Source: an optimization exercise on an open RTL-to-GDS flow (aim: small area, a short achievable clock period and few clock cycles per item). Production flows keep margins and buffers that such runs may drop.
RTL that was checked went through simulation tests only; none was proved equivalent to the original.
Some runs may be left out. An edit can pass the tests and still lose a function that they never use.
Function not checked in runs 3, 4, 6 and 7: the RTL went through the layout flow alone.

## flow/run.sh

```bash
#!/bin/bash
# synth_recipe.tcl (not shown) runs the flow's synth.tcl, then flattens the netlist and writes it again
# the make line also repeats each setting of config.mk as NAME=value (left out here)
make -C /OpenROAD-flow-scripts/flow DESIGN_CONFIG=/design/flow/config.mk WORK_HOME=/design/flow/orfs CLKGATE_MAP_FILE= SYNTH_SCRIPT=/design/flow/synth_recipe.tcl finish
```

## flow/config.mk

```make
export PLATFORM = sky130hd
export DESIGN_NAME = viterDecode
export DESIGN_NICKNAME = viterDecode
export VERILOG_FILES = /design/flow/design.v
export SDC_FILE = /design/flow/constraint.sdc
export NUM_CORES = 4
export LEC_CHECK = 0
export CAP_MARGIN = 20
export CORE_MARGIN = 2
export CORE_UTILIZATION = 40
export SLEW_MARGIN = 20
```

## flow/constraint.sdc

```tcl
create_clock -name core_clock -period 11.0 [get_ports {clk}]
set_input_delay 2.2000 -clock core_clock [delete_from_list [all_inputs] [get_ports {clk}]]
set_output_delay 2.2000 -clock core_clock [all_outputs]
set_load 0.01 [all_outputs]
```

## flow/design.v

```verilog
`timescale 1ns / 1ps
module serialToVector( input bitIn,
							  input clk,
							  input reset,
							  input en,
							  input [3:0]rate,
							  output reg [1:0]vecOut,
							  output reg punct,
							  output reg done
    );
	reg [1:0] counter;
	reg m;
	always @(posedge clk)
	begin
		if (reset)
		begin
			counter <= 0;
			done <= 0;
		end
		else
			begin
				done <= 1'b0;
				if (en)
				case (counter)
					2'b00 : begin
									m <= bitIn;
									counter <= 2'b01;
							  end
					2'b01 : begin
									vecOut <= {bitIn, m};
									punct <= 1'b0;
									done <= 1'b1;
									counter <= 2'b10;
							  end
					2'b10 : begin
									if ( rate == 4'b1001)
									begin
										vecOut <= {1'b0, bitIn};
										punct <= 1'b1;
										done <= 1'b1;
										counter <= 2'b00;
									end
									else
									begin
										m <= bitIn;
										counter <= 2'b11;
									end
							  end
					2'b11 : begin
									vecOut <= {bitIn, m};
									punct <= 1'b0;
									done <= 1'b1;
									counter <= 2'b00;
							  end
				endcase
			end
	end
endmodule
`timescale 1ns / 1ps
module branchMetric(input [1:0]vecBits,
						  input clk,
						  input reset,
						  input dataReady,
						  input punct,
						  output reg [7:0]metrics,
						  output reg done
    );
		always @(posedge clk)
		begin
			if (reset)
				done <= 1'b0;
			else if (dataReady)
				begin
					if (punct)
						begin
							metrics[1:0] <= {1'b0, 1'b0 ^ vecBits[0]};
							metrics[3:2] <= {1'b0, 1'b1 ^ vecBits[0]};
							metrics[5:4] <= {1'b0, 1'b0 ^ vecBits[0]};
							metrics[7:6] <= {1'b0, 1'b1 ^ vecBits[0]};
						end
					else
						begin
							metrics[1:0] <= (1'b0 ^ vecBits[0]) + (1'b0 ^ vecBits[1]);
							metrics[3:2] <= (1'b1 ^ vecBits[0]) + (1'b0 ^ vecBits[1]);
							metrics[5:4] <= (1'b0 ^ vecBits[0]) + (1'b1 ^ vecBits[1]);
							metrics[7:6] <= (1'b1 ^ vecBits[0]) + (1'b1 ^ vecBits[1]);
						end
					done <= 1'b1;
				end
			else
				done <= 1'b0;
		end
endmodule
`timescale 1ns / 1ps
module stateDecider(input [6:0]cost1,
						  input [6:0]cost0,
						  input [1:0]mcost1,
						  input [1:0]mcost0,
						  output [6:0] cost,
						  output decision
    );
	 wire [6:0] sum1, sum0;
	 assign sum1 = cost1 + mcost1;
	 assign sum0 = cost0 + mcost0;
	 assign decision = sum0 > sum1 ? 1'b1 : 1'b0;
	 assign cost = decision ? sum1 : sum0;
endmodule
`timescale 1ns / 1ps
module pathDecider(input [7:0] metrics,
						 input clk,
						 input reset,
						 input dataReady,
						 output [63:0]decisions,
						 output [447:0] costs,
						 output reg done
    );
			reg [447:0]pathCost;
			wire [447:0]tempCost;
			assign costs = pathCost;
			always @(posedge clk)
			begin
				if (reset)
					begin
						pathCost <= 448'd0;
						done <= 1'b0;
					end
				else
					begin
						if (dataReady)
							begin
									done <= 1'b1;
									pathCost <= tempCost;
							end
						else
							done <= 1'b0;
					end
			end
			genvar i;
			generate
				for (i = 0; i < 64; i = i + 1) begin : deciders
						stateDecider sd (
							.cost1(pathCost[{1'b1,i[5:1]}*7+6:{1'b1,i[5:1]}*7]),
							.cost0(pathCost[{1'b0,i[5:1]}*7+6:{1'b0,i[5:1]}*7]),
							.mcost1(metrics[{i[0]^i[1]^i[2]^i[3]^1'b1,i[0]^i[2]^i[3]^i[5]^1'b1}*2+1:{i[0]^i[1]^i[2]^i[3]^1'b1,i[0]^i[2]^i[3]^i[5]^1'b1}*2]),
							.mcost0(metrics[{i[0]^i[1]^i[2]^i[3]^1'b0,i[0]^i[2]^i[3]^i[5]^1'b0}*2+1:{i[0]^i[1]^i[2]^i[3]^1'b0,i[0]^i[2]^i[3]^i[5]^1'b0}*2]),
							.cost(tempCost[i*7+6:i*7]),
							.decision(decisions[i])
						);
					end
			endgenerate
endmodule
`timescale 1ns / 1ps
module pathMemory(input [63:0]decisions,
						input clk,
						input memRst,
						input we,
						input [4:0] raddr,
						output [63:0]memOut,
						output reg ready
    );
	 reg [63:0]pathMem[0:31];
	 reg [4:0] counter;
	 assign memOut = pathMem[raddr];
	 always @(posedge clk)
		begin
			if (we)
				pathMem[counter] <= decisions;
		end
	 always @(posedge clk)
		begin
			if (memRst)
				begin
					counter <= 5'd0;
					ready <= 1'b0;
				end
			else if (we)
				begin
					counter <= counter + 1'b1;
					if (&counter == 1'b1)
						ready <= 1'b1;
				end
		end
endmodule
`timescale 1ns / 1ps
module minCost( input [447:0]costs,
					 output [5:0] index
    );
	 wire [5:0] in1[0:31];		 
	 wire [5:0] in2[0:15];		 
	 wire [5:0] in3[0:7];		 
	 wire [5:0] in4[0:3];		 
	 wire [5:0] in5[0:1];		 
	 wire [6:0] value1 [0:31];
	 wire [6:0] value2 [0:15];
	 wire [6:0] value3 [0:7];
	 wire [6:0] value4 [0:3];
	 wire [6:0] value5 [0:1];
		genvar i;
		generate
			for (i = 0; i < 32; i = i + 1) begin: comparators_32
				assign in1[i] = costs[(2*(i+1))*7-1:(2*(i+1)-1)*7] < costs[(2*(i+1)-1)*7-1:2*i*7]? 2*(i+1)-1 : 2*i;
				assign value1[i] = costs[(2*(i+1))*7-1:(2*(i+1)-1)*7] < costs[(2*(i+1)-1)*7-1:2*i*7]? costs[(2*(i+1))*7-1:(2*(i+1)-1)*7] : costs[(2*(i+1)-1)*7-1:2*i*7];
			end
			for (i = 0; i < 16; i = i + 1) begin: comparators_16
				assign in2[i] =  value1[(2*i)+1] < value1[2*i] ? in1[(2*i)+1] : in1[2*i];
				assign value2[i] = value1[(2*i)+1] < value1[2*i] ? value1[(2*i)+1] :value1[2*i];
			end
			for (i = 0; i < 8; i = i + 1) begin: comparators_8
				assign in3[i] =  value2[(2*i)+1] < value2[2*i] ? in2[(2*i)+1] : in2[2*i];
				assign value3[i] = value2[(2*i)+1] < value2[2*i] ? value2[(2*i)+1] :value2[2*i];
			end
			for (i = 0; i < 4; i = i + 1) begin: comparators_4
				assign in4[i] =  value3[(2*i)+1] < value3[2*i] ? in3[(2*i)+1] : in3[2*i];
				assign value4[i] = value3[(2*i)+1] < value3[2*i] ? value3[(2*i)+1] :value3[2*i];
			end
			for (i = 0; i < 2; i = i + 1) begin: comparators_2
				assign in5[i] =  value4[(2*i)+1] < value4[2*i] ? in4[(2*i)+1] : in4[2*i];
				assign value5[i] = value4[(2*i)+1] < value4[2*i] ? value4[(2*i)+1] :value4[2*i];
			end
		endgenerate
		assign index = value5[1] < value5[0] ? in5[1] : in5[0];
endmodule
`timescale 1ns / 1ps
module restoreBits(input [63:0] decisions,
						 input clk,
						 input reset,
						 input [5:0]minCost,
						 input start,
						 output [4:0] row,
						 output last,
						 output reg[31:0] bitOut,
						 output reg done
    );
	 reg [4:0] counter;
	 reg [5:0] state;
	 reg busy;
	 assign row = counter;
	 assign last = busy & (counter == 5'd0);
	 always @(posedge clk)
		begin
			if (reset)
				begin
					busy <= 1'b0;
					done <= 1'b0;
				end
			else if (start)
				begin
					busy <= 1'b1;
					done <= 1'b0;
					state <= minCost;
					counter <= 5'b11111;
				end
			else if (busy)
				begin
					bitOut[counter] <= state[0];
					state <= {decisions[state], state[5:1]};
					counter <= counter - 1'b1;
					if (counter == 5'd0)
						begin
							busy <= 1'b0;
							done <= 1'b1;
						end
					else
						done <= 1'b0;
				end
			else
				done <= 1'b0;
		end
endmodule
`timescale 1ns / 1ps
module viterDecode(input bitIn,
						 input clk,
						 input reset,
						 input [3:0]rate,
						 output [31:0]bitsOut,
						 output done,
						 output reg ready
    );
	 wire [1:0] vecOut;
     wire SVdone, SVpunct, BMdone, PDdone, RBlast, memReady;
	  wire rst;
	  reg tbStart;
     wire [7:0] metrics;
     wire [63:0]decisions, memOut;
     wire [447:0]costs;
     wire [5:0]index;
     wire [4:0]row;
	 localparam RECV = 2'd0, WAIT = 2'd1, TB = 2'd2;
	 reg [1:0] phase;
	 reg [5:0] counter;
	 wire lastBit = (rate == 4'b1001) ? (counter == 6'd47) : (counter == 6'd63);
	 assign rst = ~reset;
	 always @(posedge clk)
		begin
			if (rst)
				begin
					counter <= 6'd0;
					ready <= 1'b0;
					tbStart <= 1'b0;
					phase <= RECV;
				end
			else
				begin
					tbStart <= 1'b0;
					case (phase)
						RECV : begin
									if (ready)
										begin
											counter <= counter + 1'b1;
											if (lastBit)
												begin
													ready <= 1'b0;
													phase <= WAIT;
												end
										end
									else
										ready <= 1'b1;
								 end
						WAIT : begin
									if (memReady)
										begin
											tbStart <= 1'b1;
											phase <= TB;
										end
								 end
						default : begin
									if (RBlast)
										begin
											counter <= 6'd0;
											ready <= 1'b1;
											phase <= RECV;
										end
								 end
					endcase
				end
		end
	 serialToVector SV (
    .bitIn(bitIn),
    .clk(clk),
    .reset(rst),
    .en(ready),
    .rate(rate), 				 
    .vecOut(vecOut),        
    .punct(SVpunct),
    .done(SVdone)
    );
	 branchMetric BM (
    .vecBits(vecOut), 		 
    .clk(clk),
    .reset(rst),
    .dataReady(SVdone),
    .punct(SVpunct),
    .metrics(metrics), 		 
    .done(BMdone)
    );
	 pathDecider PD (
    .metrics(metrics), 		 
    .clk(clk),
    .reset(rst | tbStart),
    .dataReady(BMdone),
    .decisions(decisions),  
    .costs(costs), 			 
    .done(PDdone)
    );
	 pathMemory PM (
    .decisions(decisions),  
    .clk(clk),
    .memRst(rst | tbStart),
    .we(BMdone),
    .raddr(row),
    .memOut(memOut),         
	 .ready(memReady)
    );
	 minCost MC (
    .costs(costs), 			 
    .index(index) 			 
    );
	 restoreBits RB (
    .decisions(memOut),  
    .clk(clk),
    .reset(rst),
    .minCost(index), 		 
    .start(tbStart),
    .row(row),
    .last(RBlast),
    .bitOut(bitsOut), 		 
    .done(done)
    );
endmodule
```

**Run 1: the metal 4 layer**

Supply wires on this layer in gray.
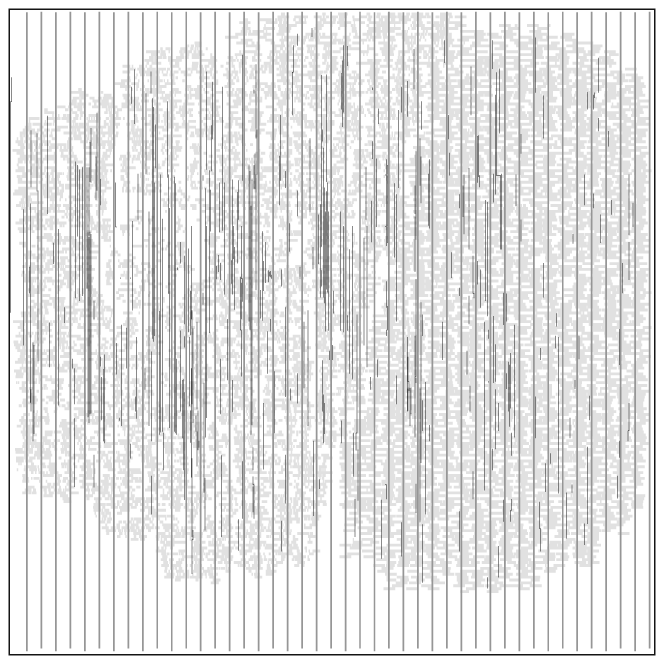
The layer holds 4.4% of the routed length. The longest straight run is 241 um. The wires run mostly vertical. 213 nets have wire on it. The layer carries 20.0 mm of wire.
routed via count: 97700
Total Routed Length: 460000 um

**Run 1: nets reached from selected ports**

Bar = 200 um.
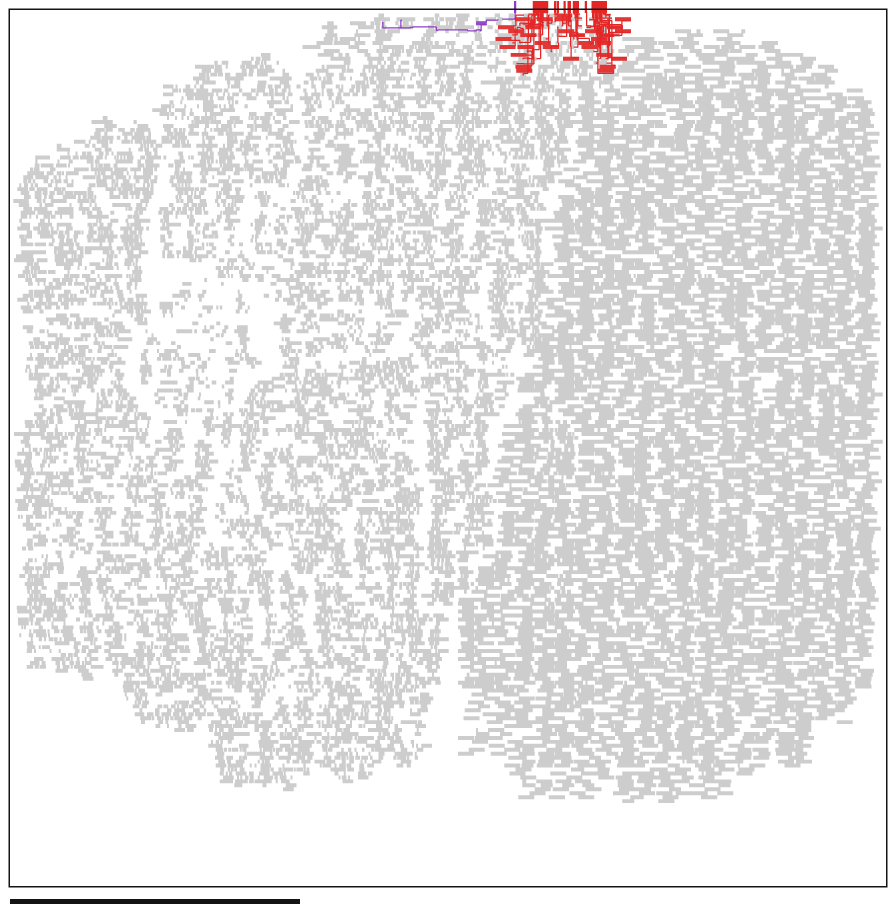
Key: red = `bitsOut` [direction output, edge north, end cells 32, wire 1240 um]; purple = `ready` [direction output, edge north, end cells 1, wire 116 um]
number of buffers added on ports: 40
ports placed on the boundary: 41

==> summary.txt, run 1 <==
Run status
  – Result of the run: finished clean

Worst setup path
  – Maximum net fanout on the critical path: 8
  – Buf/Inv on CP: 7
  – Critical Path End: RB.state[2]
  – CP startpoint kind: flop
  – Dominant delay contributor by cell family on the critical path: compound AO/OA/AOI/OAI gates
  – Worst path max stage delay: 0.49 ns
  – Required time worst endpoint: 11.55 ns
  – CP Launch Point: PD.pathCost[436]
  – Critical R2R Launch: PD.pathCost[436]
  – Endpoint type of the worst setup path: flop
  – Reg2reg setup slack: 0.39 ns
  – Endpoint arrival time on the critical path: 11.16 ns
  – Cell repeated most along the worst path: sky130_fd_sc_hd__ha_1

Clock network
  – Inserted Clock Buffers: 285
  – CTS sink count: 2578
  – Cts repair resizes: 23
  – Root Buffer: sky130_fd_sc_hd__clkbuf_16
  – Clock tree from TritonCTS: done
  – Insertion delay of the later-clocked pin in the worst-skew pair: 0.91 ns
  – Clk buf depth: 4

Synth
  – Sequential-to-total area share from yosys stat: 50.5%
  – Mux share of post-synthesis cell area: 13.5%
  – Top FF cell, synth: sky130_fd_sc_hd__edfxtp_1
  – Register bit total from synthesis: 2578
  – Combinational family with the most area after synthesis: multiplexers
  – Async SR Flop Fraction: 0%
  – Count of flip-flops with a built-in enable after synthesis: 2103
  – Distinct cells, synth: 99
  – Summed instance area of the synthesized netlist: 144000 um^2
  – Number of standard cells after synthesis: 11400
  – Adder-cell share of the synthesized area: 10.8%
  – Number of nets produced by synthesis: 12600

Place
  – RD Place Congestion: 0.971
  – Worst slack at placement: -0.521 ns
  – Hpwl dp: 318000 um
  – Placed instance count: 16400

Detailed routing
  – Number of remaining DRC errors: 0
  – Detail-routed via count per cell: 5.76
  – Antenna Violating Nets Remaining: 0
  – Detailed-routing iteration count for the pre-antenna-repair pass: 5
  – Wire length on met3: 27700 um
  – Met1 wire length: 193000 um

Floorplan
  – Row Count: 220
  – Floorplan die area: 364000 um^2
  – Std-Cell Core Area: 358000 um^2
  – DIE WIDTH: 603 um
  – Die extent in y: 603 um

Finish
  – Register bank with the most flops: PM.pathMem
  – Non-filler instance count after layout: 16900
  – Post-route core utilization: 46.0%
  – Most frequent cells in the layout: sky130_fd_sc_hd__edfxtp_1, sky130_fd_sc_hd__nor2_1, sky130_fd_sc_hd__ha_1
  – Growth of design area from synthesis to finish: 14.7%
  – Most common library cell in the layout ignoring fill and taps: sky130_fd_sc_hd__edfxtp_1
  – Post-Layout Inst Area: 165000 um^2

Timing
  – Rel. slew slack: 24.8%
  – Worst Hold Slack: 0.460 ns
  – Sum Neg Setup Slack: 0 ns
  – Clk_skew: 0.0890 ns
  – Crit share post-route: 96.5%
  – Shortest period the worst path allows: 10.61 ns
  – Final count of pins violating max slew: 0
  – Fin. Hold Viols: 0
  – Smallest setup slack after layout: 0.389 ns

Global route
  – Wire length of the first global-routing pass: 666000 um
  – Total congestion overflow after global routing: 0
  – Antenna violations before repair: 12
  – Pin count of the biggest net entering global routing: 167
  – GR Layer Usage met3: 2.94%
  – Vias in the first global route: 98400

Min path
  – Hold WC Path Type: flop to flop
  – Hold worst-path end: BM.done

Flow run
  – Max-cap violations: 0
Testbench counts for the RTL of run 1, summed over its fixed seeds: cycles 61,488, items 640.
**Run 1: metal 1**

Bar = 200 um. Supply wires on this layer in gray.
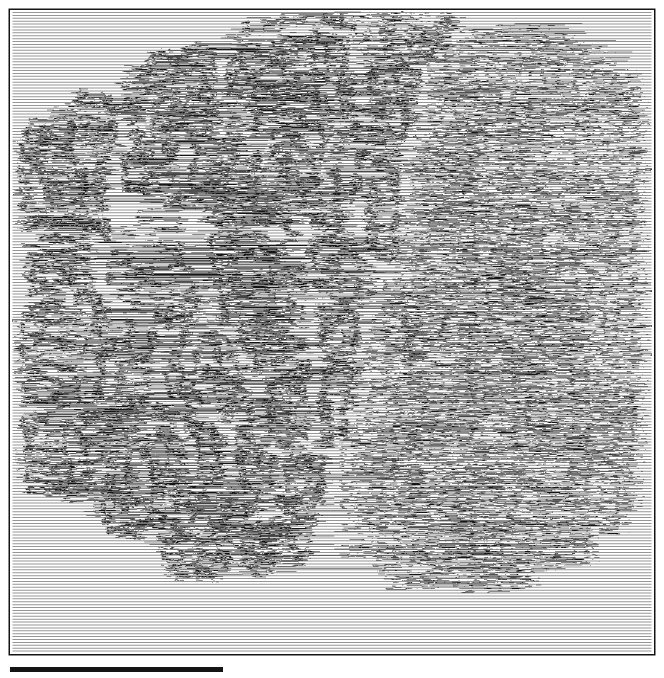
The layer carries 193 mm of wire. The wires run mostly horizontal.
met1 track utilization from global routing: 33.0%

[run 1: cell usage after synthesis, types with 332 or more instances]
cell | n | area share, %
sky130_fd_sc_hd__edfxtp_1 | 2103 | 44
sky130_fd_sc_hd__nor2_1 | 1179 | 3.1
sky130_fd_sc_hd__ha_1 | 1027 | 8.9
sky130_fd_sc_hd__nand2_1 | 713 | 1.9
sky130_fd_sc_hd__mux4_2 | 682 | 11
sky130_fd_sc_hd__clkbuf_1 | 530 | 1.4
sky130_fd_sc_hd__xnor2_1 | 500 | 3.0
sky130_fd_sc_hd__a21oi_1 | 475 | 1.7
sky130_fd_sc_hd__dfxtp_1 | 475 | 6.6
sky130_fd_sc_hd__inv_1 | 462 | 1.2
sky130_fd_sc_hd__o21ai_0 | 405 | 1.4
sky130_fd_sc_hd__nand3_1 | 332 | 1.2
[run 1: area by class of cell]
cell class / instances / area, um^2 / area share [%]
multi-input combinational: 7801 / 68600 / 41.6
inverter: 464 / 1750 / 1.06
timing repair buffer: 810 / 6500 / 3.95
clock buffer: 346 / 7570 / 4.59
clock inverter: 163 / 1760 / 1.07
antenna: 8 / 20.0 / 0.0121
tap: 4773 / 5970 / 3.62
sequential: 2578 / 72700 / 44.1
**Run 1: the routed nets**

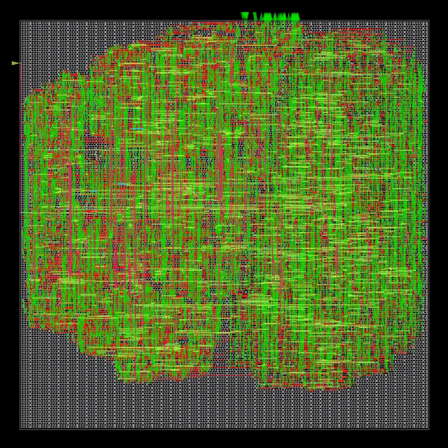

--- run 2 (changed files replaced; the others as in run 1) ---
==> flow/design.v <==
`timescale 1ns / 1ps
module serialToVector( input bitIn,
							  input clk,
							  input reset,
							  input en,
							  input punctMode,
							  output reg valid,
							  output reg a,
							  output reg b,
							  output reg punct,
							  output reg [4:0] t
    );
	reg ph;
	reg m;
	reg [4:0] tin;
	always @(posedge clk)
	begin
		if (en)
			begin
				if (!ph)
					m <= bitIn;
				a <= ph ? m : bitIn;
				b <= bitIn;
				punct <= ~ph;
				t <= tin;
			end
		if (reset)
			begin
				ph <= 1'b0;
				tin <= 5'd0;
				valid <= 1'b0;
			end
		else
			begin
				valid <= 1'b0;
				if (en)
					begin
						if (ph)
							begin
								ph <= 1'b0;
								tin <= tin + 1'b1;
								valid <= 1'b1;
							end
						else if (punctMode & tin[0])
							begin
								tin <= tin + 1'b1;
								valid <= 1'b1;
							end
						else
							ph <= 1'b1;
					end
			end
	end
endmodule
`timescale 1ns / 1ps
module branchMetric(input clk,
						  input reset,
						  input valid,
						  input a,
						  input b,
						  input punct,
						  input [4:0] t,
						  output reg bmValid,
						  output reg [7:0] bmA,
						  output reg [7:0] bmB,
						  output reg [19:0] eSel,
						  output reg first,
						  output reg last,
						  output reg we,
						  output reg [4:0] wa,
						  output reg wdir
    );
	 integer c;
	 reg xa, xb;
	 reg [1:0] da, db;
	 reg [2:0] e;
	 always @(posedge clk)
		begin
			if (valid)
				begin
					for (c = 0; c < 4; c = c + 1)
						begin
							xa = c[1] ^ a;
							xb = ~punct & (c[0] ^ b);
							da = xa + xb;
							db = !xa + (~punct & !xb);
							bmA[2*c +: 2] <= da;
							bmB[2*c +: 2] <= db;
							e = {1'b0, db} - {1'b0, da};
							eSel[5*c +: 5] <= 5'b00001 << (e + 3'd2);
						end
					first <= (t == 5'd0);
					last <= (t == 5'd31);
					we <= (t >= 5'd6);
					wa <= wdir ? (5'd31 - t) : (t - 5'd6);
				end
			if (reset)
				begin
					bmValid <= 1'b0;
					wdir <= 1'b0;
				end
			else
				begin
					bmValid <= valid;
					if (valid & (t == 5'd31))
						wdir <= ~wdir;
				end
		end
endmodule
`timescale 1ns / 1ps
module stateDecider(input [4:0]cost0,
						  input [4:0]cost1,
						  input [1:0]bmA,
						  input [1:0]bmB,
						  input [4:0]eSel,
						  output [4:0] costEven,
						  output [4:0] costOdd,
						  output decEven,
						  output decOdd
    );
	 wire [4:0] d = cost0 - cost1;
	 wire pos = ~d[4];
	 wire [4:0] g;	 
	 assign g[0] = pos | (&d);
	 assign g[1] = pos;
	 assign g[2] = pos & (|d[3:0]);
	 assign g[3] = pos & (|d[3:1]);
	 assign g[4] = pos & ((|d[3:2]) | (d[1] & d[0]));
	 assign decEven = |(eSel & g);
	 assign decOdd = |(eSel & {g[0], g[1], g[2], g[3], g[4]});
	 wire [4:0] s0A = cost0 + bmA;
	 wire [4:0] s0B = cost0 + bmB;
	 wire [4:0] s1A = cost1 + bmA;
	 wire [4:0] s1B = cost1 + bmB;
	 assign costEven = decEven ? s1B : s0A;
	 assign costOdd = decOdd ? s1A : s0B;
endmodule
`timescale 1ns / 1ps
module pathDecider(input clk,
						 input en,
						 input first,
						 input [7:0] bmA,
						 input [7:0] bmB,
						 input [19:0] eSel,
						 output [63:0] decisions,
						 output [319:0] costs
    );
			reg [4:0] pm [0:63];
			wire [4:0] npm [0:63];
			genvar i;
			generate
				for (i = 0; i < 64; i = i + 1) begin : regs
					assign costs[5*i +: 5] = pm[i];
					always @(posedge clk)
						if (en)
							pm[i] <= npm[i];
				end
				for (i = 0; i < 32; i = i + 1) begin : butterflies
					localparam [1:0] C = {i[1]^i[2]^i[4], i[0]^i[1]^i[2]};
					stateDecider sd (
						.cost0(first ? 5'd0 : pm[i]),
						.cost1(first ? 5'd0 : pm[i+32]),
						.bmA(bmA[2*C +: 2]),
						.bmB(bmB[2*C +: 2]),
						.eSel(eSel[5*C +: 5]),
						.costEven(npm[2*i]),
						.costOdd(npm[2*i+1]),
						.decEven(decisions[2*i]),
						.decOdd(decisions[2*i+1])
					);
				end
			endgenerate
endmodule
`timescale 1ns / 1ps
module pathMemory(input clk,
						input [63:0] decisions,
						input we,
						input [4:0] waddr,
						input [4:0] raddr,
						output reg [63:0] rowOut
    );
	 reg [63:0] pathMem [0:25];
	 genvar r;
	 generate
		for (r = 0; r < 26; r = r + 1) begin : rows
			always @(posedge clk)
				if (we && waddr == r)
					pathMem[r] <= decisions;
		end
	 endgenerate
	 always @(posedge clk)
		rowOut <= pathMem[raddr];
endmodule
`timescale 1ns / 1ps
module minCost( input clk,
					 input [319:0] costs,
					 output [5:0] index
    );
	 function automatic rless(input [4:0] l, input [4:0] r);
		reg [4:0] df;
		begin
			df = r - l;
			rless = df[4];
		end
	 endfunction
	 reg [4:0] v1 [0:15];
	 reg [1:0] x1 [0:15];
	 reg [4:0] v2 [0:3];
	 reg [3:0] x2 [0:3];
	 genvar g;
	 generate
		for (g = 0; g < 16; g = g + 1) begin : st1
			wire [4:0] c0 = costs[5*(4*g)   +: 5];
			wire [4:0] c1 = costs[5*(4*g+1) +: 5];
			wire [4:0] c2 = costs[5*(4*g+2) +: 5];
			wire [4:0] c3 = costs[5*(4*g+3) +: 5];
			wire l0 = rless(c0, c1);
			wire l1 = rless(c2, c3);
			wire [4:0] a = l0 ? c1 : c0;
			wire [4:0] b = l1 ? c3 : c2;
			wire l2 = rless(a, b);
			always @(posedge clk)
				begin
					v1[g] <= l2 ? b : a;
					x1[g] <= l2 ? {1'b1, l1} : {1'b0, l0};
				end
		end
		for (g = 0; g < 4; g = g + 1) begin : st2
			wire l0 = rless(v1[4*g], v1[4*g+1]);
			wire l1 = rless(v1[4*g+2], v1[4*g+3]);
			wire [4:0] a = l0 ? v1[4*g+1] : v1[4*g];
			wire [4:0] b = l1 ? v1[4*g+3] : v1[4*g+2];
			wire [3:0] xa = l0 ? {2'd1, x1[4*g+1]} : {2'd0, x1[4*g]};
			wire [3:0] xb = l1 ? {2'd3, x1[4*g+3]} : {2'd2, x1[4*g+2]};
			wire l2 = rless(a, b);
			always @(posedge clk)
				begin
					v2[g] <= l2 ? b : a;
					x2[g] <= l2 ? xb : xa;
				end
		end
	 endgenerate
	 wire m0 = rless(v2[0], v2[1]);
	 wire m1 = rless(v2[2], v2[3]);
	 wire [4:0] fa = m0 ? v2[1] : v2[0];
	 wire [4:0] fb = m1 ? v2[3] : v2[2];
	 wire [5:0] ia = m0 ? {2'd1, x2[1]} : {2'd0, x2[0]};
	 wire [5:0] ib = m1 ? {2'd3, x2[3]} : {2'd2, x2[2]};
	 assign index = rless(fa, fb) ? ib : ia;
endmodule
`timescale 1ns / 1ps
module restoreBits(input clk,
						 input reset,
						 input portReset,
						 input load,
						 input start,
						 input wdir,
						 input [5:0] minCost,
						 input [63:0] row,
						 output reg [4:0] raddr,
						 output reg [31:0] bitOut,
						 output reg done
    );
	 reg [5:0] state;
	 reg [4:0] counter;
	 reg down;
	 reg busy;
	 wire nb = row[state];
	 always @(posedge clk)
		begin
			if (load)
				begin
					raddr <= wdir ? 5'd25 : 5'd0;
					down <= wdir;
				end
			else
				raddr <= down ? raddr - 1'b1 : raddr + 1'b1;
			bitOut[31:6] <= bitOut[30:5];
			if (start)
				begin
					state <= minCost;
					bitOut[5:0] <= {minCost[0], minCost[1], minCost[2], minCost[3], minCost[4], minCost[5]};
				end
			else
				begin
					state <= {nb, state[5:1]};
					bitOut[5:0] <= {bitOut[4:0], nb};
				end
			counter <= start ? 5'd0 : counter + 1'b1;
			if (reset)
				begin
					busy <= 1'b0;
					done <= 1'b0;
				end
			else
				begin
					done <= portReset & busy & (counter == 5'd25);
					if (start)
						busy <= 1'b1;
					else if (counter == 5'd25)
						busy <= 1'b0;
				end
		end
endmodule
`timescale 1ns / 1ps
module viterDecode(input bitIn,
						 input clk,
						 input reset,
						 input [3:0]rate,
						 output [31:0]bitsOut,
						 output done,
						 output reg ready
    );
	 reg rst;
	 reg is23;
	 always @(posedge clk)
		begin
			rst <= ~reset;
			is23 <= (rate == 4'b1001);
			ready <= reset & (rst | ready);
		end
	 wire symValid, symA, symB, symPunct;
	 wire [4:0] symT;
	 serialToVector SV (
    .bitIn(bitIn),
    .clk(clk),
    .reset(rst),
    .en(ready),
    .punctMode(is23),
    .valid(symValid),
    .a(symA),
    .b(symB),
    .punct(symPunct),
    .t(symT)
    );
	 wire bmValid, bmFirst, bmLast, bmWe, wdir;
	 wire [4:0] bmWa;
	 wire [7:0] bmA, bmB;
	 wire [19:0] eSel;
	 branchMetric BM (
    .clk(clk),
    .reset(rst),
    .valid(symValid),
    .a(symA),
    .b(symB),
    .punct(symPunct),
    .t(symT),
    .bmValid(bmValid),
    .bmA(bmA),
    .bmB(bmB),
    .eSel(eSel),
    .first(bmFirst),
    .last(bmLast),
    .we(bmWe),
    .wa(bmWa),
    .wdir(wdir)
    );
	 wire [63:0] decisions;
	 wire [319:0] costs;
	 pathDecider PD (
    .clk(clk),
    .en(bmValid),
    .first(bmFirst),
    .bmA(bmA),
    .bmB(bmB),
    .eSel(eSel),
    .decisions(decisions),
    .costs(costs)
    );
	 reg f1, f2, f3;
	 always @(posedge clk)
		begin
			if (rst)
				begin
					f1 <= 1'b0;
					f2 <= 1'b0;
					f3 <= 1'b0;
				end
			else
				begin
					f1 <= bmValid & bmLast;
					f2 <= f1;
					f3 <= f2;
				end
		end
	 wire [63:0] row;
	 wire [4:0] ra;
	 pathMemory PM (
    .clk(clk),
    .decisions(decisions),
    .we(bmValid & bmWe),
    .waddr(bmWa),
    .raddr(ra),
    .rowOut(row)
    );
	 wire [5:0] best;
	 minCost MC (
    .clk(clk),
    .costs(costs),
    .index(best)
    );
	 restoreBits RB (
    .clk(clk),
    .reset(rst),
    .portReset(reset),
    .load(f2),
    .start(f3),
    .wdir(wdir),
    .minCost(best),
    .row(row),
    .raddr(ra),
    .bitOut(bitsOut),
    .done(done)
    );
endmodule
**Run 2: the routed nets**

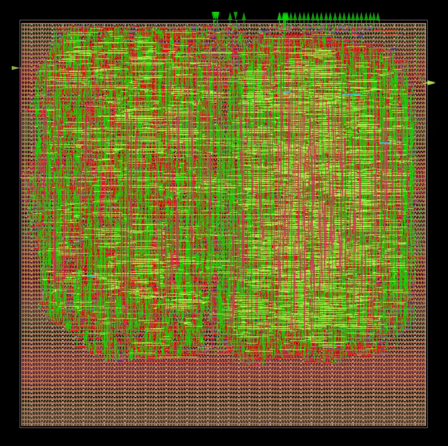
routed via count: 82500
DR WL/cell: 33.5 um

==> summary.txt, run 2 <==
Finish
  – Post-Layout Inst Area: 130000 um^2
  – Total of fill cells in the finished design: 25700
  – Max reg flops: 1664
  – Final-stage net count: 9924
  – Fraction of layout cells with a size suffix above 1: 10.2%
  – Register bank with the most flops: PM.pathMem
  – Post-route core utilization: 45.1%
  – Most frequent cells in the layout: sky130_fd_sc_hd__edfxtp_1, sky130_fd_sc_hd__ha_1, sky130_fd_sc_hd__mux2i_1
  – Growth of design area from synthesis to finish: 12.0%
  – Registers with the most flip-flops: PM.pathMem: 1664 flops, PD.pm: 320 flops, MC.v1: 80 flops
  – Most common library cell in the layout ignoring fill and taps: sky130_fd_sc_hd__edfxtp_1
  – Non-filler instance count after layout: 13300

Worst setup path
  – Endpoint type of the worst setup path: flop
  – Buf/Inv on CP: 5
  – Endpoint arrival time on the critical path: 6.06 ns
  – CP startpoint kind: flop
  – Critical setup path kind: flop to flop
  – Required time worst endpoint: 11.49 ns
  – Slowest cell on the critical path: sky130_fd_sc_hd__a211oi_4
  – List of cells traversed by the critical path: buf_12 -> buf_12 -> buf_4 -> nor2b_1 -> ha_1 -> inv_1 -> ha_1 -> maj3_1 -> nor3_1 -> nor3_1 -> a211oi_4 -> inv_1
  – Worst path max stage delay: 0.91 ns
  – Dominant delay contributor by cell family on the critical path: buffers and inverters
  – Maximum net fanout on the critical path: 120

Synth
  – Xor/xnor cell area share of the yosys netlist: 5.29%
  – Async SR Flop Fraction: 0%
  – Post-synth top area share: 52.5%
  – Synth top cells by count: sky130_fd_sc_hd__edfxtp_1, sky130_fd_sc_hd__nor2_1, sky130_fd_sc_hd__ha_1
  – Sequential-to-total area share from yosys stat: 57.1%
  – Summed instance area of the synthesized netlist: 116000 um^2
  – Mux share of post-synthesis cell area: 6.54%
  – Distinct cells, synth: 110
  – Number of standard cells after synthesis: 9188
  – Area contributors post-synth: sky130_fd_sc_hd__edfxtp_1, sky130_fd_sc_hd__ha_1, sky130_fd_sc_hd__mux2i_1
  – Register bit total from synthesis: 2300
  – Top FF cell, synth: sky130_fd_sc_hd__edfxtp_1
  – Combinational family with the most area after synthesis: compound AO/OA/AOI/OAI gates
  – Count of flip-flops with a built-in enable after synthesis: 2029
  – Mean instance size in the synthesized netlist: 12.6 um^2
  – Number of nets produced by synthesis: 9854
  – Adder-cell share of the synthesized area: 8.19%
  – Library cell with the largest summed area after synthesis: sky130_fd_sc_hd__edfxtp_1
  – Dominant cell by count in the synthesized netlist: sky130_fd_sc_hd__edfxtp_1
  – Compound-Gate Fraction of Synth Area: 12.2%
  – Total of warnings raised by yosys: 14
  – Post-Synth Simple-Gate Area: 7.50%

Detailed routing
  – Number of violations reported at the end of detailed-routing iteration 0: 11000
  – Antenna Violating Nets Remaining: 0
  – Met2 Routed Length: 197000 um
  – Met1 wire length: 168000 um
  – Detailed-routing iteration count for the pre-antenna-repair pass: 8
  – Number of remaining DRC errors: 0
  – Detail-routed via count per cell: 6.22
  – Uppermost signal routing layer after detailed routing: met5
  – Wire length on met3: 47300 um

Timing
  – Sum Neg Setup Slack: 0 ns
  – Setup repair after global routing missed its margin: false
  – Fin. Hold Viols: 0
  – Final count of pins violating max slew: 0
  – Smallest setup slack after layout: 5.43 ns
  – Rel. slew slack: 14.2%
  – Worst slew pin tran: 1.29 ns
  – Final Setup Violations: 0
  – Top achievable clock speed: 180 MHz
  – Worst Hold Slack: 0.344 ns
  – Crit share post-route: 50.6%
  – Clk_skew: 0.120 ns
  – Shortest period the worst path allows: 5.57 ns

Global route
  – Total congestion overflow after global routing: 0
  – Pin count of the biggest net entering global routing: 136
  – Antenna violations before repair: 33
  – Wire length of the first global-routing pass: 612000 um
  – GR Layer Usage met3: 5.77%
  – Fraction of met2 tracks used by global routing: 45.8%
  – Busiest grt layer: met2
  – Overall track demand over capacity in global routing: 29.4%
  – Vias in the first global route: 78800

Clock network
  – Clock transition at path regs: 0.06 ns
  – Number of post-CTS setup repair buffers: 0
  – Inserted Clock Buffers: 239
  – Cts repair resizes: 0
  – Root Buffer: sky130_fd_sc_hd__clkbuf_16
  – # H-tree levels: 4
  – Hold buffer count at cts: 0
  – CTS sink count: 2300
  – Insertion delay of the later-clocked pin in the worst-skew pair: 0.96 ns
  – Clk buf depth: 4
  – Clock tree from TritonCTS: done

Flow run
  – Max-cap violations: 0

Place
  – Placed instance count: 12800
  – Number of buffers added on ports: 40
  – Worst slack at placement: 5.52 ns
  – RD Place Congestion: 0.944
  – Hpwl dp: 283000 um
  – Instance area after placement: 122000 um^2

Floorplan
  – Ports placed on the boundary: 41
  – Die extent in y: 543 um
  – Floorplan die area: 295000 um^2
  – DIE WIDTH: 543 um
  – Starting density of the core: 40.3%
  – Std-Cell Core Area: 288000 um^2
  – Row Count: 197

Run status
  – Result of the run: finished clean

Min path
  – Hold WC Path Type: flop to flop
Testbench counts for the RTL of run 2, summed over its fixed seeds: cycles 39,192, items 640.
**Run 2: metal 1**

Bar = 200 um. Supply wires on this layer in gray.
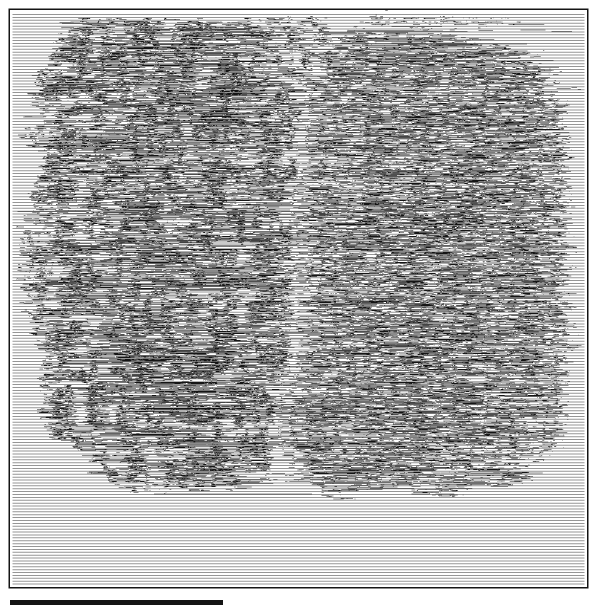
The wires run mostly horizontal. The layer holds 38% of the routed length.
met1 track utilization from global routing: 38.3%
Total Routed Length: 444000 um

-- run 2: layout make-up --
class	instances	area, um^2	area share [%]
Timing Repair Buffer	259	2250	1.73
Clock inverter	126	1330	1.02
Clock buffer	318	6650	5.11
Multi-Input combinational cell	5933	46800	35.9
Tap cell	3781	4730	3.64
Sequential cell	2300	66400	51.0
Inverter	525	1980	1.52
Antenna cell	21	52.6	0.0404
-- run 2: worst paths after layout --
kind,startpoint,endpoint,slack (ns),cells after the start
worst max-delay path,BM.first,PM.pathMem[11][54],5.43,12
worst min register to register,RB.bitOut[6],RB.bitOut[7],0.34,0
worst max register to register,BM.first,PM.pathMem[11][54],5.43,12
worst min-delay path,RB.bitOut[6],RB.bitOut[7],0.34,0
-- run 2: kinds of logic (layout without fill, tap and decap cells) --
| family | Yosys count | count (layout) |
|---|---|---|
| and+or+nand+nor | 1885 | 1885 |
| buffers and inverters | 955 | 1228 |
| adders and majority gates | 737 | 737 |
| AOI/OAI and AO/OA | 1969 | 1969 |
| xor gates and xnor gates | 628 | 628 |
| DFF | 2300 | 2300 |
| other | 0 | 21 |
| muxes | 714 | 714 |
**Run 2: the metal 4 layer**

Supply wires on this layer in gray.
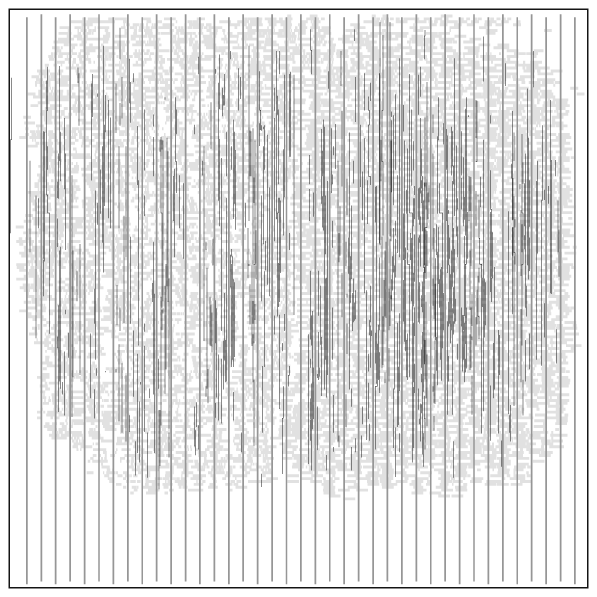

==> run 3: changes to the inputs <==
--- a/flow/design.v
+++ b/flow/design.v
@@ -64,7 +64,6 @@
 						  output reg [7:0] bmA,
 						  output reg [7:0] bmB,
 						  output reg [19:0] eSel,
-						  output reg first,
 						  output reg last,
 						  output reg we,
 						  output reg [4:0] wa,
@@ -89,7 +88,6 @@
 							e = {1'b0, db} - {1'b0, da};
 							eSel[5*c +: 5] <= 5'b00001 << (e + 3'd2);
 						end
-					first <= (t == 5'd0);
 					last <= (t == 5'd31);
 					we <= (t >= 5'd6);
 					wa <= wdir ? (5'd31 - t) : (t - 5'd6);
@@ -138,35 +136,40 @@
 `timescale 1ns / 1ps
 module pathDecider(input clk,
 						 input en,
-						 input first,
+						 input clr,
 						 input [7:0] bmA,
 						 input [7:0] bmB,
 						 input [19:0] eSel,
-						 output [63:0] decisions,
+						 output reg [63:0] decisions,
 						 output [319:0] costs
     );
 			reg [4:0] pm [0:63];
 			wire [4:0] npm [0:63];
+			wire [63:0] dec;
+			always @(posedge clk)
+				decisions <= dec;
 			genvar i;
 			generate
 				for (i = 0; i < 64; i = i + 1) begin : regs
 					assign costs[5*i +: 5] = pm[i];
 					always @(posedge clk)
-						if (en)
+						if (clr)
+							pm[i] <= 5'd0;
+						else if (en)
 							pm[i] <= npm[i];
 				end
 				for (i = 0; i < 32; i = i + 1) begin : butterflies
 					localparam [1:0] C = {i[1]^i[2]^i[4], i[0]^i[1]^i[2]};
 					stateDecider sd (
-						.cost0(first ? 5'd0 : pm[i]),
-						.cost1(first ? 5'd0 : pm[i+32]),
+						.cost0(pm[i]),
+						.cost1(pm[i+32]),
 						.bmA(bmA[2*C +: 2]),
 						.bmB(bmB[2*C +: 2]),
 						.eSel(eSel[5*C +: 5]),
 						.costEven(npm[2*i]),
 						.costOdd(npm[2*i+1]),
-						.decEven(decisions[2*i]),
-						.decOdd(decisions[2*i+1])
+						.decEven(dec[2*i]),
+						.decOdd(dec[2*i+1])
 					);
 				end
 			endgenerate
@@ -176,7 +179,7 @@
 						input [63:0] decisions,
 						input we,
 						input [4:0] waddr,
-						input [4:0] raddr,
+						input [25:0] rsel,
 						output reg [63:0] rowOut
     );
 	 reg [63:0] pathMem [0:25];
@@ -188,8 +191,16 @@
 					pathMem[r] <= decisions;
 		end
 	 endgenerate
+	 reg [63:0] rd;
+	 integer k;
+	 always @*
+		begin
+			rd = 64'd0;
+			for (k = 0; k < 26; k = k + 1)
+				rd = rd | (pathMem[k] & {64{rsel[k]}});
+		end
 	 always @(posedge clk)
-		rowOut <= pathMem[raddr];
+		rowOut <= rd;
 endmodule
 `timescale 1ns / 1ps
 module minCost( input clk,
@@ -257,7 +268,7 @@
 						 input wdir,
 						 input [5:0] minCost,
 						 input [63:0] row,
-						 output reg [4:0] raddr,
+						 output reg [25:0] rsel,
 						 output reg [31:0] bitOut,
 						 output reg done
     );
@@ -270,11 +281,11 @@
 		begin
 			if (load)
 				begin
-					raddr <= wdir ? 5'd25 : 5'd0;
+					rsel <= wdir ? 26'h2000000 : 26'h1;
 					down <= wdir;
 				end
 			else
-				raddr <= down ? raddr - 1'b1 : raddr + 1'b1;
+				rsel <= down ? rsel >> 1 : rsel << 1;
 			bitOut[31:6] <= bitOut[30:5];
 			if (start)
 				begin
@@ -333,7 +344,7 @@
     .punct(symPunct),
     .t(symT)
     );
-	 wire bmValid, bmFirst, bmLast, bmWe, wdir;
+	 wire bmValid, bmLast, bmWe, wdir;
 	 wire [4:0] bmWa;
 	 wire [7:0] bmA, bmB;
 	 wire [19:0] eSel;
@@ -349,7 +360,6 @@
     .bmA(bmA),
     .bmB(bmB),
     .eSel(eSel),
-    .first(bmFirst),
     .last(bmLast),
     .we(bmWe),
     .wa(bmWa),
@@ -360,7 +370,7 @@
 	 pathDecider PD (
     .clk(clk),
     .en(bmValid),
-    .first(bmFirst),
+    .clr(rst | f1),
     .bmA(bmA),
     .bmB(bmB),
     .eSel(eSel),
@@ -383,14 +393,21 @@
 					f3 <= f2;
 				end
 		end
+	 reg memWe;
+	 reg [4:0] memWa;
+	 always @(posedge clk)
+		begin
+			memWe <= bmValid & bmWe;
+			memWa <= bmWa;
+		end
 	 wire [63:0] row;
-	 wire [4:0] ra;
+	 wire [25:0] rsel;
 	 pathMemory PM (
     .clk(clk),
     .decisions(decisions),
-    .we(bmValid & bmWe),
-    .waddr(bmWa),
-    .raddr(ra),
+    .we(memWe),
+    .waddr(memWa),
+    .rsel(rsel),
     .rowOut(row)
     );
 	 wire [5:0] best;
@@ -408,7 +425,7 @@
     .wdir(wdir),
     .minCost(best),
     .row(row),
-    .raddr(ra),
+    .rsel(rsel),
     .bitOut(bitsOut),
     .done(done)
     );
**Run 3: the metal 4 layer**

Supply wires on this layer in gray.
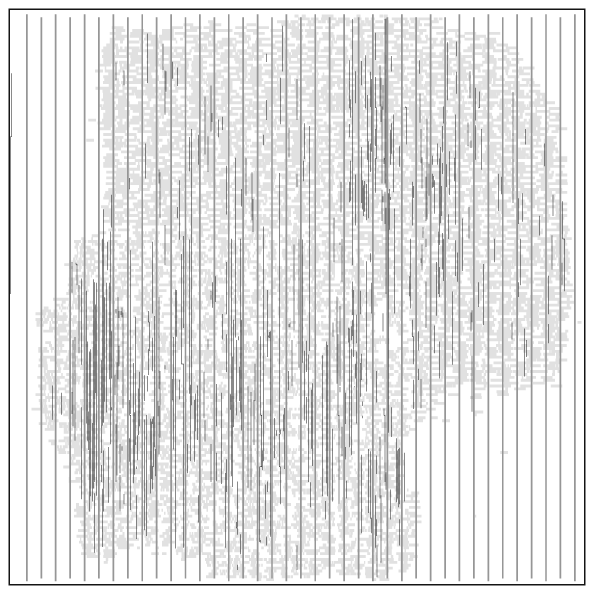
The longest straight run is 260 um. The layer holds 4.8% of the routed length. The wires run mostly vertical.
Total Routed Length: 412000 um
routed via count: 79700

**Run 3: the routed nets**

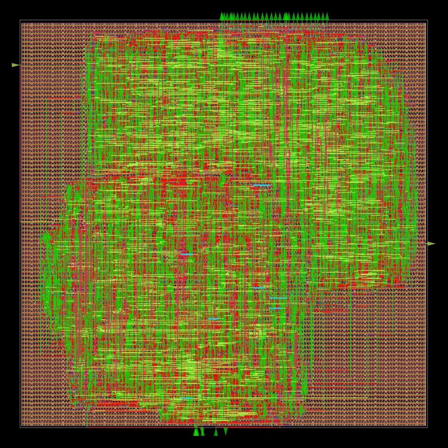
uppermost signal routing layer after detailed routing: met5
met1 wire length: 165000 um
overall track demand over capacity in global routing: 27.5%
wire length on met3: 39600 um
Met2 Routed Length: 187000 um

==> summary.txt, run 3 <==
Timing
  – Worst Hold Slack: 0.345 ns
  – Setup repair after global routing missed its margin: false
  – Smallest setup slack after layout: 6.17 ns
  – Sum Neg Setup Slack: 0 ns
  – Crit share post-route: 43.9%
  – Top achievable clock speed: 207 MHz
  – Fin. Hold Viols: 0
  – Rel. slew slack: 19.6%
  – Final Setup Violations: 0
  – Shortest period the worst path allows: 4.83 ns

Worst setup path
  – Buf/Inv on CP: 2
  – Critical R2R Launch: PD.pm[14][1]
  – Reg2reg setup slack: 6.35 ns
  – Dominant delay contributor by cell family on the critical path: buffers and inverters
  – Reg2Reg Depth: 13
  – Slowest cell on the critical path: sky130_fd_sc_hd__clkdlybuf4s50_1

Clock network
  – Cts repair resizes: 0
  – # H-tree levels: 5
  – Insertion delay of the later-clocked pin in the worst-skew pair: 0.89 ns
  – CTS sink count: 2390
  – Root Buffer: sky130_fd_sc_hd__clkbuf_16
  – Clk buf depth: 4
  – Inserted Clock Buffers: 266

Finish
  – Max reg flops: 1664
  – Growth of design area from synthesis to finish: 11.6%
  – Most frequent cells in the layout: sky130_fd_sc_hd__edfxtp_1, sky130_fd_sc_hd__dfxtp_1, sky130_fd_sc_hd__ha_1
  – Post-route core utilization: 44.9%
  – Non-filler instance count after layout: 13000
  – Final-stage net count: 9777
  – Post-Layout Inst Area: 128000 um^2

Detailed routing
  – Antenna Violating Nets Remaining: 0
  – Detail-routed via count per cell: 6.13
  – Number of violations reported at the end of detailed-routing iteration 0: 8972

Run status
  – Result of the run: finished clean

Synth
  – Mean instance size in the synthesized netlist: 12.7 um^2
  – Dominant cell by count in the synthesized netlist: sky130_fd_sc_hd__edfxtp_1
  – Synth top cells by count: sky130_fd_sc_hd__edfxtp_1, sky130_fd_sc_hd__dfxtp_1, sky130_fd_sc_hd__ha_1
  – Adder-cell share of the synthesized area: 9.25%
  – Async SR Flop Fraction: 0%
  – Top FF cell, synth: sky130_fd_sc_hd__edfxtp_1
  – Number of standard cells after synthesis: 9022
  – Count of flip-flops with a built-in enable after synthesis: 1708
  – Register bit total from synthesis: 2390

Min path
  – Hold path startpoint: RB.bitOut[24]
  – WHS Path Cells: 0
  – Hold worst-path end: RB.bitOut[25]
  – Hold WC Path Type: flop to flop

Global route
  – Vias in the first global route: 77300
  – Wire length of the first global-routing pass: 578000 um
  – Pin count of the biggest net entering global routing: 83

Floorplan
  – DIE WIDTH: 540 um
  – Starting density of the core: 40.3%
  – Std-Cell Core Area: 285000 um^2
  – Die extent in y: 540 um

Place
  – RD Place Congestion: 0.933
## run 3: changes by cell type after synthesis, sizes merged, moves of 93 or more
cell    before   now
fa          64   160
edfxtp    2029  1708
a22o        79   304
dfxtp      271   682
xor2       124   221
xnor2      504   400
nand2      583   264
nand2b     153    60
a211oi     136     5
a22oi      274   452
nand4       45   138
## run 3: layout make-up
type                       instances  area (um^2)  area share (%)
tap                             3762         4710            3.67
sequential                      2390        65000            50.7
antenna                           14         35.0          0.0273
clock buffer                     370         7420            5.78
inverter                         546         2050            1.60
clock inverter                   100         1010           0.787
multi-input combinational       5618        46400            36.2
timing repair buffer             199         1620            1.26
## run 3: how the worst max path moves through the flow
stage                       startpoint           endpoint  slack (ns)  cells after the start
final                     RB.bitOut[5]         bitsOut[5]        6.17                      2
after global routing      PD.pm[14][1]        MC.v1[3][1]        6.09                     13
after CTS                 RB.bitOut[5]         bitsOut[5]        6.17                      2
after detailed placement  PD.pm[14][1]        MC.v1[3][2]        6.48                     13
after global placement    PD.pm[14][1]        MC.v1[3][1]        6.15                     13
after floorplan               memWa[3]  PM.pathMem[24][0]        3.57                      3
**Run 3: metal 1**

Bar = 200 um. Supply wires on this layer in gray.
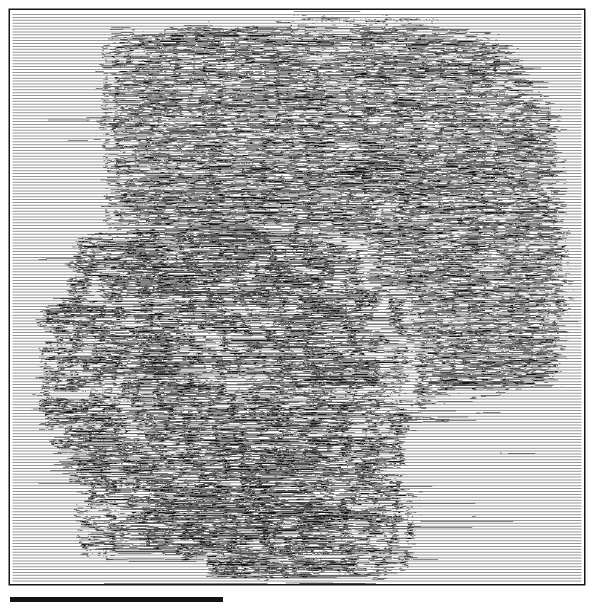

==> run 4: changes to the inputs <==
==> flow/flow/run.sh (new file) <==
#!/bin/bash
# The standard layout (standard.sh: ORFS synthesis to final layout)
# with a larger setup-slack margin for ORFS's timing repair, so repair keeps
# working below the 11 ns clock. The clock, constraints and every other
# setting are the standard flow's own.
set -euo pipefail
bash standard.sh SETUP_SLACK_MARGIN=7.5 finish > standard_flow.log 2>&1
==> flow/standard.sh (new file) <==
#!/bin/bash
# synth_recipe.tcl (not shown) runs the flow's synth.tcl, then flattens the netlist and writes it again
# the make line also repeats each setting of config.mk as NAME=value (left out here)
make -C /OpenROAD-flow-scripts/flow DESIGN_CONFIG=/design/flow/config.mk WORK_HOME=/design/flow/orfs CLKGATE_MAP_FILE= SYNTH_SCRIPT=/design/flow/synth_recipe.tcl "${@:-finish}"
removed: flow/run.sh
**Run 4: metal 1**

Bar = 200 um. Supply wires on this layer in gray.
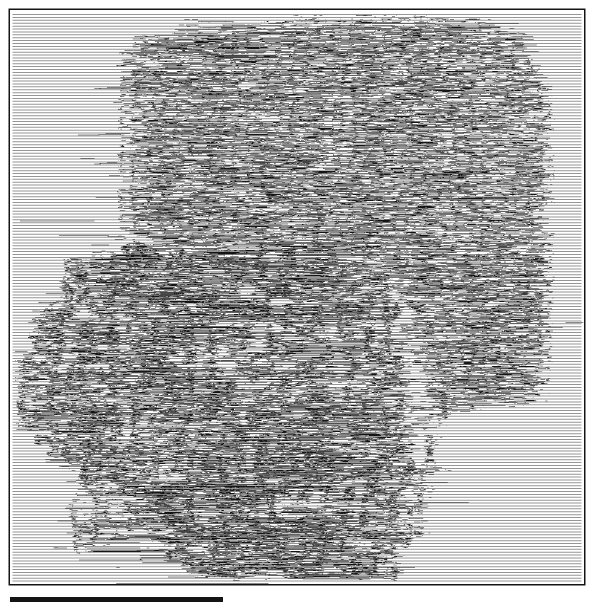
The layer holds 40% of the routed length. The wires run mostly horizontal.
met1 track utilization from global routing: 36.6%
routed via count: 80000
Total Routed Length: 416000 um

**Run 4: nets reached from selected ports**

Bar = 200 um.
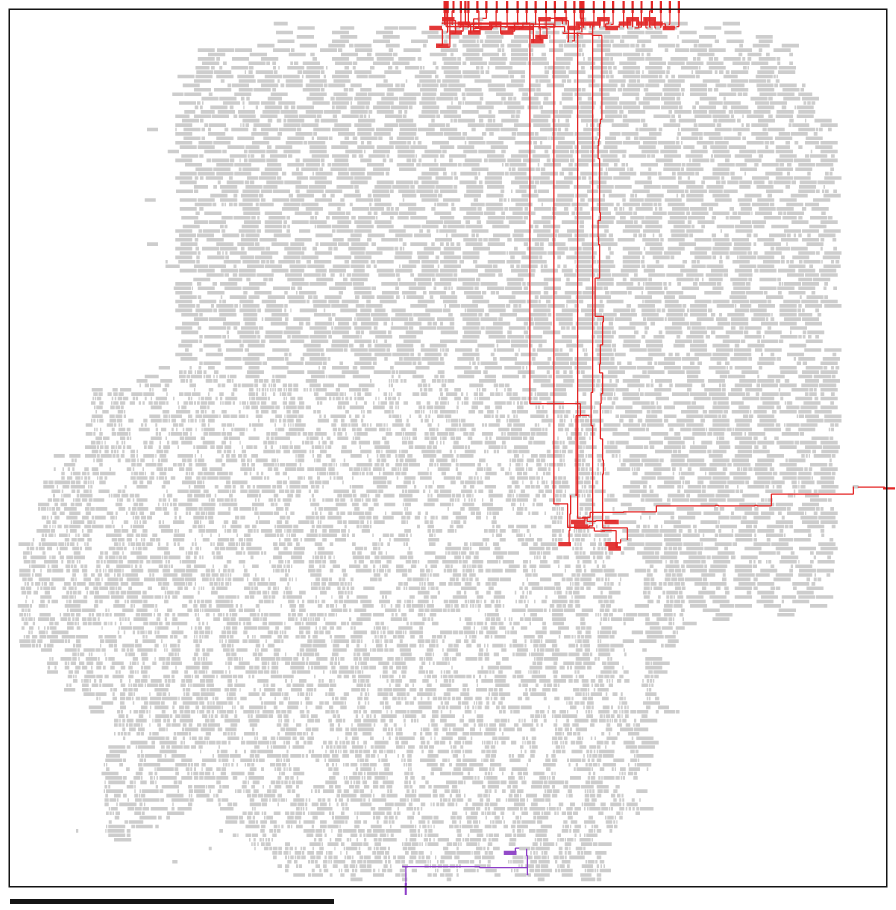
Key: red = `bitsOut` [direction output, edge 31 north, 1 east, end cells 32, wire 2720 um]; purple = `ready` [direction output, edge south, end cells 1, wire 111 um]

==> summary.txt, run 4 <==
Clock network
  – CTS sink count: 2390
  – Number of post-CTS setup repair buffers: 60
  – Insertion delay of the later-clocked pin in the worst-skew pair: 0.91 ns
  – Cts repair resizes: 352
  – # H-tree levels: 5
  – Hold buffer count at cts: 0
  – Clock tree from TritonCTS: done
  – Clk buf depth: 4
  – Clock transition at path regs: 0.06 ns
  – Root Buffer: sky130_fd_sc_hd__clkbuf_16

Synth
  – Dominant cell by count in the synthesized netlist: sky130_fd_sc_hd__edfxtp_1
  – Async SR Flop Fraction: 0%
  – Top FF cell, synth: sky130_fd_sc_hd__edfxtp_1
  – Compound-Gate Fraction of Synth Area: 14.0%
  – Count of flip-flops with a built-in enable after synthesis: 1708
  – Xor/xnor cell area share of the yosys netlist: 5.15%
  – Area contributors post-synth: sky130_fd_sc_hd__edfxtp_1, sky130_fd_sc_hd__dfxtp_1, sky130_fd_sc_hd__ha_1
  – Number of nets produced by synthesis: 9778
  – Distinct cells, synth: 92
  – Combinational family with the most area after synthesis: compound AO/OA/AOI/OAI gates
  – Register bit total from synthesis: 2390
  – Mean instance size in the synthesized netlist: 12.7 um^2
  – Number of standard cells after synthesis: 9022
  – Adder-cell share of the synthesized area: 9.25%
  – Post-Synth Simple-Gate Area: 6.15%
  – Sequential-to-total area share from yosys stat: 56.5%
  – Mux share of post-synthesis cell area: 5.58%
  – Summed instance area of the synthesized netlist: 115000 um^2

Timing
  – Sum Neg Setup Slack: 0 ns
  – Worst Hold Slack: 0.341 ns
  – Fin. Hold Viols: 0
  – Top achievable clock speed: 272 MHz
  – Shortest period the worst path allows: 3.67 ns
  – Smallest setup slack after layout: 7.33 ns
  – Final Setup Violations: 0
  – Setup repair after global routing missed its margin: true
  – Worst slew pin tran: 1.16 ns
  – Final count of pins violating max slew: 0

Finish
  – Max reg flops: 1664
  – Register bank with the most flops: PM.pathMem
  – Post-route core utilization: 46.3%
  – Post-Layout Inst Area: 132000 um^2
  – Total of fill cells in the finished design: 25200
  – Registers with the most flip-flops: PM.pathMem: 1664 flops, PD.pm: 320 flops, MC.v1: 80 flops
  – Fraction of layout cells with a size suffix above 1: 14.9%
  – Final-stage net count: 9937
  – Non-filler instance count after layout: 13200
  – Most common library cell in the layout ignoring fill and taps: sky130_fd_sc_hd__edfxtp_1

Detailed routing
  – Detail-routed via count per cell: 6.07
  – Number of violations reported at the end of detailed-routing iteration 0: 9604
  – Wire length on met3: 40400 um
  – Detailed-routing iteration count for the pre-antenna-repair pass: 6
  – DR WL/cell: 31.6 um
  – Antenna Violating Nets Remaining: 0
  – Met1 wire length: 166000 um
  – Uppermost signal routing layer after detailed routing: met5

Flow run
  – Max-cap violations: 0

Floorplan
  – Die extent in y: 540 um
  – Std-Cell Core Area: 285000 um^2
  – Floorplan die area: 292000 um^2
  – Ports placed on the boundary: 41
  – DIE WIDTH: 540 um

Global route
  – Pin count of the biggest net entering global routing: 120
  – Wire length of the first global-routing pass: 580000 um
  – Total congestion overflow after global routing: 0
  – Antenna violations before repair: 34

Worst setup path
  – Reg2reg setup slack: 7.43 ns
  – Critical R2R Launch: BM.eSel[2]
  – Buf/Inv on CP: 2
  – Critical setup path kind: flop to output port
  – Slowest cell on the critical path: sky130_fd_sc_hd__dfxtp_2
  – List of cells traversed by the critical path: buf_12 -> buf_6
  – Required time worst endpoint: 8.80 ns
  – Dominant delay contributor by cell family on the critical path: flip-flops
  – CP startpoint kind: flop
  – Endpoint arrival time on the critical path: 1.47 ns
  – Endpoint type of the worst setup path: output port
  – Crit path depth: 2
  – Reg2Reg Capture Point: PD.pm[16][4]

Place
  – Instance area after placement: 120000 um^2
  – RD Place Congestion: 0.950
  – Placed instance count: 12500
  – Worst slack at placement: 6.53 ns

Run status
  – Result of the run: finished clean
==> run 4: area by class of cell <==
cell class / instances / area, um^2 / area share [%]
clock inverters: 109 / 1410 / 1.07
flip-flops and latches: 2390 / 65300 / 49.5
multi-input cells: 5619 / 47800 / 36.2
repair buffers: 354 / 2980 / 2.25
clock buffers: 368 / 7590 / 5.75
well taps: 3762 / 4710 / 3.56
inverters: 546 / 2100 / 1.59
diodes: 31 / 77.6 / 0.0587
==> run 4: kinds of logic after synthesis <==
family,Yosys count
DFF,2390
AOI/OAI and AO/OA,2151
and+or+nand+nor,1479
buffers and inverters,1014
adders and majority gates,755
xor gates and xnor gates,621
muxes,612
==> run 4: how the worst min path moves through the flow <==
stage	startpoint	endpoint	cells past startpoint
2_1_floorplan	BM.wa[0]	memWa[0]	0
3_3_place_gp	BM.wa[1]	memWa[1]	0
3_5_place_dp	BM.wa[4]	memWa[4]	0
4_1_cts	RB.bitOut[13]	RB.bitOut[14]	0
5_1_grt	BM.wa[4]	memWa[4]	0
6_report	RB.bitOut[13]	RB.bitOut[14]	0
**Run 4: the routed nets**

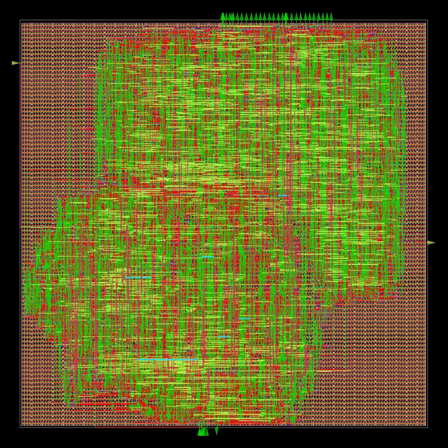

==> run 5: changes to the inputs <==
--- a/flow/design.v
+++ b/flow/design.v
@@ -208,10 +208,13 @@
 					 output [5:0] index
     );
 	 function automatic rless(input [4:0] l, input [4:0] r);
-		reg [4:0] df;
+		reg b;
+		integer k;
 		begin
-			df = r - l;
-			rless = df[4];
+			b = 1'b0;
+			for (k = 0; k < 4; k = k + 1)
+				b = (~r[k] & l[k]) | (~(r[k] ^ l[k]) & b);
+			rless = r[4] ^ l[4] ^ b;
 		end
 	 endfunction
 	 reg [4:0] v1 [0:15];
@@ -273,6 +276,7 @@
 						 output reg done
     );
 	 reg [5:0] state;
+	 reg [5:0] lo;
 	 reg [4:0] counter;
 	 reg down;
 	 reg busy;
@@ -286,17 +290,19 @@
 				end
 			else
 				rsel <= down ? rsel >> 1 : rsel << 1;
-			bitOut[31:6] <= bitOut[30:5];
+			bitOut[31:6] <= {bitOut[30:6], lo[5]};
 			if (start)
 				begin
 					state <= minCost;
-					bitOut[5:0] <= {minCost[0], minCost[1], minCost[2], minCost[3], minCost[4], minCost[5]};
+					lo <= {minCost[0], minCost[1], minCost[2], minCost[3], minCost[4], minCost[5]};
 				end
 			else
 				begin
 					state <= {nb, state[5:1]};
-					bitOut[5:0] <= {bitOut[4:0], nb};
+					lo <= {lo[4:0], nb};
 				end
+			if (counter == 5'd25)
+				bitOut[5:0] <= {lo[4:0], nb};
 			counter <= start ? 5'd0 : counter + 1'b1;
 			if (reset)
 				begin
**Run 5: the routed nets**

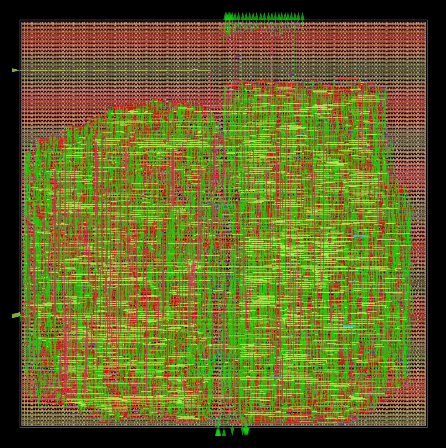
met1 wire length: 164000 um
wire length on met3: 39900 um
routed via count: 82400
overall track demand over capacity in global routing: 27.7%

==> summary.txt, run 5 <==
Synth
  – Distinct cells, synth: 86
  – Top FF cell, synth: sky130_fd_sc_hd__edfxtp_1
  – Register bit total from synthesis: 2396
  – Sequential-to-total area share from yosys stat: 56.9%
  – Async SR Flop Fraction: 0%
  – Area contributors post-synth: sky130_fd_sc_hd__edfxtp_1, sky130_fd_sc_hd__dfxtp_1, sky130_fd_sc_hd__ha_1
  – Total of warnings raised by yosys: 14
  – Number of standard cells after synthesis: 9231
  – Count of flip-flops with a built-in enable after synthesis: 1714
  – Library cell with the largest summed area after synthesis: sky130_fd_sc_hd__edfxtp_1
  – Summed instance area of the synthesized netlist: 114000 um^2
  – Dominant cell by count in the synthesized netlist: sky130_fd_sc_hd__edfxtp_1
  – Mean instance size in the synthesized netlist: 12.4 um^2

Finish
  – Total of plain and repair buffers excluding clock buffers: 383
  – Non-filler instance count after layout: 13400
  – Total of fill cells in the finished design: 25200
  – Fraction of standard cell area that is sequential: 49.7%
  – Most common library cell in the layout ignoring fill and taps: sky130_fd_sc_hd__edfxtp_1
  – Number of multi-input combinational cells: 5788
  – Multi-input gate area: 47500 um^2
  – Fraction of area in multi-input gates: 36.1%
  – Final-stage net count: 10200
  – Growth of design area from synthesis to finish: 15.3%
  – Register bank with the most flops: PM.pathMem
  – Seq. cell area: 65500 um^2
  – Seq_cells: 2396
  – Fraction of layout cells with a size suffix above 1: 14.8%
  – Non-clock buffering overhead: 2.34%
  – Clock buffers: 348
  – Largest cell class by area: sequential cells
  – Post-route core utilization: 46.3%
  – Number of antenna cells inserted: 10
  – Post-Layout Inst Area: 132000 um^2
  – Inverters: 577
  – Registers with the most flip-flops: PM.pathMem: 1664 flops, PD.pm: 320 flops, MC.v1: 80 flops
  – Max reg flops: 1664

Clock network
  – Clk buf depth: 4
  – Clock transition at path regs: 0.06 ns
  – Number of post-CTS setup repair buffers: 83
  – Hold buffer count at cts: 0
  – # H-tree levels: 5
  – Insertion delay of the later-clocked pin in the worst-skew pair: 0.90 ns
  – CTS sink count: 2396
  – Inserted Clock Buffers: 265
  – Root Buffer: sky130_fd_sc_hd__clkbuf_16
  – Clock tree from TritonCTS: done

Worst setup path
  – Reg2Reg Capture Point: MC.v1[3][1]
  – Dominant delay contributor by cell family on the critical path: flip-flops
  – Worst path max stage delay: 0.46 ns
  – Endpoint arrival time on the critical path: 1.51 ns
  – Crit path depth: 1
  – Critical setup path kind: flop to output port
  – CP startpoint kind: flop
  – Required time worst endpoint: 8.80 ns
  – Maximum net fanout on the critical path: 1
  – List of cells traversed by the critical path: buf_2
  – Buf/Inv on CP: 1
  – Critical R2R Launch: PD.pm[13][1]
  – Slowest cell on the critical path: sky130_fd_sc_hd__edfxtp_1
  – Reg2reg setup slack: 7.49 ns

Detailed routing
  – Detail-routed via count per cell: 6.15
  – Detailed-routing iteration count for the pre-antenna-repair pass: 6
  – Antenna Violating Nets Remaining: 0
  – Number of remaining DRC errors: 0
  – DR WL/cell: 31.1 um
  – Number of violations reported at the end of detailed-routing iteration 0: 9448

Flow run
  – Max-cap violations: 0

Timing
  – Final count of pins violating max slew: 0
  – Fin. Hold Viols: 0
  – Shortest period the worst path allows: 3.71 ns
  – Setup repair after global routing missed its margin: true
  – Worst Hold Slack: 0.337 ns
  – Final Setup Violations: 0
  – Crit share post-route: 33.7%
  – Sum Neg Setup Slack: 0 ns
  – Worst slew pin tran: 1.38 ns
  – Clk_skew: 0.0610 ns

Place
  – Number of buffers added on ports: 40
  – RD Place Congestion: 0.926
  – Instance area after placement: 119000 um^2
  – Placed instance count: 12700
  – Hpwl dp: 248000 um
  – Worst slack at placement: 6.66 ns

Min path
  – Hold WC Path Type: flop to flop
  – Hold path startpoint: BM.wa[3]
  – Hold worst-path end: memWa[3]

Floorplan
  – Std-Cell Core Area: 285000 um^2
  – DIE WIDTH: 539 um
  – Starting density of the core: 40.2%
  – Die extent in y: 539 um
  – Floorplan die area: 290000 um^2
  – Ports placed on the boundary: 41
  – Well-Tap Cells: 3762

Global route
  – Antenna violations before repair: 17
  – Wire length of the first global-routing pass: 582000 um
  – Pin count of the biggest net entering global routing: 164
  – Total congestion overflow after global routing: 0

Run status
  – Result of the run: finished clean
Testbench counts for the RTL of run 5, summed over its fixed seeds: cycles 39,192, items 640.
**Run 5: metal 1**

Bar = 200 um. Supply wires on this layer in gray.
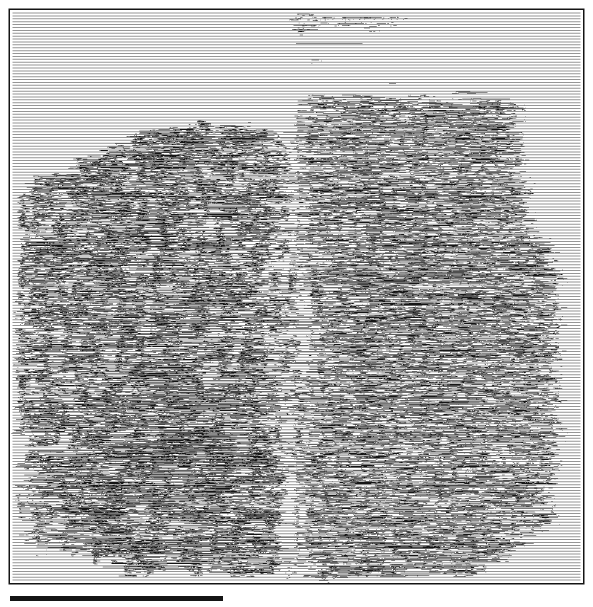
9877 nets have wire on it. The layer carries 164 mm of wire. The layer holds 39% of the routed length. The longest straight run is 197 um. The wires run mostly horizontal.
met1 track utilization from global routing: 36.3%
Total Routed Length: 416000 um

## run 5: cell count changes in the layout (fill, tap and decap cells not counted), sizes merged, moves of 50 or more
cell and delta:
a21oi +63, a22o -112, mux2i -192, nand2 -55
nand3 +122, nor3 +50, or3 +94
## run 5: metal layers
metal | wire length [um] | track usage (%)
met2 | 192000 | 44.5
met5 | 41 | 0
met3 | 39900 | 5.18
met4 | 21100 | 12.4
met1 | 164000 | 36.3
## run 5: how the worst max path moves through the flow
stage                         to  slack [ns]         start
2_1_floorplan  PM.pathMem[21][0]        6.80      memWa[3]
3_3_place_gp         MC.v1[9][1]        6.70  PD.pm[39][2]
3_5_place_dp         MC.v1[9][2]        6.66  PD.pm[39][1]
4_1_cts               bitsOut[3]        7.25  RB.bitOut[3]
5_1_grt               bitsOut[3]        7.28  RB.bitOut[3]
6_report              bitsOut[3]        7.29  RB.bitOut[3]
## run 5: cell families after synthesis
kind of cell	Yosys count	synth area share, %
AND/OR/NAND/NOR	1729	7.40
multiplexers	429	4.01
XOR/XNOR	631	4.96
adder cells (fa/ha/maj)	756	9.31
AO/OA/AOI/OAI	2243	13.9
flip-flops	2396	56.9
buffers and inverters	1047	3.47
**Run 5: nets reached from selected ports**

Bar = 200 um.
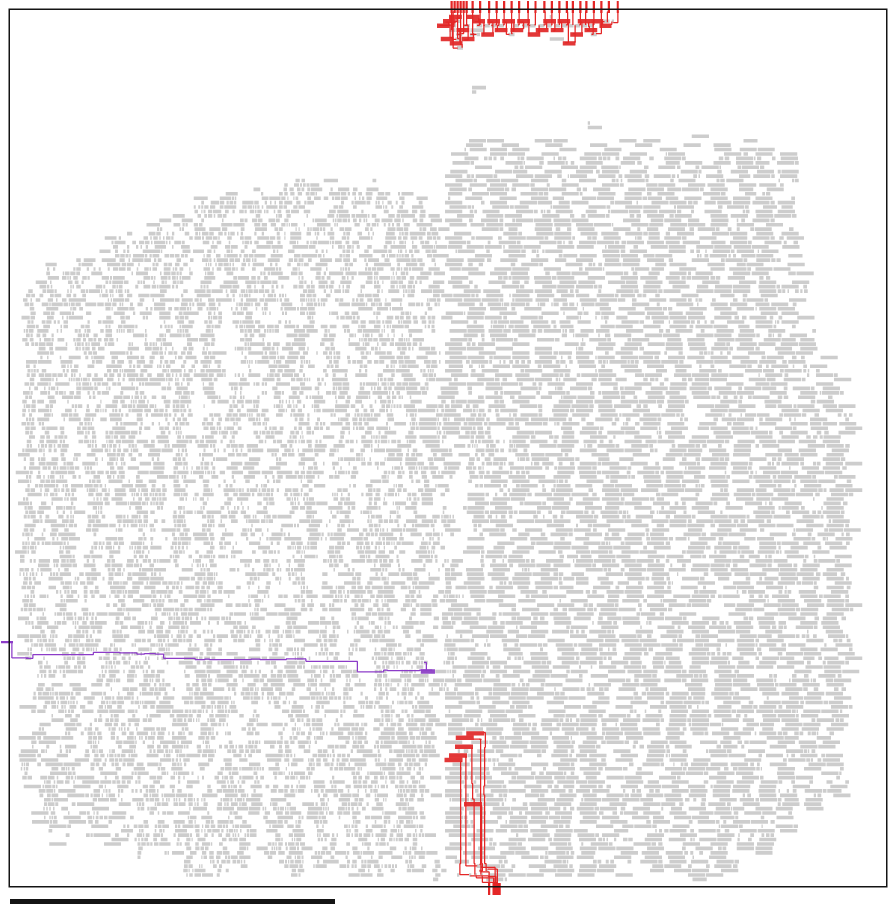

==> run 6: changes to the inputs <==
--- a/flow/design.v
+++ b/flow/design.v
@@ -65,6 +65,7 @@
 						  output reg [7:0] bmB,
 						  output reg [19:0] eSel,
 						  output reg last,
+						  output reg keep,
 						  output reg we,
 						  output reg [4:0] wa,
 						  output reg wdir
@@ -89,8 +90,9 @@
 							eSel[5*c +: 5] <= 5'b00001 << (e + 3'd2);
 						end
 					last <= (t == 5'd31);
-					we <= (t >= 5'd6);
-					wa <= wdir ? (5'd31 - t) : (t - 5'd6);
+					keep <= (t >= 5'd6);
+					we <= (t >= 5'd6) && (t != 5'd31);
+					wa <= wdir ? (5'd30 - t) : (t - 5'd6);
 				end
 			if (reset)
 				begin
@@ -137,6 +139,7 @@
 module pathDecider(input clk,
 						 input en,
 						 input clr,
+						 input keep,
 						 input [7:0] bmA,
 						 input [7:0] bmB,
 						 input [19:0] eSel,
@@ -147,7 +150,8 @@
 			wire [4:0] npm [0:63];
 			wire [63:0] dec;
 			always @(posedge clk)
-				decisions <= dec;
+				if (en & keep)
+					decisions <= dec;
 			genvar i;
 			generate
 				for (i = 0; i < 64; i = i + 1) begin : regs
@@ -182,10 +186,10 @@
 						input [25:0] rsel,
 						output reg [63:0] rowOut
     );
-	 reg [63:0] pathMem [0:25];
+	 reg [63:0] pathMem [0:24];
 	 genvar r;
 	 generate
-		for (r = 0; r < 26; r = r + 1) begin : rows
+		for (r = 0; r < 25; r = r + 1) begin : rows
 			always @(posedge clk)
 				if (we && waddr == r)
 					pathMem[r] <= decisions;
@@ -195,8 +199,8 @@
 	 integer k;
 	 always @*
 		begin
-			rd = 64'd0;
-			for (k = 0; k < 26; k = k + 1)
+			rd = decisions & {64{rsel[25]}};
+			for (k = 0; k < 25; k = k + 1)
 				rd = rd | (pathMem[k] & {64{rsel[k]}});
 		end
 	 always @(posedge clk)
@@ -285,11 +289,11 @@
 		begin
 			if (load)
 				begin
-					rsel <= wdir ? 26'h2000000 : 26'h1;
+					rsel <= 26'h2000000;
 					down <= wdir;
 				end
 			else
-				rsel <= down ? rsel >> 1 : rsel << 1;
+				rsel <= down ? rsel >> 1 : {rsel[24:0], rsel[25]};
 			bitOut[31:6] <= {bitOut[30:6], lo[5]};
 			if (start)
 				begin
@@ -350,7 +354,7 @@
     .punct(symPunct),
     .t(symT)
     );
-	 wire bmValid, bmLast, bmWe, wdir;
+	 wire bmValid, bmLast, bmKeep, bmWe, wdir;
 	 wire [4:0] bmWa;
 	 wire [7:0] bmA, bmB;
 	 wire [19:0] eSel;
@@ -367,6 +371,7 @@
     .bmB(bmB),
     .eSel(eSel),
     .last(bmLast),
+    .keep(bmKeep),
     .we(bmWe),
     .wa(bmWa),
     .wdir(wdir)
@@ -377,6 +382,7 @@
     .clk(clk),
     .en(bmValid),
     .clr(rst | f1),
+    .keep(bmKeep),
     .bmA(bmA),
     .bmB(bmB),
     .eSel(eSel),
--- a/flow/flow/run.sh
+++ b/flow/flow/run.sh
@@ -4,4 +4,4 @@
 # working below the 11 ns clock. The clock, constraints and every other
 # setting are the standard flow's own.
 set -euo pipefail
-bash standard.sh SETUP_SLACK_MARGIN=7.5 finish > standard_flow.log 2>&1
+bash standard.sh SETUP_SLACK_MARGIN=7.8 finish > standard_flow.log 2>&1
--- a/flow/config.mk
+++ b/flow/config.mk
@@ -7,5 +7,8 @@
 export LEC_CHECK = 0
 export CAP_MARGIN = 20
 export CORE_MARGIN = 2
-export CORE_UTILIZATION = 40
+export CORE_UTILIZATION = 55
+export CTS_CLUSTER_DIAMETER = 100
+export CTS_CLUSTER_SIZE = 30
+export PLACE_DENSITY = 0.65
 export SLEW_MARGIN = 20
**Run 6: nets reached from selected ports**

Bar = 100 um.
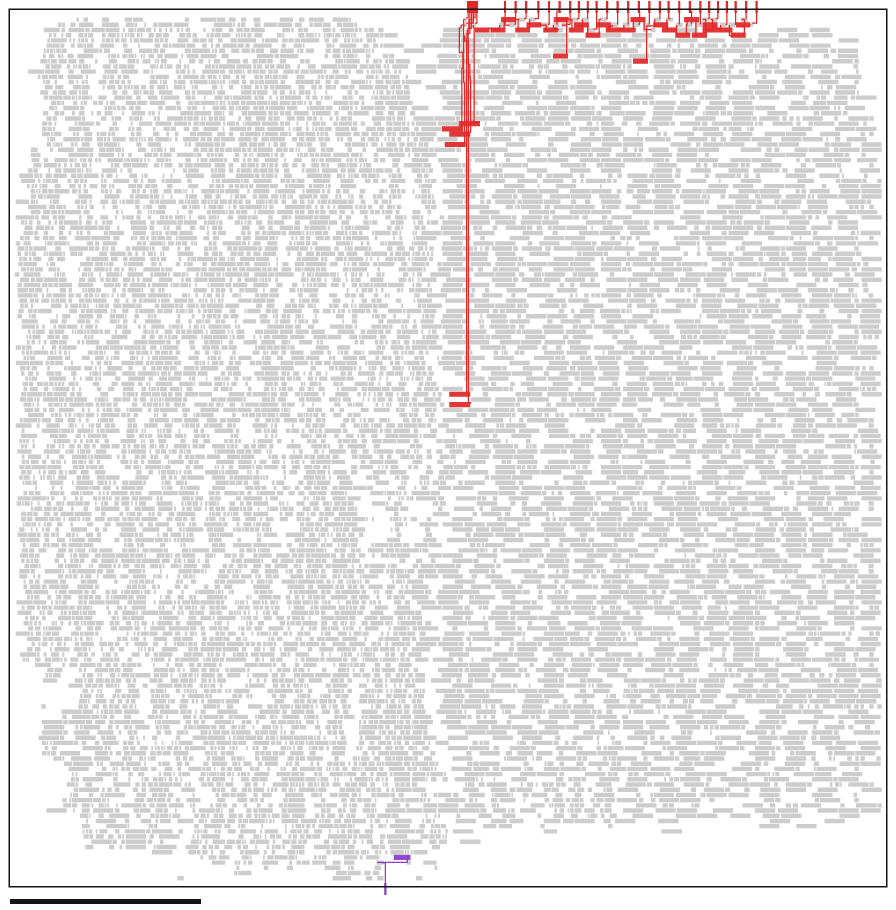
Key: purple = `ready` [direction output, edge south, end cells 1, wire 30.4 um]; red = `bitsOut` [direction output, edge north, end cells 32, wire 1090 um]

**Run 6: the metal 4 layer**

Supply wires on this layer in gray.
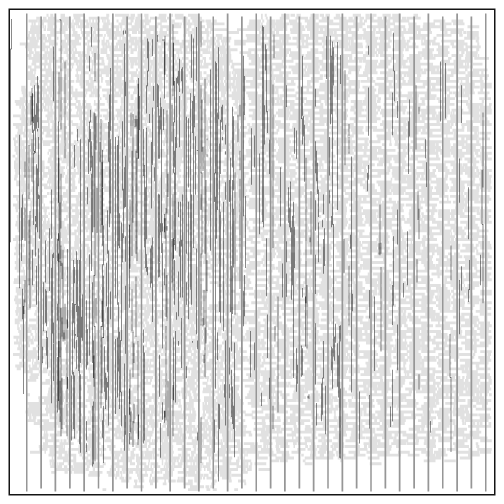
297 nets have wire on it. The longest straight run is 223 um. The layer holds 6.3% of the routed length.
routed via count: 83100
Total Routed Length: 403000 um

==> summary.txt, run 6 <==
Clock network
  – Number of post-CTS setup repair buffers: 250
  – Clock transition at path regs: 0.11 ns
  – Cts repair resizes: 945
  – Hold buffer count at cts: 0
  – Insertion delay of the later-clocked pin in the worst-skew pair: 0.84 ns
  – Inserted Clock Buffers: 100
  – Clock tree from TritonCTS: done

Timing
  – Sum Neg Setup Slack: 0 ns
  – Final Setup Violations: 0
  – Crit share post-route: 34.3%
  – Smallest setup slack after layout: 7.23 ns
  – Top achievable clock speed: 265 MHz
  – Clk_skew: 0.0772 ns

Detailed routing
  – Antenna Violating Nets Remaining: 1
  – Met2 Routed Length: 187000 um
  – Uppermost signal routing layer after detailed routing: met5
  – Number of remaining DRC errors: 0
  – Number of violations reported at the end of detailed-routing iteration 0: 10000
  – Met1 wire length: 149000 um

Finish
  – Clock buffers: 155
  – Layout clock area frac: 2.54%
  – Number of antenna cells inserted: 16
  – Seq. cell area: 64700 um^2
  – Most frequent cells in the layout: sky130_fd_sc_hd__edfxtp_1, sky130_fd_sc_hd__buf_4, sky130_fd_sc_hd__ha_1
  – Final-stage net count: 10300
  – Registers with the most flip-flops: PM.pathMem: 1600 flops, PD.pm: 320 flops, MC.v1: 80 flops
  – Total of plain and repair buffers excluding clock buffers: 721
  – Seq_cells: 2333
  – Growth of design area from synthesis to finish: 15.3%
  – Fraction of layout cells with a size suffix above 1: 21.8%
  – Non-clock buffering overhead: 4.56%
  – Fraction of standard cell area that is sequential: 49.5%
  – Total of fill cells in the finished design: 15500

Worst setup path
  – Buf/Inv on CP: 1
  – Reg2Reg Capture Point: MC.v1[13][0]
  – Critical setup path kind: flop to output port
  – Dominant delay contributor by cell family on the critical path: flip-flops
  – Critical R2R Launch: PD.pm[53][4]
  – Worst path max stage delay: 0.58 ns
  – List of cells traversed by the critical path: buf_2
  – Endpoint arrival time on the critical path: 1.57 ns
  – Required time worst endpoint: 8.80 ns
  – Reg2reg setup slack: 7.50 ns

Run status
  – Result of the run: finished with violations
  – List of failed layout checks: antenna rules

Min path
  – Hold path startpoint: RB.bitOut[29]
  – Hold worst-path end: RB.bitOut[30]

Synth
  – Distinct cells, synth: 91
  – Compound-Gate Fraction of Synth Area: 14.3%
  – Number of nets produced by synthesis: 9913
  – Mux share of post-synthesis cell area: 4.46%
  – Count of flip-flops with a built-in enable after synthesis: 1715
  – Combinational family with the most area after synthesis: compound AO/OA/AOI/OAI gates
  – Summed instance area of the synthesized netlist: 113000 um^2
  – Async SR Flop Fraction: 0%
  – Sequential-to-total area share from yosys stat: 56.4%
  – Xor/xnor cell area share of the yosys netlist: 4.80%

Floorplan
  – Floorplan die area: 210000 um^2
  – Row Count: 166

Place
  – Worst slack at placement: 6.73 ns
  – Placed instance count: 11600

Global route
  – Wire length of the first global-routing pass: 562000 um
  – Busiest grt layer: met2
  – Vias in the first global route: 78700
  – Met1 track utilization from global routing: 48.6%
  – Total congestion overflow after global routing: 0
  – Fraction of met2 tracks used by global routing: 60.0%

Flow run
  – Max-cap violations: 0
-- run 6: changes by cell type after synthesis, sizes merged, moves of 34 or more --
cell and change:
a211o +34, a21oi +49, dfxtp -64, mux2i +46, nand3 -128, xor2 -60
-- run 6: how the worst max path moves through the flow --
stage,slack [ns],startpoint,endpoint
4_1_cts,7.20,RB.bitOut[1],bitsOut[1]
3_3_place_gp,6.84,PD.pm[47][2],MC.v1[11][3]
6_report,7.23,RB.bitOut[0],bitsOut[0]
2_1_floorplan,6.88,memWa[2],PM.pathMem[21][0]
5_1_grt,7.24,RB.bitOut[1],bitsOut[1]
3_5_place_dp,6.73,PD.pm[47][1],MC.v1[11][3]
-- run 6: metrics by stage --
stage	hold slack, ns	cell area (um^2)
2_1_floorplan	0.323	114000
3_3_place_gp	0.330	118000
3_5_place_dp	0.334	118000
4_1_cts	0.360	126000
5_1_grt	0.360	131000
6_report	0.358	131000
**Run 6: metal 1**

Bar = 100 um. Supply wires on this layer in gray.
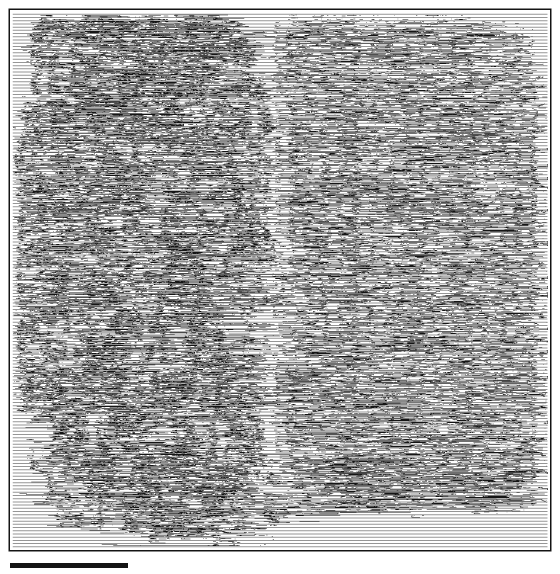

==> run 7: changes to the inputs <==
--- a/flow/design.v
+++ b/flow/design.v
@@ -303,10 +303,10 @@
 			else
 				begin
 					state <= {nb, state[5:1]};
-					lo <= {lo[4:0], nb};
+					if (busy)
+						lo <= {lo[4:0], nb};
 				end
-			if (counter == 5'd25)
-				bitOut[5:0] <= {lo[4:0], nb};
+			bitOut[5:0] <= {lo[4:0], nb};
 			counter <= start ? 5'd0 : counter + 1'b1;
 			if (reset)
 				begin
@@ -338,7 +338,7 @@
 		begin
 			rst <= ~reset;
 			is23 <= (rate == 4'b1001);
-			ready <= reset & (rst | ready);
+			ready <= reset;
 		end
 	 wire symValid, symA, symB, symPunct;
 	 wire [4:0] symT;
@@ -346,7 +346,7 @@
     .bitIn(bitIn),
     .clk(clk),
     .reset(rst),
-    .en(ready),
+    .en(~rst),
     .punctMode(is23),
     .valid(symValid),
     .a(symA),
--- a/flow/flow/run.sh
+++ b/flow/flow/run.sh
@@ -4,4 +4,4 @@
 # working below the 11 ns clock. The clock, constraints and every other
 # setting are the standard flow's own.
 set -euo pipefail
-bash standard.sh SETUP_SLACK_MARGIN=7.8 finish > standard_flow.log 2>&1
+bash standard.sh SETUP_SLACK_MARGIN=7.6 finish > standard_flow.log 2>&1
--- a/flow/config.mk
+++ b/flow/config.mk
@@ -7,8 +7,5 @@
 export LEC_CHECK = 0
 export CAP_MARGIN = 20
 export CORE_MARGIN = 2
-export CORE_UTILIZATION = 55
-export CTS_CLUSTER_DIAMETER = 100
-export CTS_CLUSTER_SIZE = 30
-export PLACE_DENSITY = 0.65
+export CORE_UTILIZATION = 40
 export SLEW_MARGIN = 20
**Run 7: metal 1**

Bar = 200 um. Supply wires on this layer in gray.
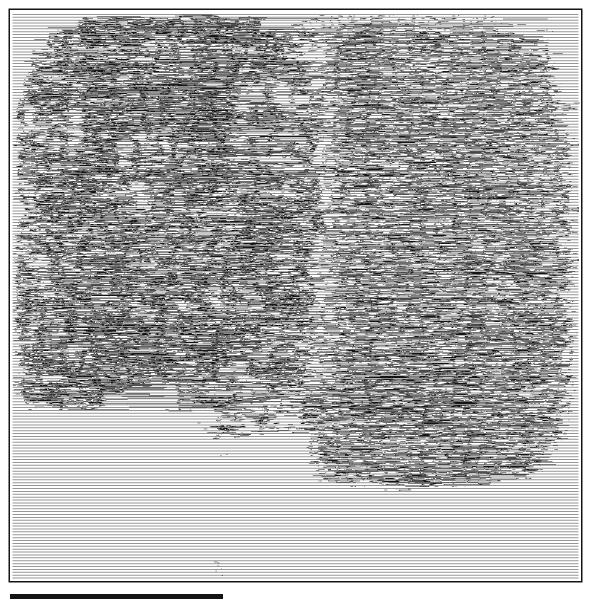
The layer carries 163 mm of wire. 9928 nets have wire on it. The layer holds 39% of the routed length.
Total Routed Length: 423000 um
routed via count: 83000
met1 track utilization from global routing: 36.7%

==> summary.txt, run 7 <==
Synth
  – Dominant cell by count in the synthesized netlist: sky130_fd_sc_hd__edfxtp_1
  – Async SR Flop Fraction: 0%
  – Number of nets produced by synthesis: 9980
  – Area contributors post-synth: sky130_fd_sc_hd__edfxtp_1, sky130_fd_sc_hd__dfxtp_1, sky130_fd_sc_hd__ha_1
  – Mean instance size in the synthesized netlist: 12.3 um^2
  – Library cell with the largest summed area after synthesis: sky130_fd_sc_hd__edfxtp_1
  – Distinct cells, synth: 97
  – Summed instance area of the synthesized netlist: 114000 um^2
  – Post-Synth Simple-Gate Area: 8.03%
  – Top FF cell, synth: sky130_fd_sc_hd__edfxtp_1
  – Post-synth top area share: 45.3%
  – Total of warnings raised by yosys: 14
  – Adder-cell share of the synthesized area: 9.34%
  – Compound-Gate Fraction of Synth Area: 13.3%
  – Sequential-to-total area share from yosys stat: 56.3%
  – Count of flip-flops with a built-in enable after synthesis: 1715
  – Register bit total from synthesis: 2339
  – Synth top cells by count: sky130_fd_sc_hd__edfxtp_1, sky130_fd_sc_hd__dfxtp_1, sky130_fd_sc_hd__nor2_1
  – Xor/xnor cell area share of the yosys netlist: 4.93%
  – Mux share of post-synthesis cell area: 4.52%
  – Number of standard cells after synthesis: 9221
  – Combinational family with the most area after synthesis: compound AO/OA/AOI/OAI gates

Clock network
  – Insertion delay of the later-clocked pin in the worst-skew pair: 0.94 ns
  – Inserted Clock Buffers: 237
  – Hold buffer count at cts: 0
  – Cts repair resizes: 577
  – CTS sink count: 2339
  – Clock transition at path regs: 0.06 ns
  – Number of post-CTS setup repair buffers: 156
  – Root Buffer: sky130_fd_sc_hd__clkbuf_16
  – # H-tree levels: 4
  – Clock tree from TritonCTS: done
  – Clk buf depth: 4

Global route
  – Overall track demand over capacity in global routing: 28.5%
  – Vias in the first global route: 79800
  – Total congestion overflow after global routing: 0
  – Wire length of the first global-routing pass: 591000 um
  – Antenna violations before repair: 32
  – Pin count of the biggest net entering global routing: 118

Finish
  – Max reg flops: 1600
  – Most common library cell in the layout ignoring fill and taps: sky130_fd_sc_hd__edfxtp_1
  – Non-filler instance count after layout: 13500
  – Registers with the most flip-flops: PM.pathMem: 1600 flops, PD.pm: 320 flops, MC.v1: 80 flops
  – Most frequent cells in the layout: sky130_fd_sc_hd__edfxtp_1, sky130_fd_sc_hd__ha_1, sky130_fd_sc_hd__nor2_1
  – Post-Layout Inst Area: 132000 um^2
  – Final-stage net count: 10300
  – Growth of design area from synthesis to finish: 16.5%
  – Fraction of layout cells with a size suffix above 1: 17.5%
  – Post-route core utilization: 46.9%
  – Register bank with the most flops: PM.pathMem

Floorplan
  – Floorplan die area: 289000 um^2
  – Std-Cell Core Area: 283000 um^2
  – DIE WIDTH: 537 um
  – Row Count: 195
  – Starting density of the core: 40.3%
  – Die extent in y: 537 um
  – Ports placed on the boundary: 41

Place
  – RD Place Congestion: 0.970
  – Instance area after placement: 119000 um^2
  – Hpwl dp: 256000 um
  – Worst slack at placement: 6.51 ns
  – Placed instance count: 12700
  – Number of buffers added on ports: 40

Worst setup path
  – List of cells traversed by the critical path: buf_6
  – Endpoint type of the worst setup path: output port
  – Buf/Inv on CP: 1
  – Required time worst endpoint: 8.80 ns
  – Endpoint arrival time on the critical path: 1.39 ns
  – Dominant delay contributor by cell family on the critical path: flip-flops
  – CP startpoint kind: flop
  – Slowest cell on the critical path: sky130_fd_sc_hd__dfxtp_4
  – Worst path max stage delay: 0.36 ns
  – Maximum net fanout on the critical path: 2
  – Critical setup path kind: flop to output port

Timing
  – Worst slew pin tran: 1.17 ns
  – Final count of pins violating max slew: 0
  – Crit share post-route: 32.6%
  – Final Setup Violations: 0
  – Top achievable clock speed: 279 MHz
  – Rel. slew slack: 22.1%
  – Fin. Hold Viols: 0
  – Clk_skew: 0.105 ns
  – Setup repair after global routing missed its margin: true
  – Worst Hold Slack: 0.253 ns
  – Shortest period the worst path allows: 3.59 ns
  – Sum Neg Setup Slack: 0 ns
  – Smallest setup slack after layout: 7.41 ns

Run status
  – Result of the run: finished clean

Detailed routing
  – DR WL/cell: 31.4 um
  – Number of violations reported at the end of detailed-routing iteration 0: 9321
  – Antenna Violating Nets Remaining: 0
  – Detailed-routing iteration count for the pre-antenna-repair pass: 6
  – Number of remaining DRC errors: 0
  – Detail-routed via count per cell: 6.17

Min path
  – Hold WC Path Type: flop to flop

Flow run
  – Max-cap violations: 0
**Run 7: nets reached from selected ports**

Bar = 200 um.
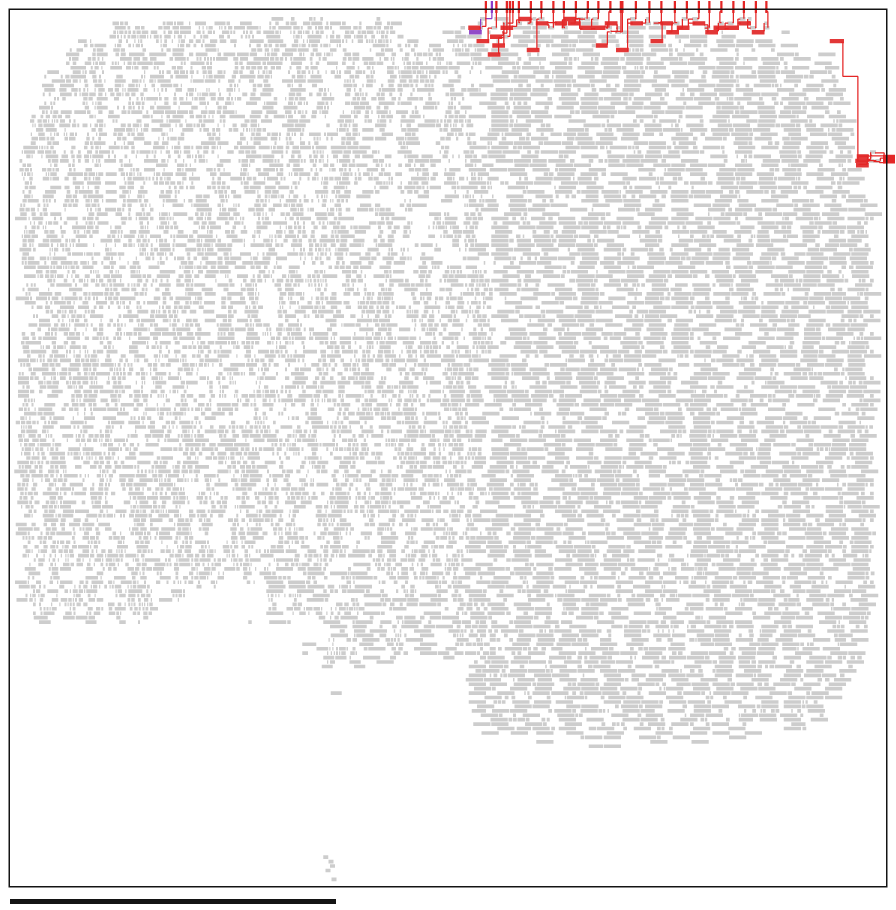
Key: red = `bitsOut` [direction output, edge 28 north, 4 east, end cells 32, wire 682 um]; purple = `ready` [direction output, edge north, end cells 1, wire 16.2 um]

-- run 7: final timing paths --
path | start | to | slack [ns] | cells after the start
worst min register to register | BM.wa[2] | memWa[2] | 0.25 | 0
worst min-delay path | BM.wa[2] | memWa[2] | 0.25 | 0
worst max-delay path | RB.bitOut[28] | bitsOut[28] | 7.41 | 1
worst max register to register | PD.pm[35][1] | MC.v1[8][2] | 7.42 | 16
-- run 7: cell type report --
type / count / area (um^2)
multi-input combinational: 5819 / 48900
sequential: 2339 / 64500
inverter: 594 / 2370
timing repair buffer: 515 / 4370
fill: 25000 / 150000
clock buffer: 315 / 6460
antenna: 14 / 35.0
clock inverter: 119 / 1160
tap: 3743 / 4680
-- run 7: per-layer routing --
metal	vias up	GRT usage [%]	part of all wire, %
met1	42200	36.7	39
met5	-	0	0.044
li1	35300	-	-
met3	1079	5.54	9.4
met2	4359	45.6	46
met4	26	14.7	6.2
**Run 7: the routed nets**

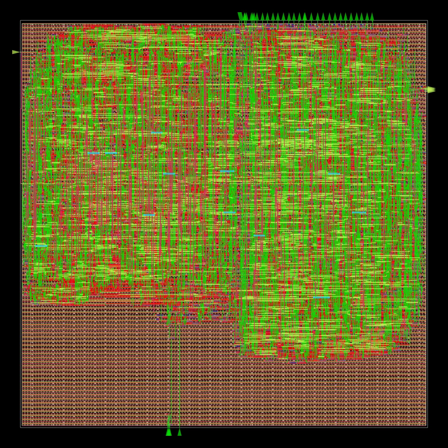

==> run 8: changes to the inputs <==
--- a/flow/design.v
+++ b/flow/design.v
@@ -63,7 +63,6 @@
 						  output reg bmValid,
 						  output reg [7:0] bmA,
 						  output reg [7:0] bmB,
-						  output reg [19:0] eSel,
 						  output reg last,
 						  output reg keep,
 						  output reg we,
@@ -73,7 +72,6 @@
 	 integer c;
 	 reg xa, xb;
 	 reg [1:0] da, db;
-	 reg [2:0] e;
 	 always @(posedge clk)
 		begin
 			if (valid)
@@ -86,8 +84,6 @@
 							db = !xa + (~punct & !xb);
 							bmA[2*c +: 2] <= da;
 							bmB[2*c +: 2] <= db;
-							e = {1'b0, db} - {1'b0, da};
-							eSel[5*c +: 5] <= 5'b00001 << (e + 3'd2);
 						end
 					last <= (t == 5'd31);
 					keep <= (t >= 5'd6);
@@ -112,26 +108,27 @@
 						  input [4:0]cost1,
 						  input [1:0]bmA,
 						  input [1:0]bmB,
-						  input [4:0]eSel,
 						  output [4:0] costEven,
 						  output [4:0] costOdd,
 						  output decEven,
 						  output decOdd
     );
-	 wire [4:0] d = cost0 - cost1;
-	 wire pos = ~d[4];
-	 wire [4:0] g;	 
-	 assign g[0] = pos | (&d);
-	 assign g[1] = pos;
-	 assign g[2] = pos & (|d[3:0]);
-	 assign g[3] = pos & (|d[3:1]);
-	 assign g[4] = pos & ((|d[3:2]) | (d[1] & d[0]));
-	 assign decEven = |(eSel & g);
-	 assign decOdd = |(eSel & {g[0], g[1], g[2], g[3], g[4]});
+	 function automatic rless(input [4:0] l, input [4:0] r);
+		reg b;
+		integer k;
+		begin
+			b = 1'b0;
+			for (k = 0; k < 4; k = k + 1)
+				b = (~r[k] & l[k]) | (~(r[k] ^ l[k]) & b);
+			rless = r[4] ^ l[4] ^ b;
+		end
+	 endfunction
 	 wire [4:0] s0A = cost0 + bmA;
 	 wire [4:0] s0B = cost0 + bmB;
 	 wire [4:0] s1A = cost1 + bmA;
 	 wire [4:0] s1B = cost1 + bmB;
+	 assign decEven = rless(s0A, s1B);
+	 assign decOdd = rless(s0B, s1A);
 	 assign costEven = decEven ? s1B : s0A;
 	 assign costOdd = decOdd ? s1A : s0B;
 endmodule
@@ -142,7 +139,6 @@
 						 input keep,
 						 input [7:0] bmA,
 						 input [7:0] bmB,
-						 input [19:0] eSel,
 						 output reg [63:0] decisions,
 						 output [319:0] costs
     );
@@ -169,7 +165,6 @@
 						.cost1(pm[i+32]),
 						.bmA(bmA[2*C +: 2]),
 						.bmB(bmB[2*C +: 2]),
-						.eSel(eSel[5*C +: 5]),
 						.costEven(npm[2*i]),
 						.costOdd(npm[2*i+1]),
 						.decEven(dec[2*i]),
@@ -357,7 +352,6 @@
 	 wire bmValid, bmLast, bmKeep, bmWe, wdir;
 	 wire [4:0] bmWa;
 	 wire [7:0] bmA, bmB;
-	 wire [19:0] eSel;
 	 branchMetric BM (
     .clk(clk),
     .reset(rst),
@@ -369,7 +363,6 @@
     .bmValid(bmValid),
     .bmA(bmA),
     .bmB(bmB),
-    .eSel(eSel),
     .last(bmLast),
     .keep(bmKeep),
     .we(bmWe),
@@ -385,7 +378,6 @@
     .keep(bmKeep),
     .bmA(bmA),
     .bmB(bmB),
-    .eSel(eSel),
     .decisions(decisions),
     .costs(costs)
     );
--- a/flow/config.mk
+++ b/flow/config.mk
@@ -8,4 +8,5 @@
 export CAP_MARGIN = 20
 export CORE_MARGIN = 2
 export CORE_UTILIZATION = 40
+export CTS_BUF_LIST = sky130_fd_sc_hd__clkbuf_8 sky130_fd_sc_hd__clkbuf_16
 export SLEW_MARGIN = 20
**Run 8: the routed nets**

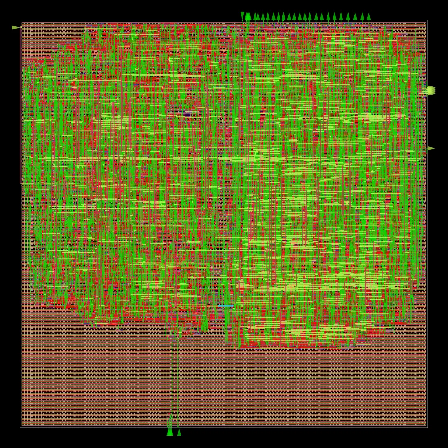
overall track demand over capacity in global routing: 25.5%
Total Routed Length: 375000 um
DR WL/cell: 29.4 um
wire length on met3: 31000 um
routed via count: 74900

**Run 8: metal 1**

Bar = 200 um. Supply wires on this layer in gray.
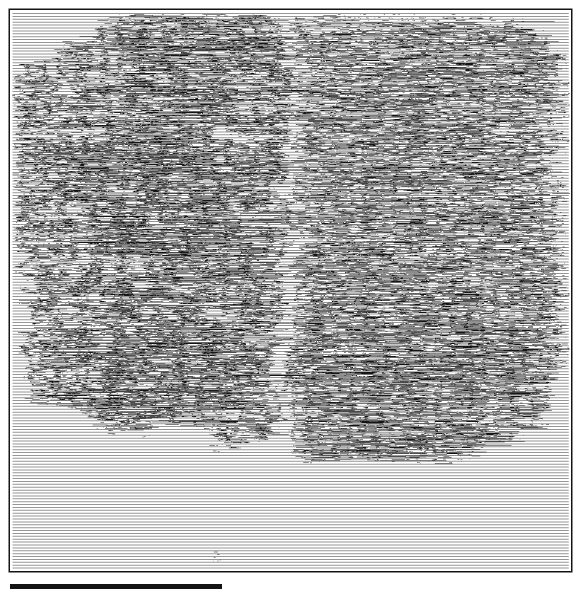
The layer carries 150 mm of wire. The wires run mostly horizontal. The layer holds 40% of the routed length.
met1 track utilization from global routing: 34.1%

==> summary.txt, run 8 <==
Synth
  – Synth top cells by count: sky130_fd_sc_hd__edfxtp_1, sky130_fd_sc_hd__nor2_1, sky130_fd_sc_hd__ha_1
  – Async SR Flop Fraction: 0%
  – Combinational family with the most area after synthesis: compound AO/OA/AOI/OAI gates
  – Number of standard cells after synthesis: 8585
  – Register bit total from synthesis: 2319
  – Number of nets produced by synthesis: 9368
  – Library cell with the largest summed area after synthesis: sky130_fd_sc_hd__edfxtp_1
  – Dominant cell by count in the synthesized netlist: sky130_fd_sc_hd__edfxtp_1
  – Count of flip-flops with a built-in enable after synthesis: 1695
  – Area contributors post-synth: sky130_fd_sc_hd__edfxtp_1, sky130_fd_sc_hd__dfxtp_1, sky130_fd_sc_hd__ha_1
  – Xor/xnor cell area share of the yosys netlist: 5.60%
  – Summed instance area of the synthesized netlist: 110000 um^2
  – Top FF cell, synth: sky130_fd_sc_hd__edfxtp_1
  – Total of warnings raised by yosys: 15
  – Post-synth top area share: 46.3%
  – Mux share of post-synthesis cell area: 5.76%
  – Post-Synth Simple-Gate Area: 6.85%
  – Adder-cell share of the synthesized area: 9.70%
  – Compound-Gate Fraction of Synth Area: 11.5%

Clock network
  – Number of post-CTS setup repair buffers: 117
  – Root Buffer: sky130_fd_sc_hd__clkbuf_16
  – Clock transition at path regs: 0.06 ns
  – Clk buf depth: 4
  – CTS sink count: 2319
  – Insertion delay of the later-clocked pin in the worst-skew pair: 0.95 ns
  – Cts repair resizes: 563
  – # H-tree levels: 4
  – Clock tree from TritonCTS: done
  – Inserted Clock Buffers: 233

Finish
  – Multi-input gate area: 47200 um^2
  – Number of multi-input combinational cells: 5404
  – Register bank with the most flops: PM.pathMem
  – Final-stage net count: 9731
  – Clock buffers: 261
  – Seq. cell area: 64000 um^2
  – Post-route core utilization: 47.6%
  – Number of antenna cells inserted: 5
  – Fraction of standard cell area that is sequential: 49.1%
  – Inverters: 450
  – Registers with the most flip-flops: PM.pathMem: 1600 flops, PD.pm: 320 flops, MC.v1: 80 flops
  – Total of fill cells in the finished design: 23600
  – Seq_cells: 2319
  – Growth of design area from synthesis to finish: 18.6%
  – Fraction of area in multi-input gates: 36.2%
  – Most frequent cells in the layout: sky130_fd_sc_hd__edfxtp_1, sky130_fd_sc_hd__nor2_1, sky130_fd_sc_hd__ha_1
  – Fraction of layout cells with a size suffix above 1: 20.0%
  – Largest cell class by area: sequential cells
  – Layout clock area frac: 5.94%
  – Most common library cell in the layout ignoring fill and taps: sky130_fd_sc_hd__edfxtp_1

Worst setup path
  – Slowest cell on the critical path: sky130_fd_sc_hd__dfxtp_4
  – Worst path max stage delay: 0.39 ns
  – Buf/Inv on CP: 1
  – Critical Path End: bitsOut[2]
  – Endpoint type of the worst setup path: output port
  – CP Launch Point: RB.bitOut[2]
  – Required time worst endpoint: 8.80 ns
  – Reg2Reg Capture Point: MC.v1[12][1]
  – Reg2Reg Depth: 15
  – Reg2reg setup slack: 7.52 ns
  – Critical R2R Launch: PD.pm[49][1]
  – Endpoint arrival time on the critical path: 1.42 ns
  – CP startpoint kind: flop
  – Crit path depth: 1
  – Dominant delay contributor by cell family on the critical path: flip-flops

Timing
  – Final count of pins violating max slew: 0
  – Setup repair after global routing missed its margin: true
  – Fin. Hold Viols: 0
  – Worst Hold Slack: 0.349 ns
  – Shortest period the worst path allows: 3.62 ns
  – Rel. slew slack: 22.8%
  – Clk_skew: 0.125 ns
  – Top achievable clock speed: 277 MHz
  – Worst slew pin tran: 1.16 ns
  – Sum Neg Setup Slack: 0 ns

Floorplan
  – Row Count: 192
  – DIE WIDTH: 528 um
  – Floorplan die area: 279000 um^2
  – Die extent in y: 528 um
  – Starting density of the core: 40.2%
  – Std-Cell Core Area: 274000 um^2
  – Ports placed on the boundary: 41

Global route
  – Total congestion overflow after global routing: 0
  – GR Layer Usage met3: 3.25%
  – Antenna violations before repair: 15
  – Busiest grt layer: met2
  – Fraction of met2 tracks used by global routing: 42.8%
  – Vias in the first global route: 71800

Run status
  – Result of the run: finished clean

Min path
  – Hold worst-path end: memWa[0]
  – WHS Path Cells: 0
  – Hold path startpoint: BM.wa[0]
  – Hold WC Path Type: flop to flop

Place
  – RD Place Congestion: 0.906
  – Number of buffers added on ports: 40

Flow run
  – Max-cap violations: 0

Detailed routing
  – Antenna Violating Nets Remaining: 0
  – Detailed-routing iteration count for the pre-antenna-repair pass: 6
  – Number of remaining DRC errors: 0
  – Detail-routed via count per cell: 5.88
Testbench counts for the RTL of run 8, summed over its fixed seeds: cycles 39,192, items 640.
==> run 8: cell types whose count changed after synthesis, moves of 96 or more <==
cell,before,now
sky130_fd_sc_hd__nand3_1,281,131
sky130_fd_sc_hd__or3_1,144,9
sky130_fd_sc_hd__mux2i_1,442,547
sky130_fd_sc_hd__a211oi_1,5,101
sky130_fd_sc_hd__o21ai_0,252,86
sky130_fd_sc_hd__nor2_1,600,830
sky130_fd_sc_hd__nor3_1,187,35
sky130_fd_sc_hd__inv_1,589,450
==> run 8: metal layers <==
metal  up-vias  wire [um]
li1      32700          -
met1     38000     150000
met2      3455     178000
met3       692      31000
met4         2      15700
met5         -         17
==> run 8: per-stage QoR <==
| stage | instance area (um^2) | cells | setup WS [ns] |
|---|---|---|---|
| final | 130000 | 12700 | 7.38 |
| after global routing | 130000 | 12700 | 7.35 |
| after CTS | 126000 | 12500 | 7.33 |
| after detailed placement | 116000 | 11900 | 6.62 |
| after global placement | 116000 | 11900 | 6.77 |
| after floorplan | 111000 | 8585 | 6.31 |
==> run 8: kinds of logic after synthesis <==
logic type,Yosys count
compound gates,1717
xor+xnor,647
fa+ha+maj,776
buf+inv,863
flops,2319
mux,602
simple gates,1661
**Run 8: nets reached from selected ports**

Bar = 200 um.
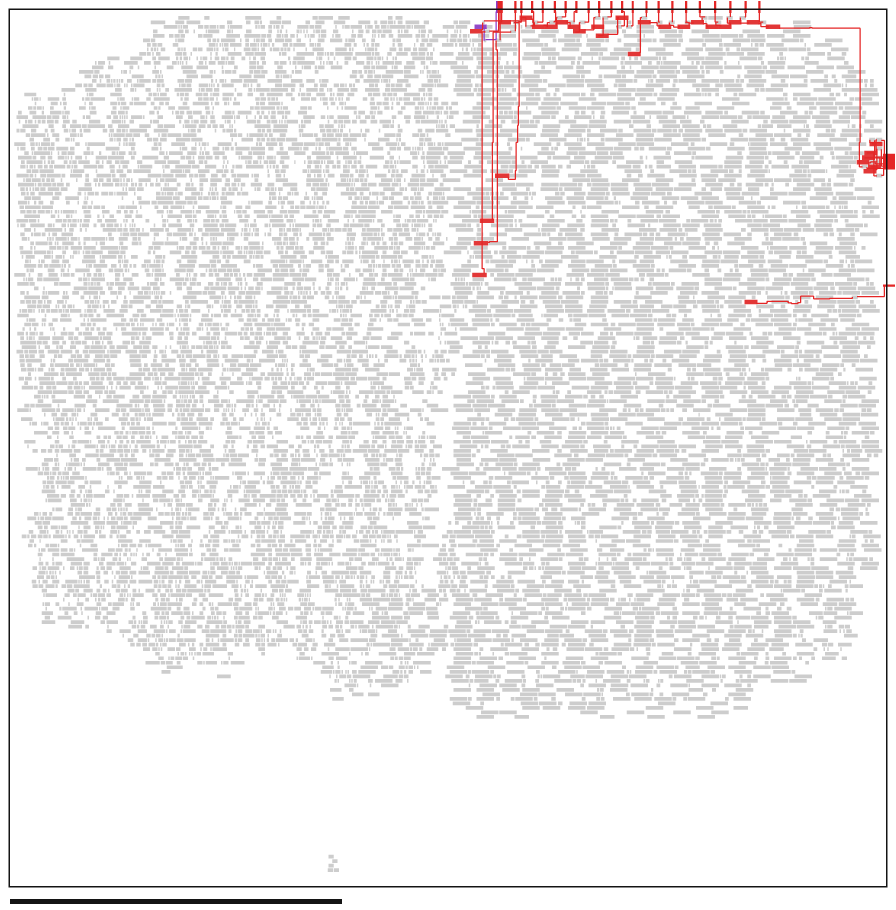

==> run 9: changes to the inputs <==
--- a/flow/config.mk
+++ b/flow/config.mk
@@ -8,5 +8,4 @@
 export CAP_MARGIN = 20
 export CORE_MARGIN = 2
 export CORE_UTILIZATION = 40
-export CTS_BUF_LIST = sky130_fd_sc_hd__clkbuf_8 sky130_fd_sc_hd__clkbuf_16
 export SLEW_MARGIN = 20
**Run 9: nets reached from selected ports**

Bar = 200 um.
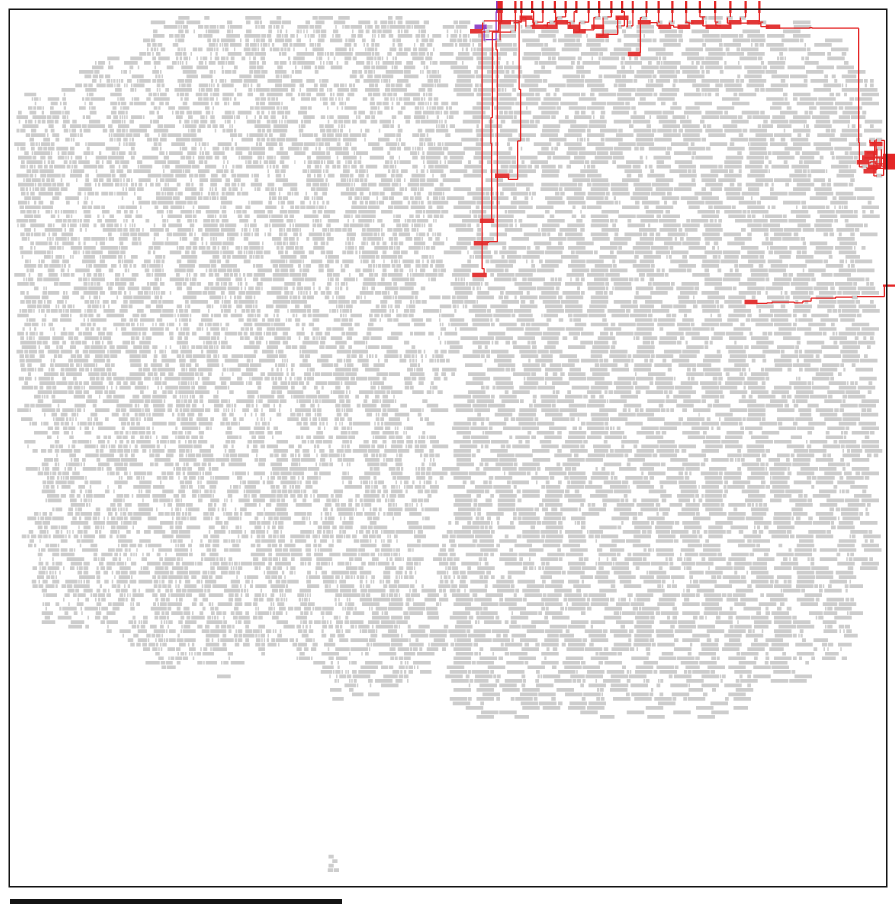
Key: purple = `ready` [direction output, edge north, end cells 1, wire 33.3 um]; red = `bitsOut` [direction output, edge 24 north, 8 east, end cells 32, wire 1290 um]

==> summary.txt, run 9 <==
Detailed routing
  – Number of violations reported at the end of detailed-routing iteration 0: 8497
  – DR WL/cell: 29.4 um
  – Number of remaining DRC errors: 0
  – Detailed-routing iteration count for the pre-antenna-repair pass: 6

Worst setup path
  – List of cells traversed by the critical path: buf_6
  – CP startpoint kind: flop
  – Worst path max stage delay: 0.39 ns
  – Critical setup path kind: flop to output port
  – Slowest cell on the critical path: sky130_fd_sc_hd__dfxtp_4
  – Required time worst endpoint: 8.80 ns
  – Endpoint type of the worst setup path: output port

Global route
  – GR Layer Usage met3: 3.25%
  – Fraction of met2 tracks used by global routing: 42.8%
  – Pin count of the biggest net entering global routing: 74
  – Vias in the first global route: 71800
  – Antenna violations before repair: 16
  – Met1 track utilization from global routing: 34.1%

Timing
  – Top achievable clock speed: 277 MHz
  – Sum Neg Setup Slack: 0 ns
  – Fin. Hold Viols: 0
  – Clk_skew: 0.122 ns
  – Worst slew pin tran: 1.15 ns
  – Worst Hold Slack: 0.347 ns
  – Final Setup Violations: 0

Synth
  – Top FF cell, synth: sky130_fd_sc_hd__edfxtp_1
  – Compound-Gate Fraction of Synth Area: 11.5%
  – Summed instance area of the synthesized netlist: 110000 um^2
  – Number of standard cells after synthesis: 8585
  – Distinct cells, synth: 62
  – Number of nets produced by synthesis: 9368
  – Register bit total from synthesis: 2319
  – Post-synth top area share: 46.3%
  – Sequential-to-total area share from yosys stat: 57.6%
  – Synth top cells by count: sky130_fd_sc_hd__edfxtp_1, sky130_fd_sc_hd__nor2_1, sky130_fd_sc_hd__ha_1
  – Combinational family with the most area after synthesis: compound AO/OA/AOI/OAI gates
  – Dominant cell by count in the synthesized netlist: sky130_fd_sc_hd__edfxtp_1
  – Xor/xnor cell area share of the yosys netlist: 5.60%
  – Async SR Flop Fraction: 0%
  – Count of flip-flops with a built-in enable after synthesis: 1695

Place
  – Number of buffers added on ports: 40
  – Hpwl dp: 220000 um
  – Worst slack at placement: 6.62 ns

Finish
  – Final-stage net count: 9723
  – Most common library cell in the layout ignoring fill and taps: sky130_fd_sc_hd__edfxtp_1
  – Post-Layout Inst Area: 130000 um^2
  – Post-route core utilization: 47.6%
  – Non-filler instance count after layout: 12700
  – Most frequent cells in the layout: sky130_fd_sc_hd__edfxtp_1, sky130_fd_sc_hd__nor2_1, sky130_fd_sc_hd__ha_1

Clock network
  – Clock transition at path regs: 0.06 ns
  – Inserted Clock Buffers: 233
  – # H-tree levels: 4
  – Number of post-CTS setup repair buffers: 117
  – Hold buffer count at cts: 0

Floorplan
  – DIE WIDTH: 528 um
  – Die extent in y: 528 um

Run status
  – Result of the run: finished clean

Flow run
  – Max-cap violations: 0
**Run 9: the routed nets**

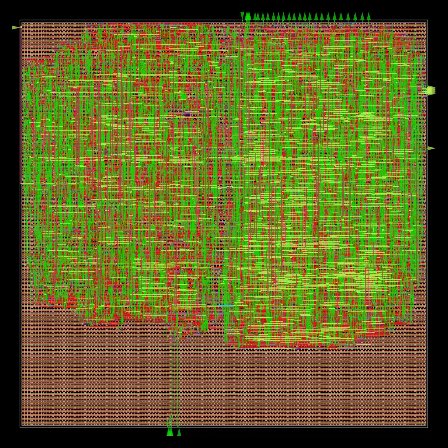
Total Routed Length: 374000 um
met1 wire length: 150000 um
routed via count: 74800

run 9: cell counts after synthesis:
Identical to the previous run, type by type.
run 9: path summary, 6_finish.rpt:
kind	endpoint	cells after the start	from	slack, ns
max	bitsOut[2]	1	RB.bitOut[2]	7.38
min	memWa[2]	0	BM.wa[2]	0.35
max reg2reg	MC.v1[12][1]	15	PD.pm[49][1]	7.53
min reg2reg	memWa[2]	0	BM.wa[2]	0.35
run 9: cell type report:
| type | instances | share of cell area [%] |
|---|---|---|
| clock inverter | 119 | 1.02 |
| timing repair buffer | 532 | 3.84 |
| sequential | 2319 | 49.1 |
| clock buffer | 309 | 4.93 |
| inverter | 450 | 1.41 |
| multi-input combinational | 5404 | 36.2 |
| antenna | 4 | 0.00768 |
| tap | 3589 | 3.45 |
run 9: layer usage:
metal / wire [um] / vias to the layer above
li1: - / 32700
met1: 150000 / 38000
met2: 178000 / 3356
met3: 30700 / 662
met4: 15600 / 2
met5: 17 / -

==> gallery <==
The metal 4 layer.
Supply wires on this layer in gray.
picture 1
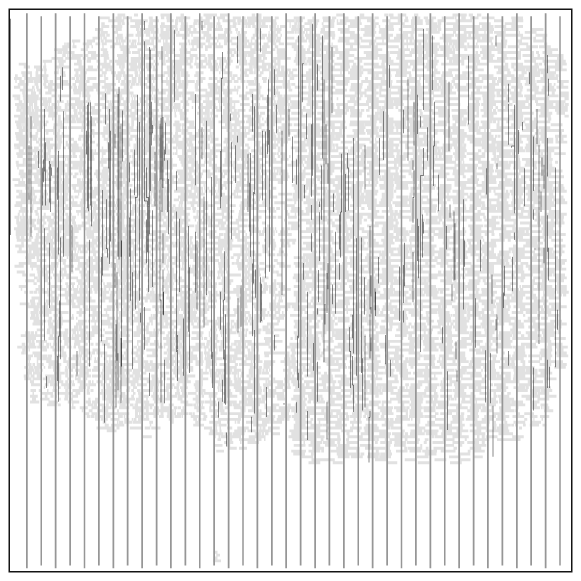
picture 2
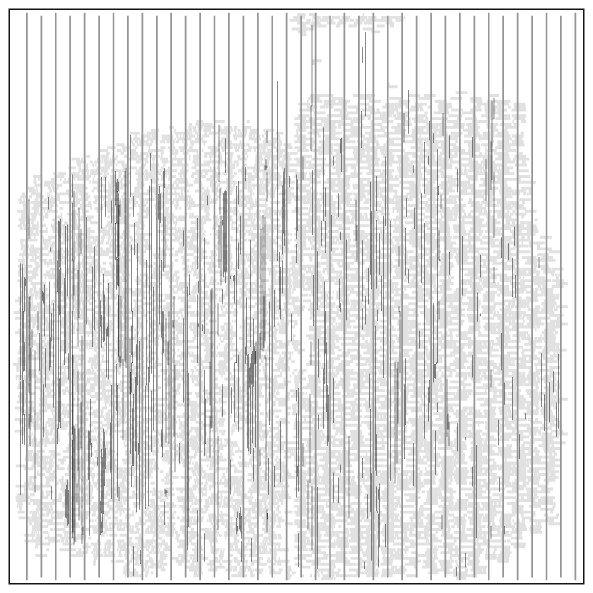
picture 3
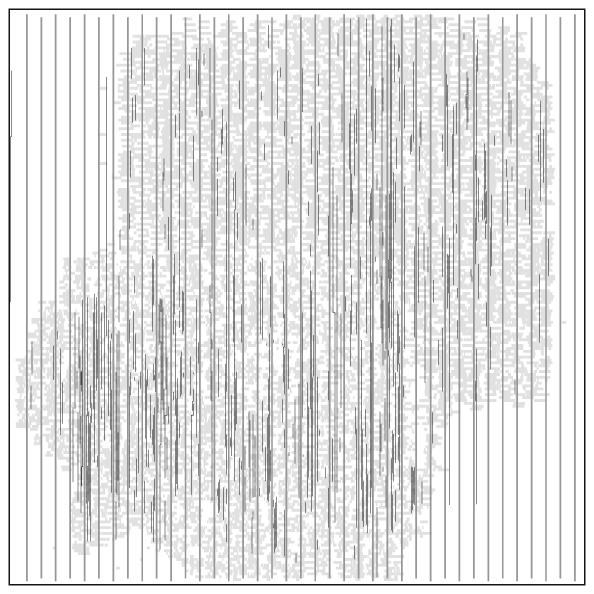
picture 3: run 4
picture 1: run 9
picture 2: run 5

Key to picture 1:
179 nets have wire on it. The layer holds 4.2% of the routed length. The wires run mostly vertical.

-- port drivers added, routing unchanged --
The results above use ideal ports. As a check the final layouts listed here were re-extracted and re-timed, cells and wires unchanged.
Step 1, drivers: a clkbuf_16 drives clk and a buf_2 each remaining input, both assumed.
Step 2 moves the port delays by t, midway between the first and last clock arrival at a register: inputs arrive t later, outputs are due t later. That takes back most of the time a late clock gives input paths.
a / b / c = no drivers / after step 1 / after step 2; a / b = the first two.
run	t, ns	setup WS [ns]	hold slack, ns
run 1	0.964	0.389 / 0.389 / 0.389	0.460 / 0.460 / 0.460
run 2	0.989	5.431 / 5.431 / 5.431	0.344 / 0.344 / 0.344
run 3	0.934	6.167 / 6.070 / 6.354	0.345 / 0.345 / 0.345
run 4	0.932	7.325 / 7.236 / 7.426	0.341 / 0.341 / 0.341
run 5	0.960	7.288 / 7.201 / 7.491	0.337 / 0.337 / 0.337
run 6	0.900	7.227 / 7.134 / 7.501	0.358 / 0.358 / 0.358
run 7	0.984	7.411 / 7.314 / 7.420	0.253 / 0.253 / 0.253
run 8	0.981	7.384 / 7.289 / 7.516	0.349 / 0.349 / 0.349
run 9	0.978	7.385 / 7.291 / 7.527	0.347 / 0.347 / 0.347
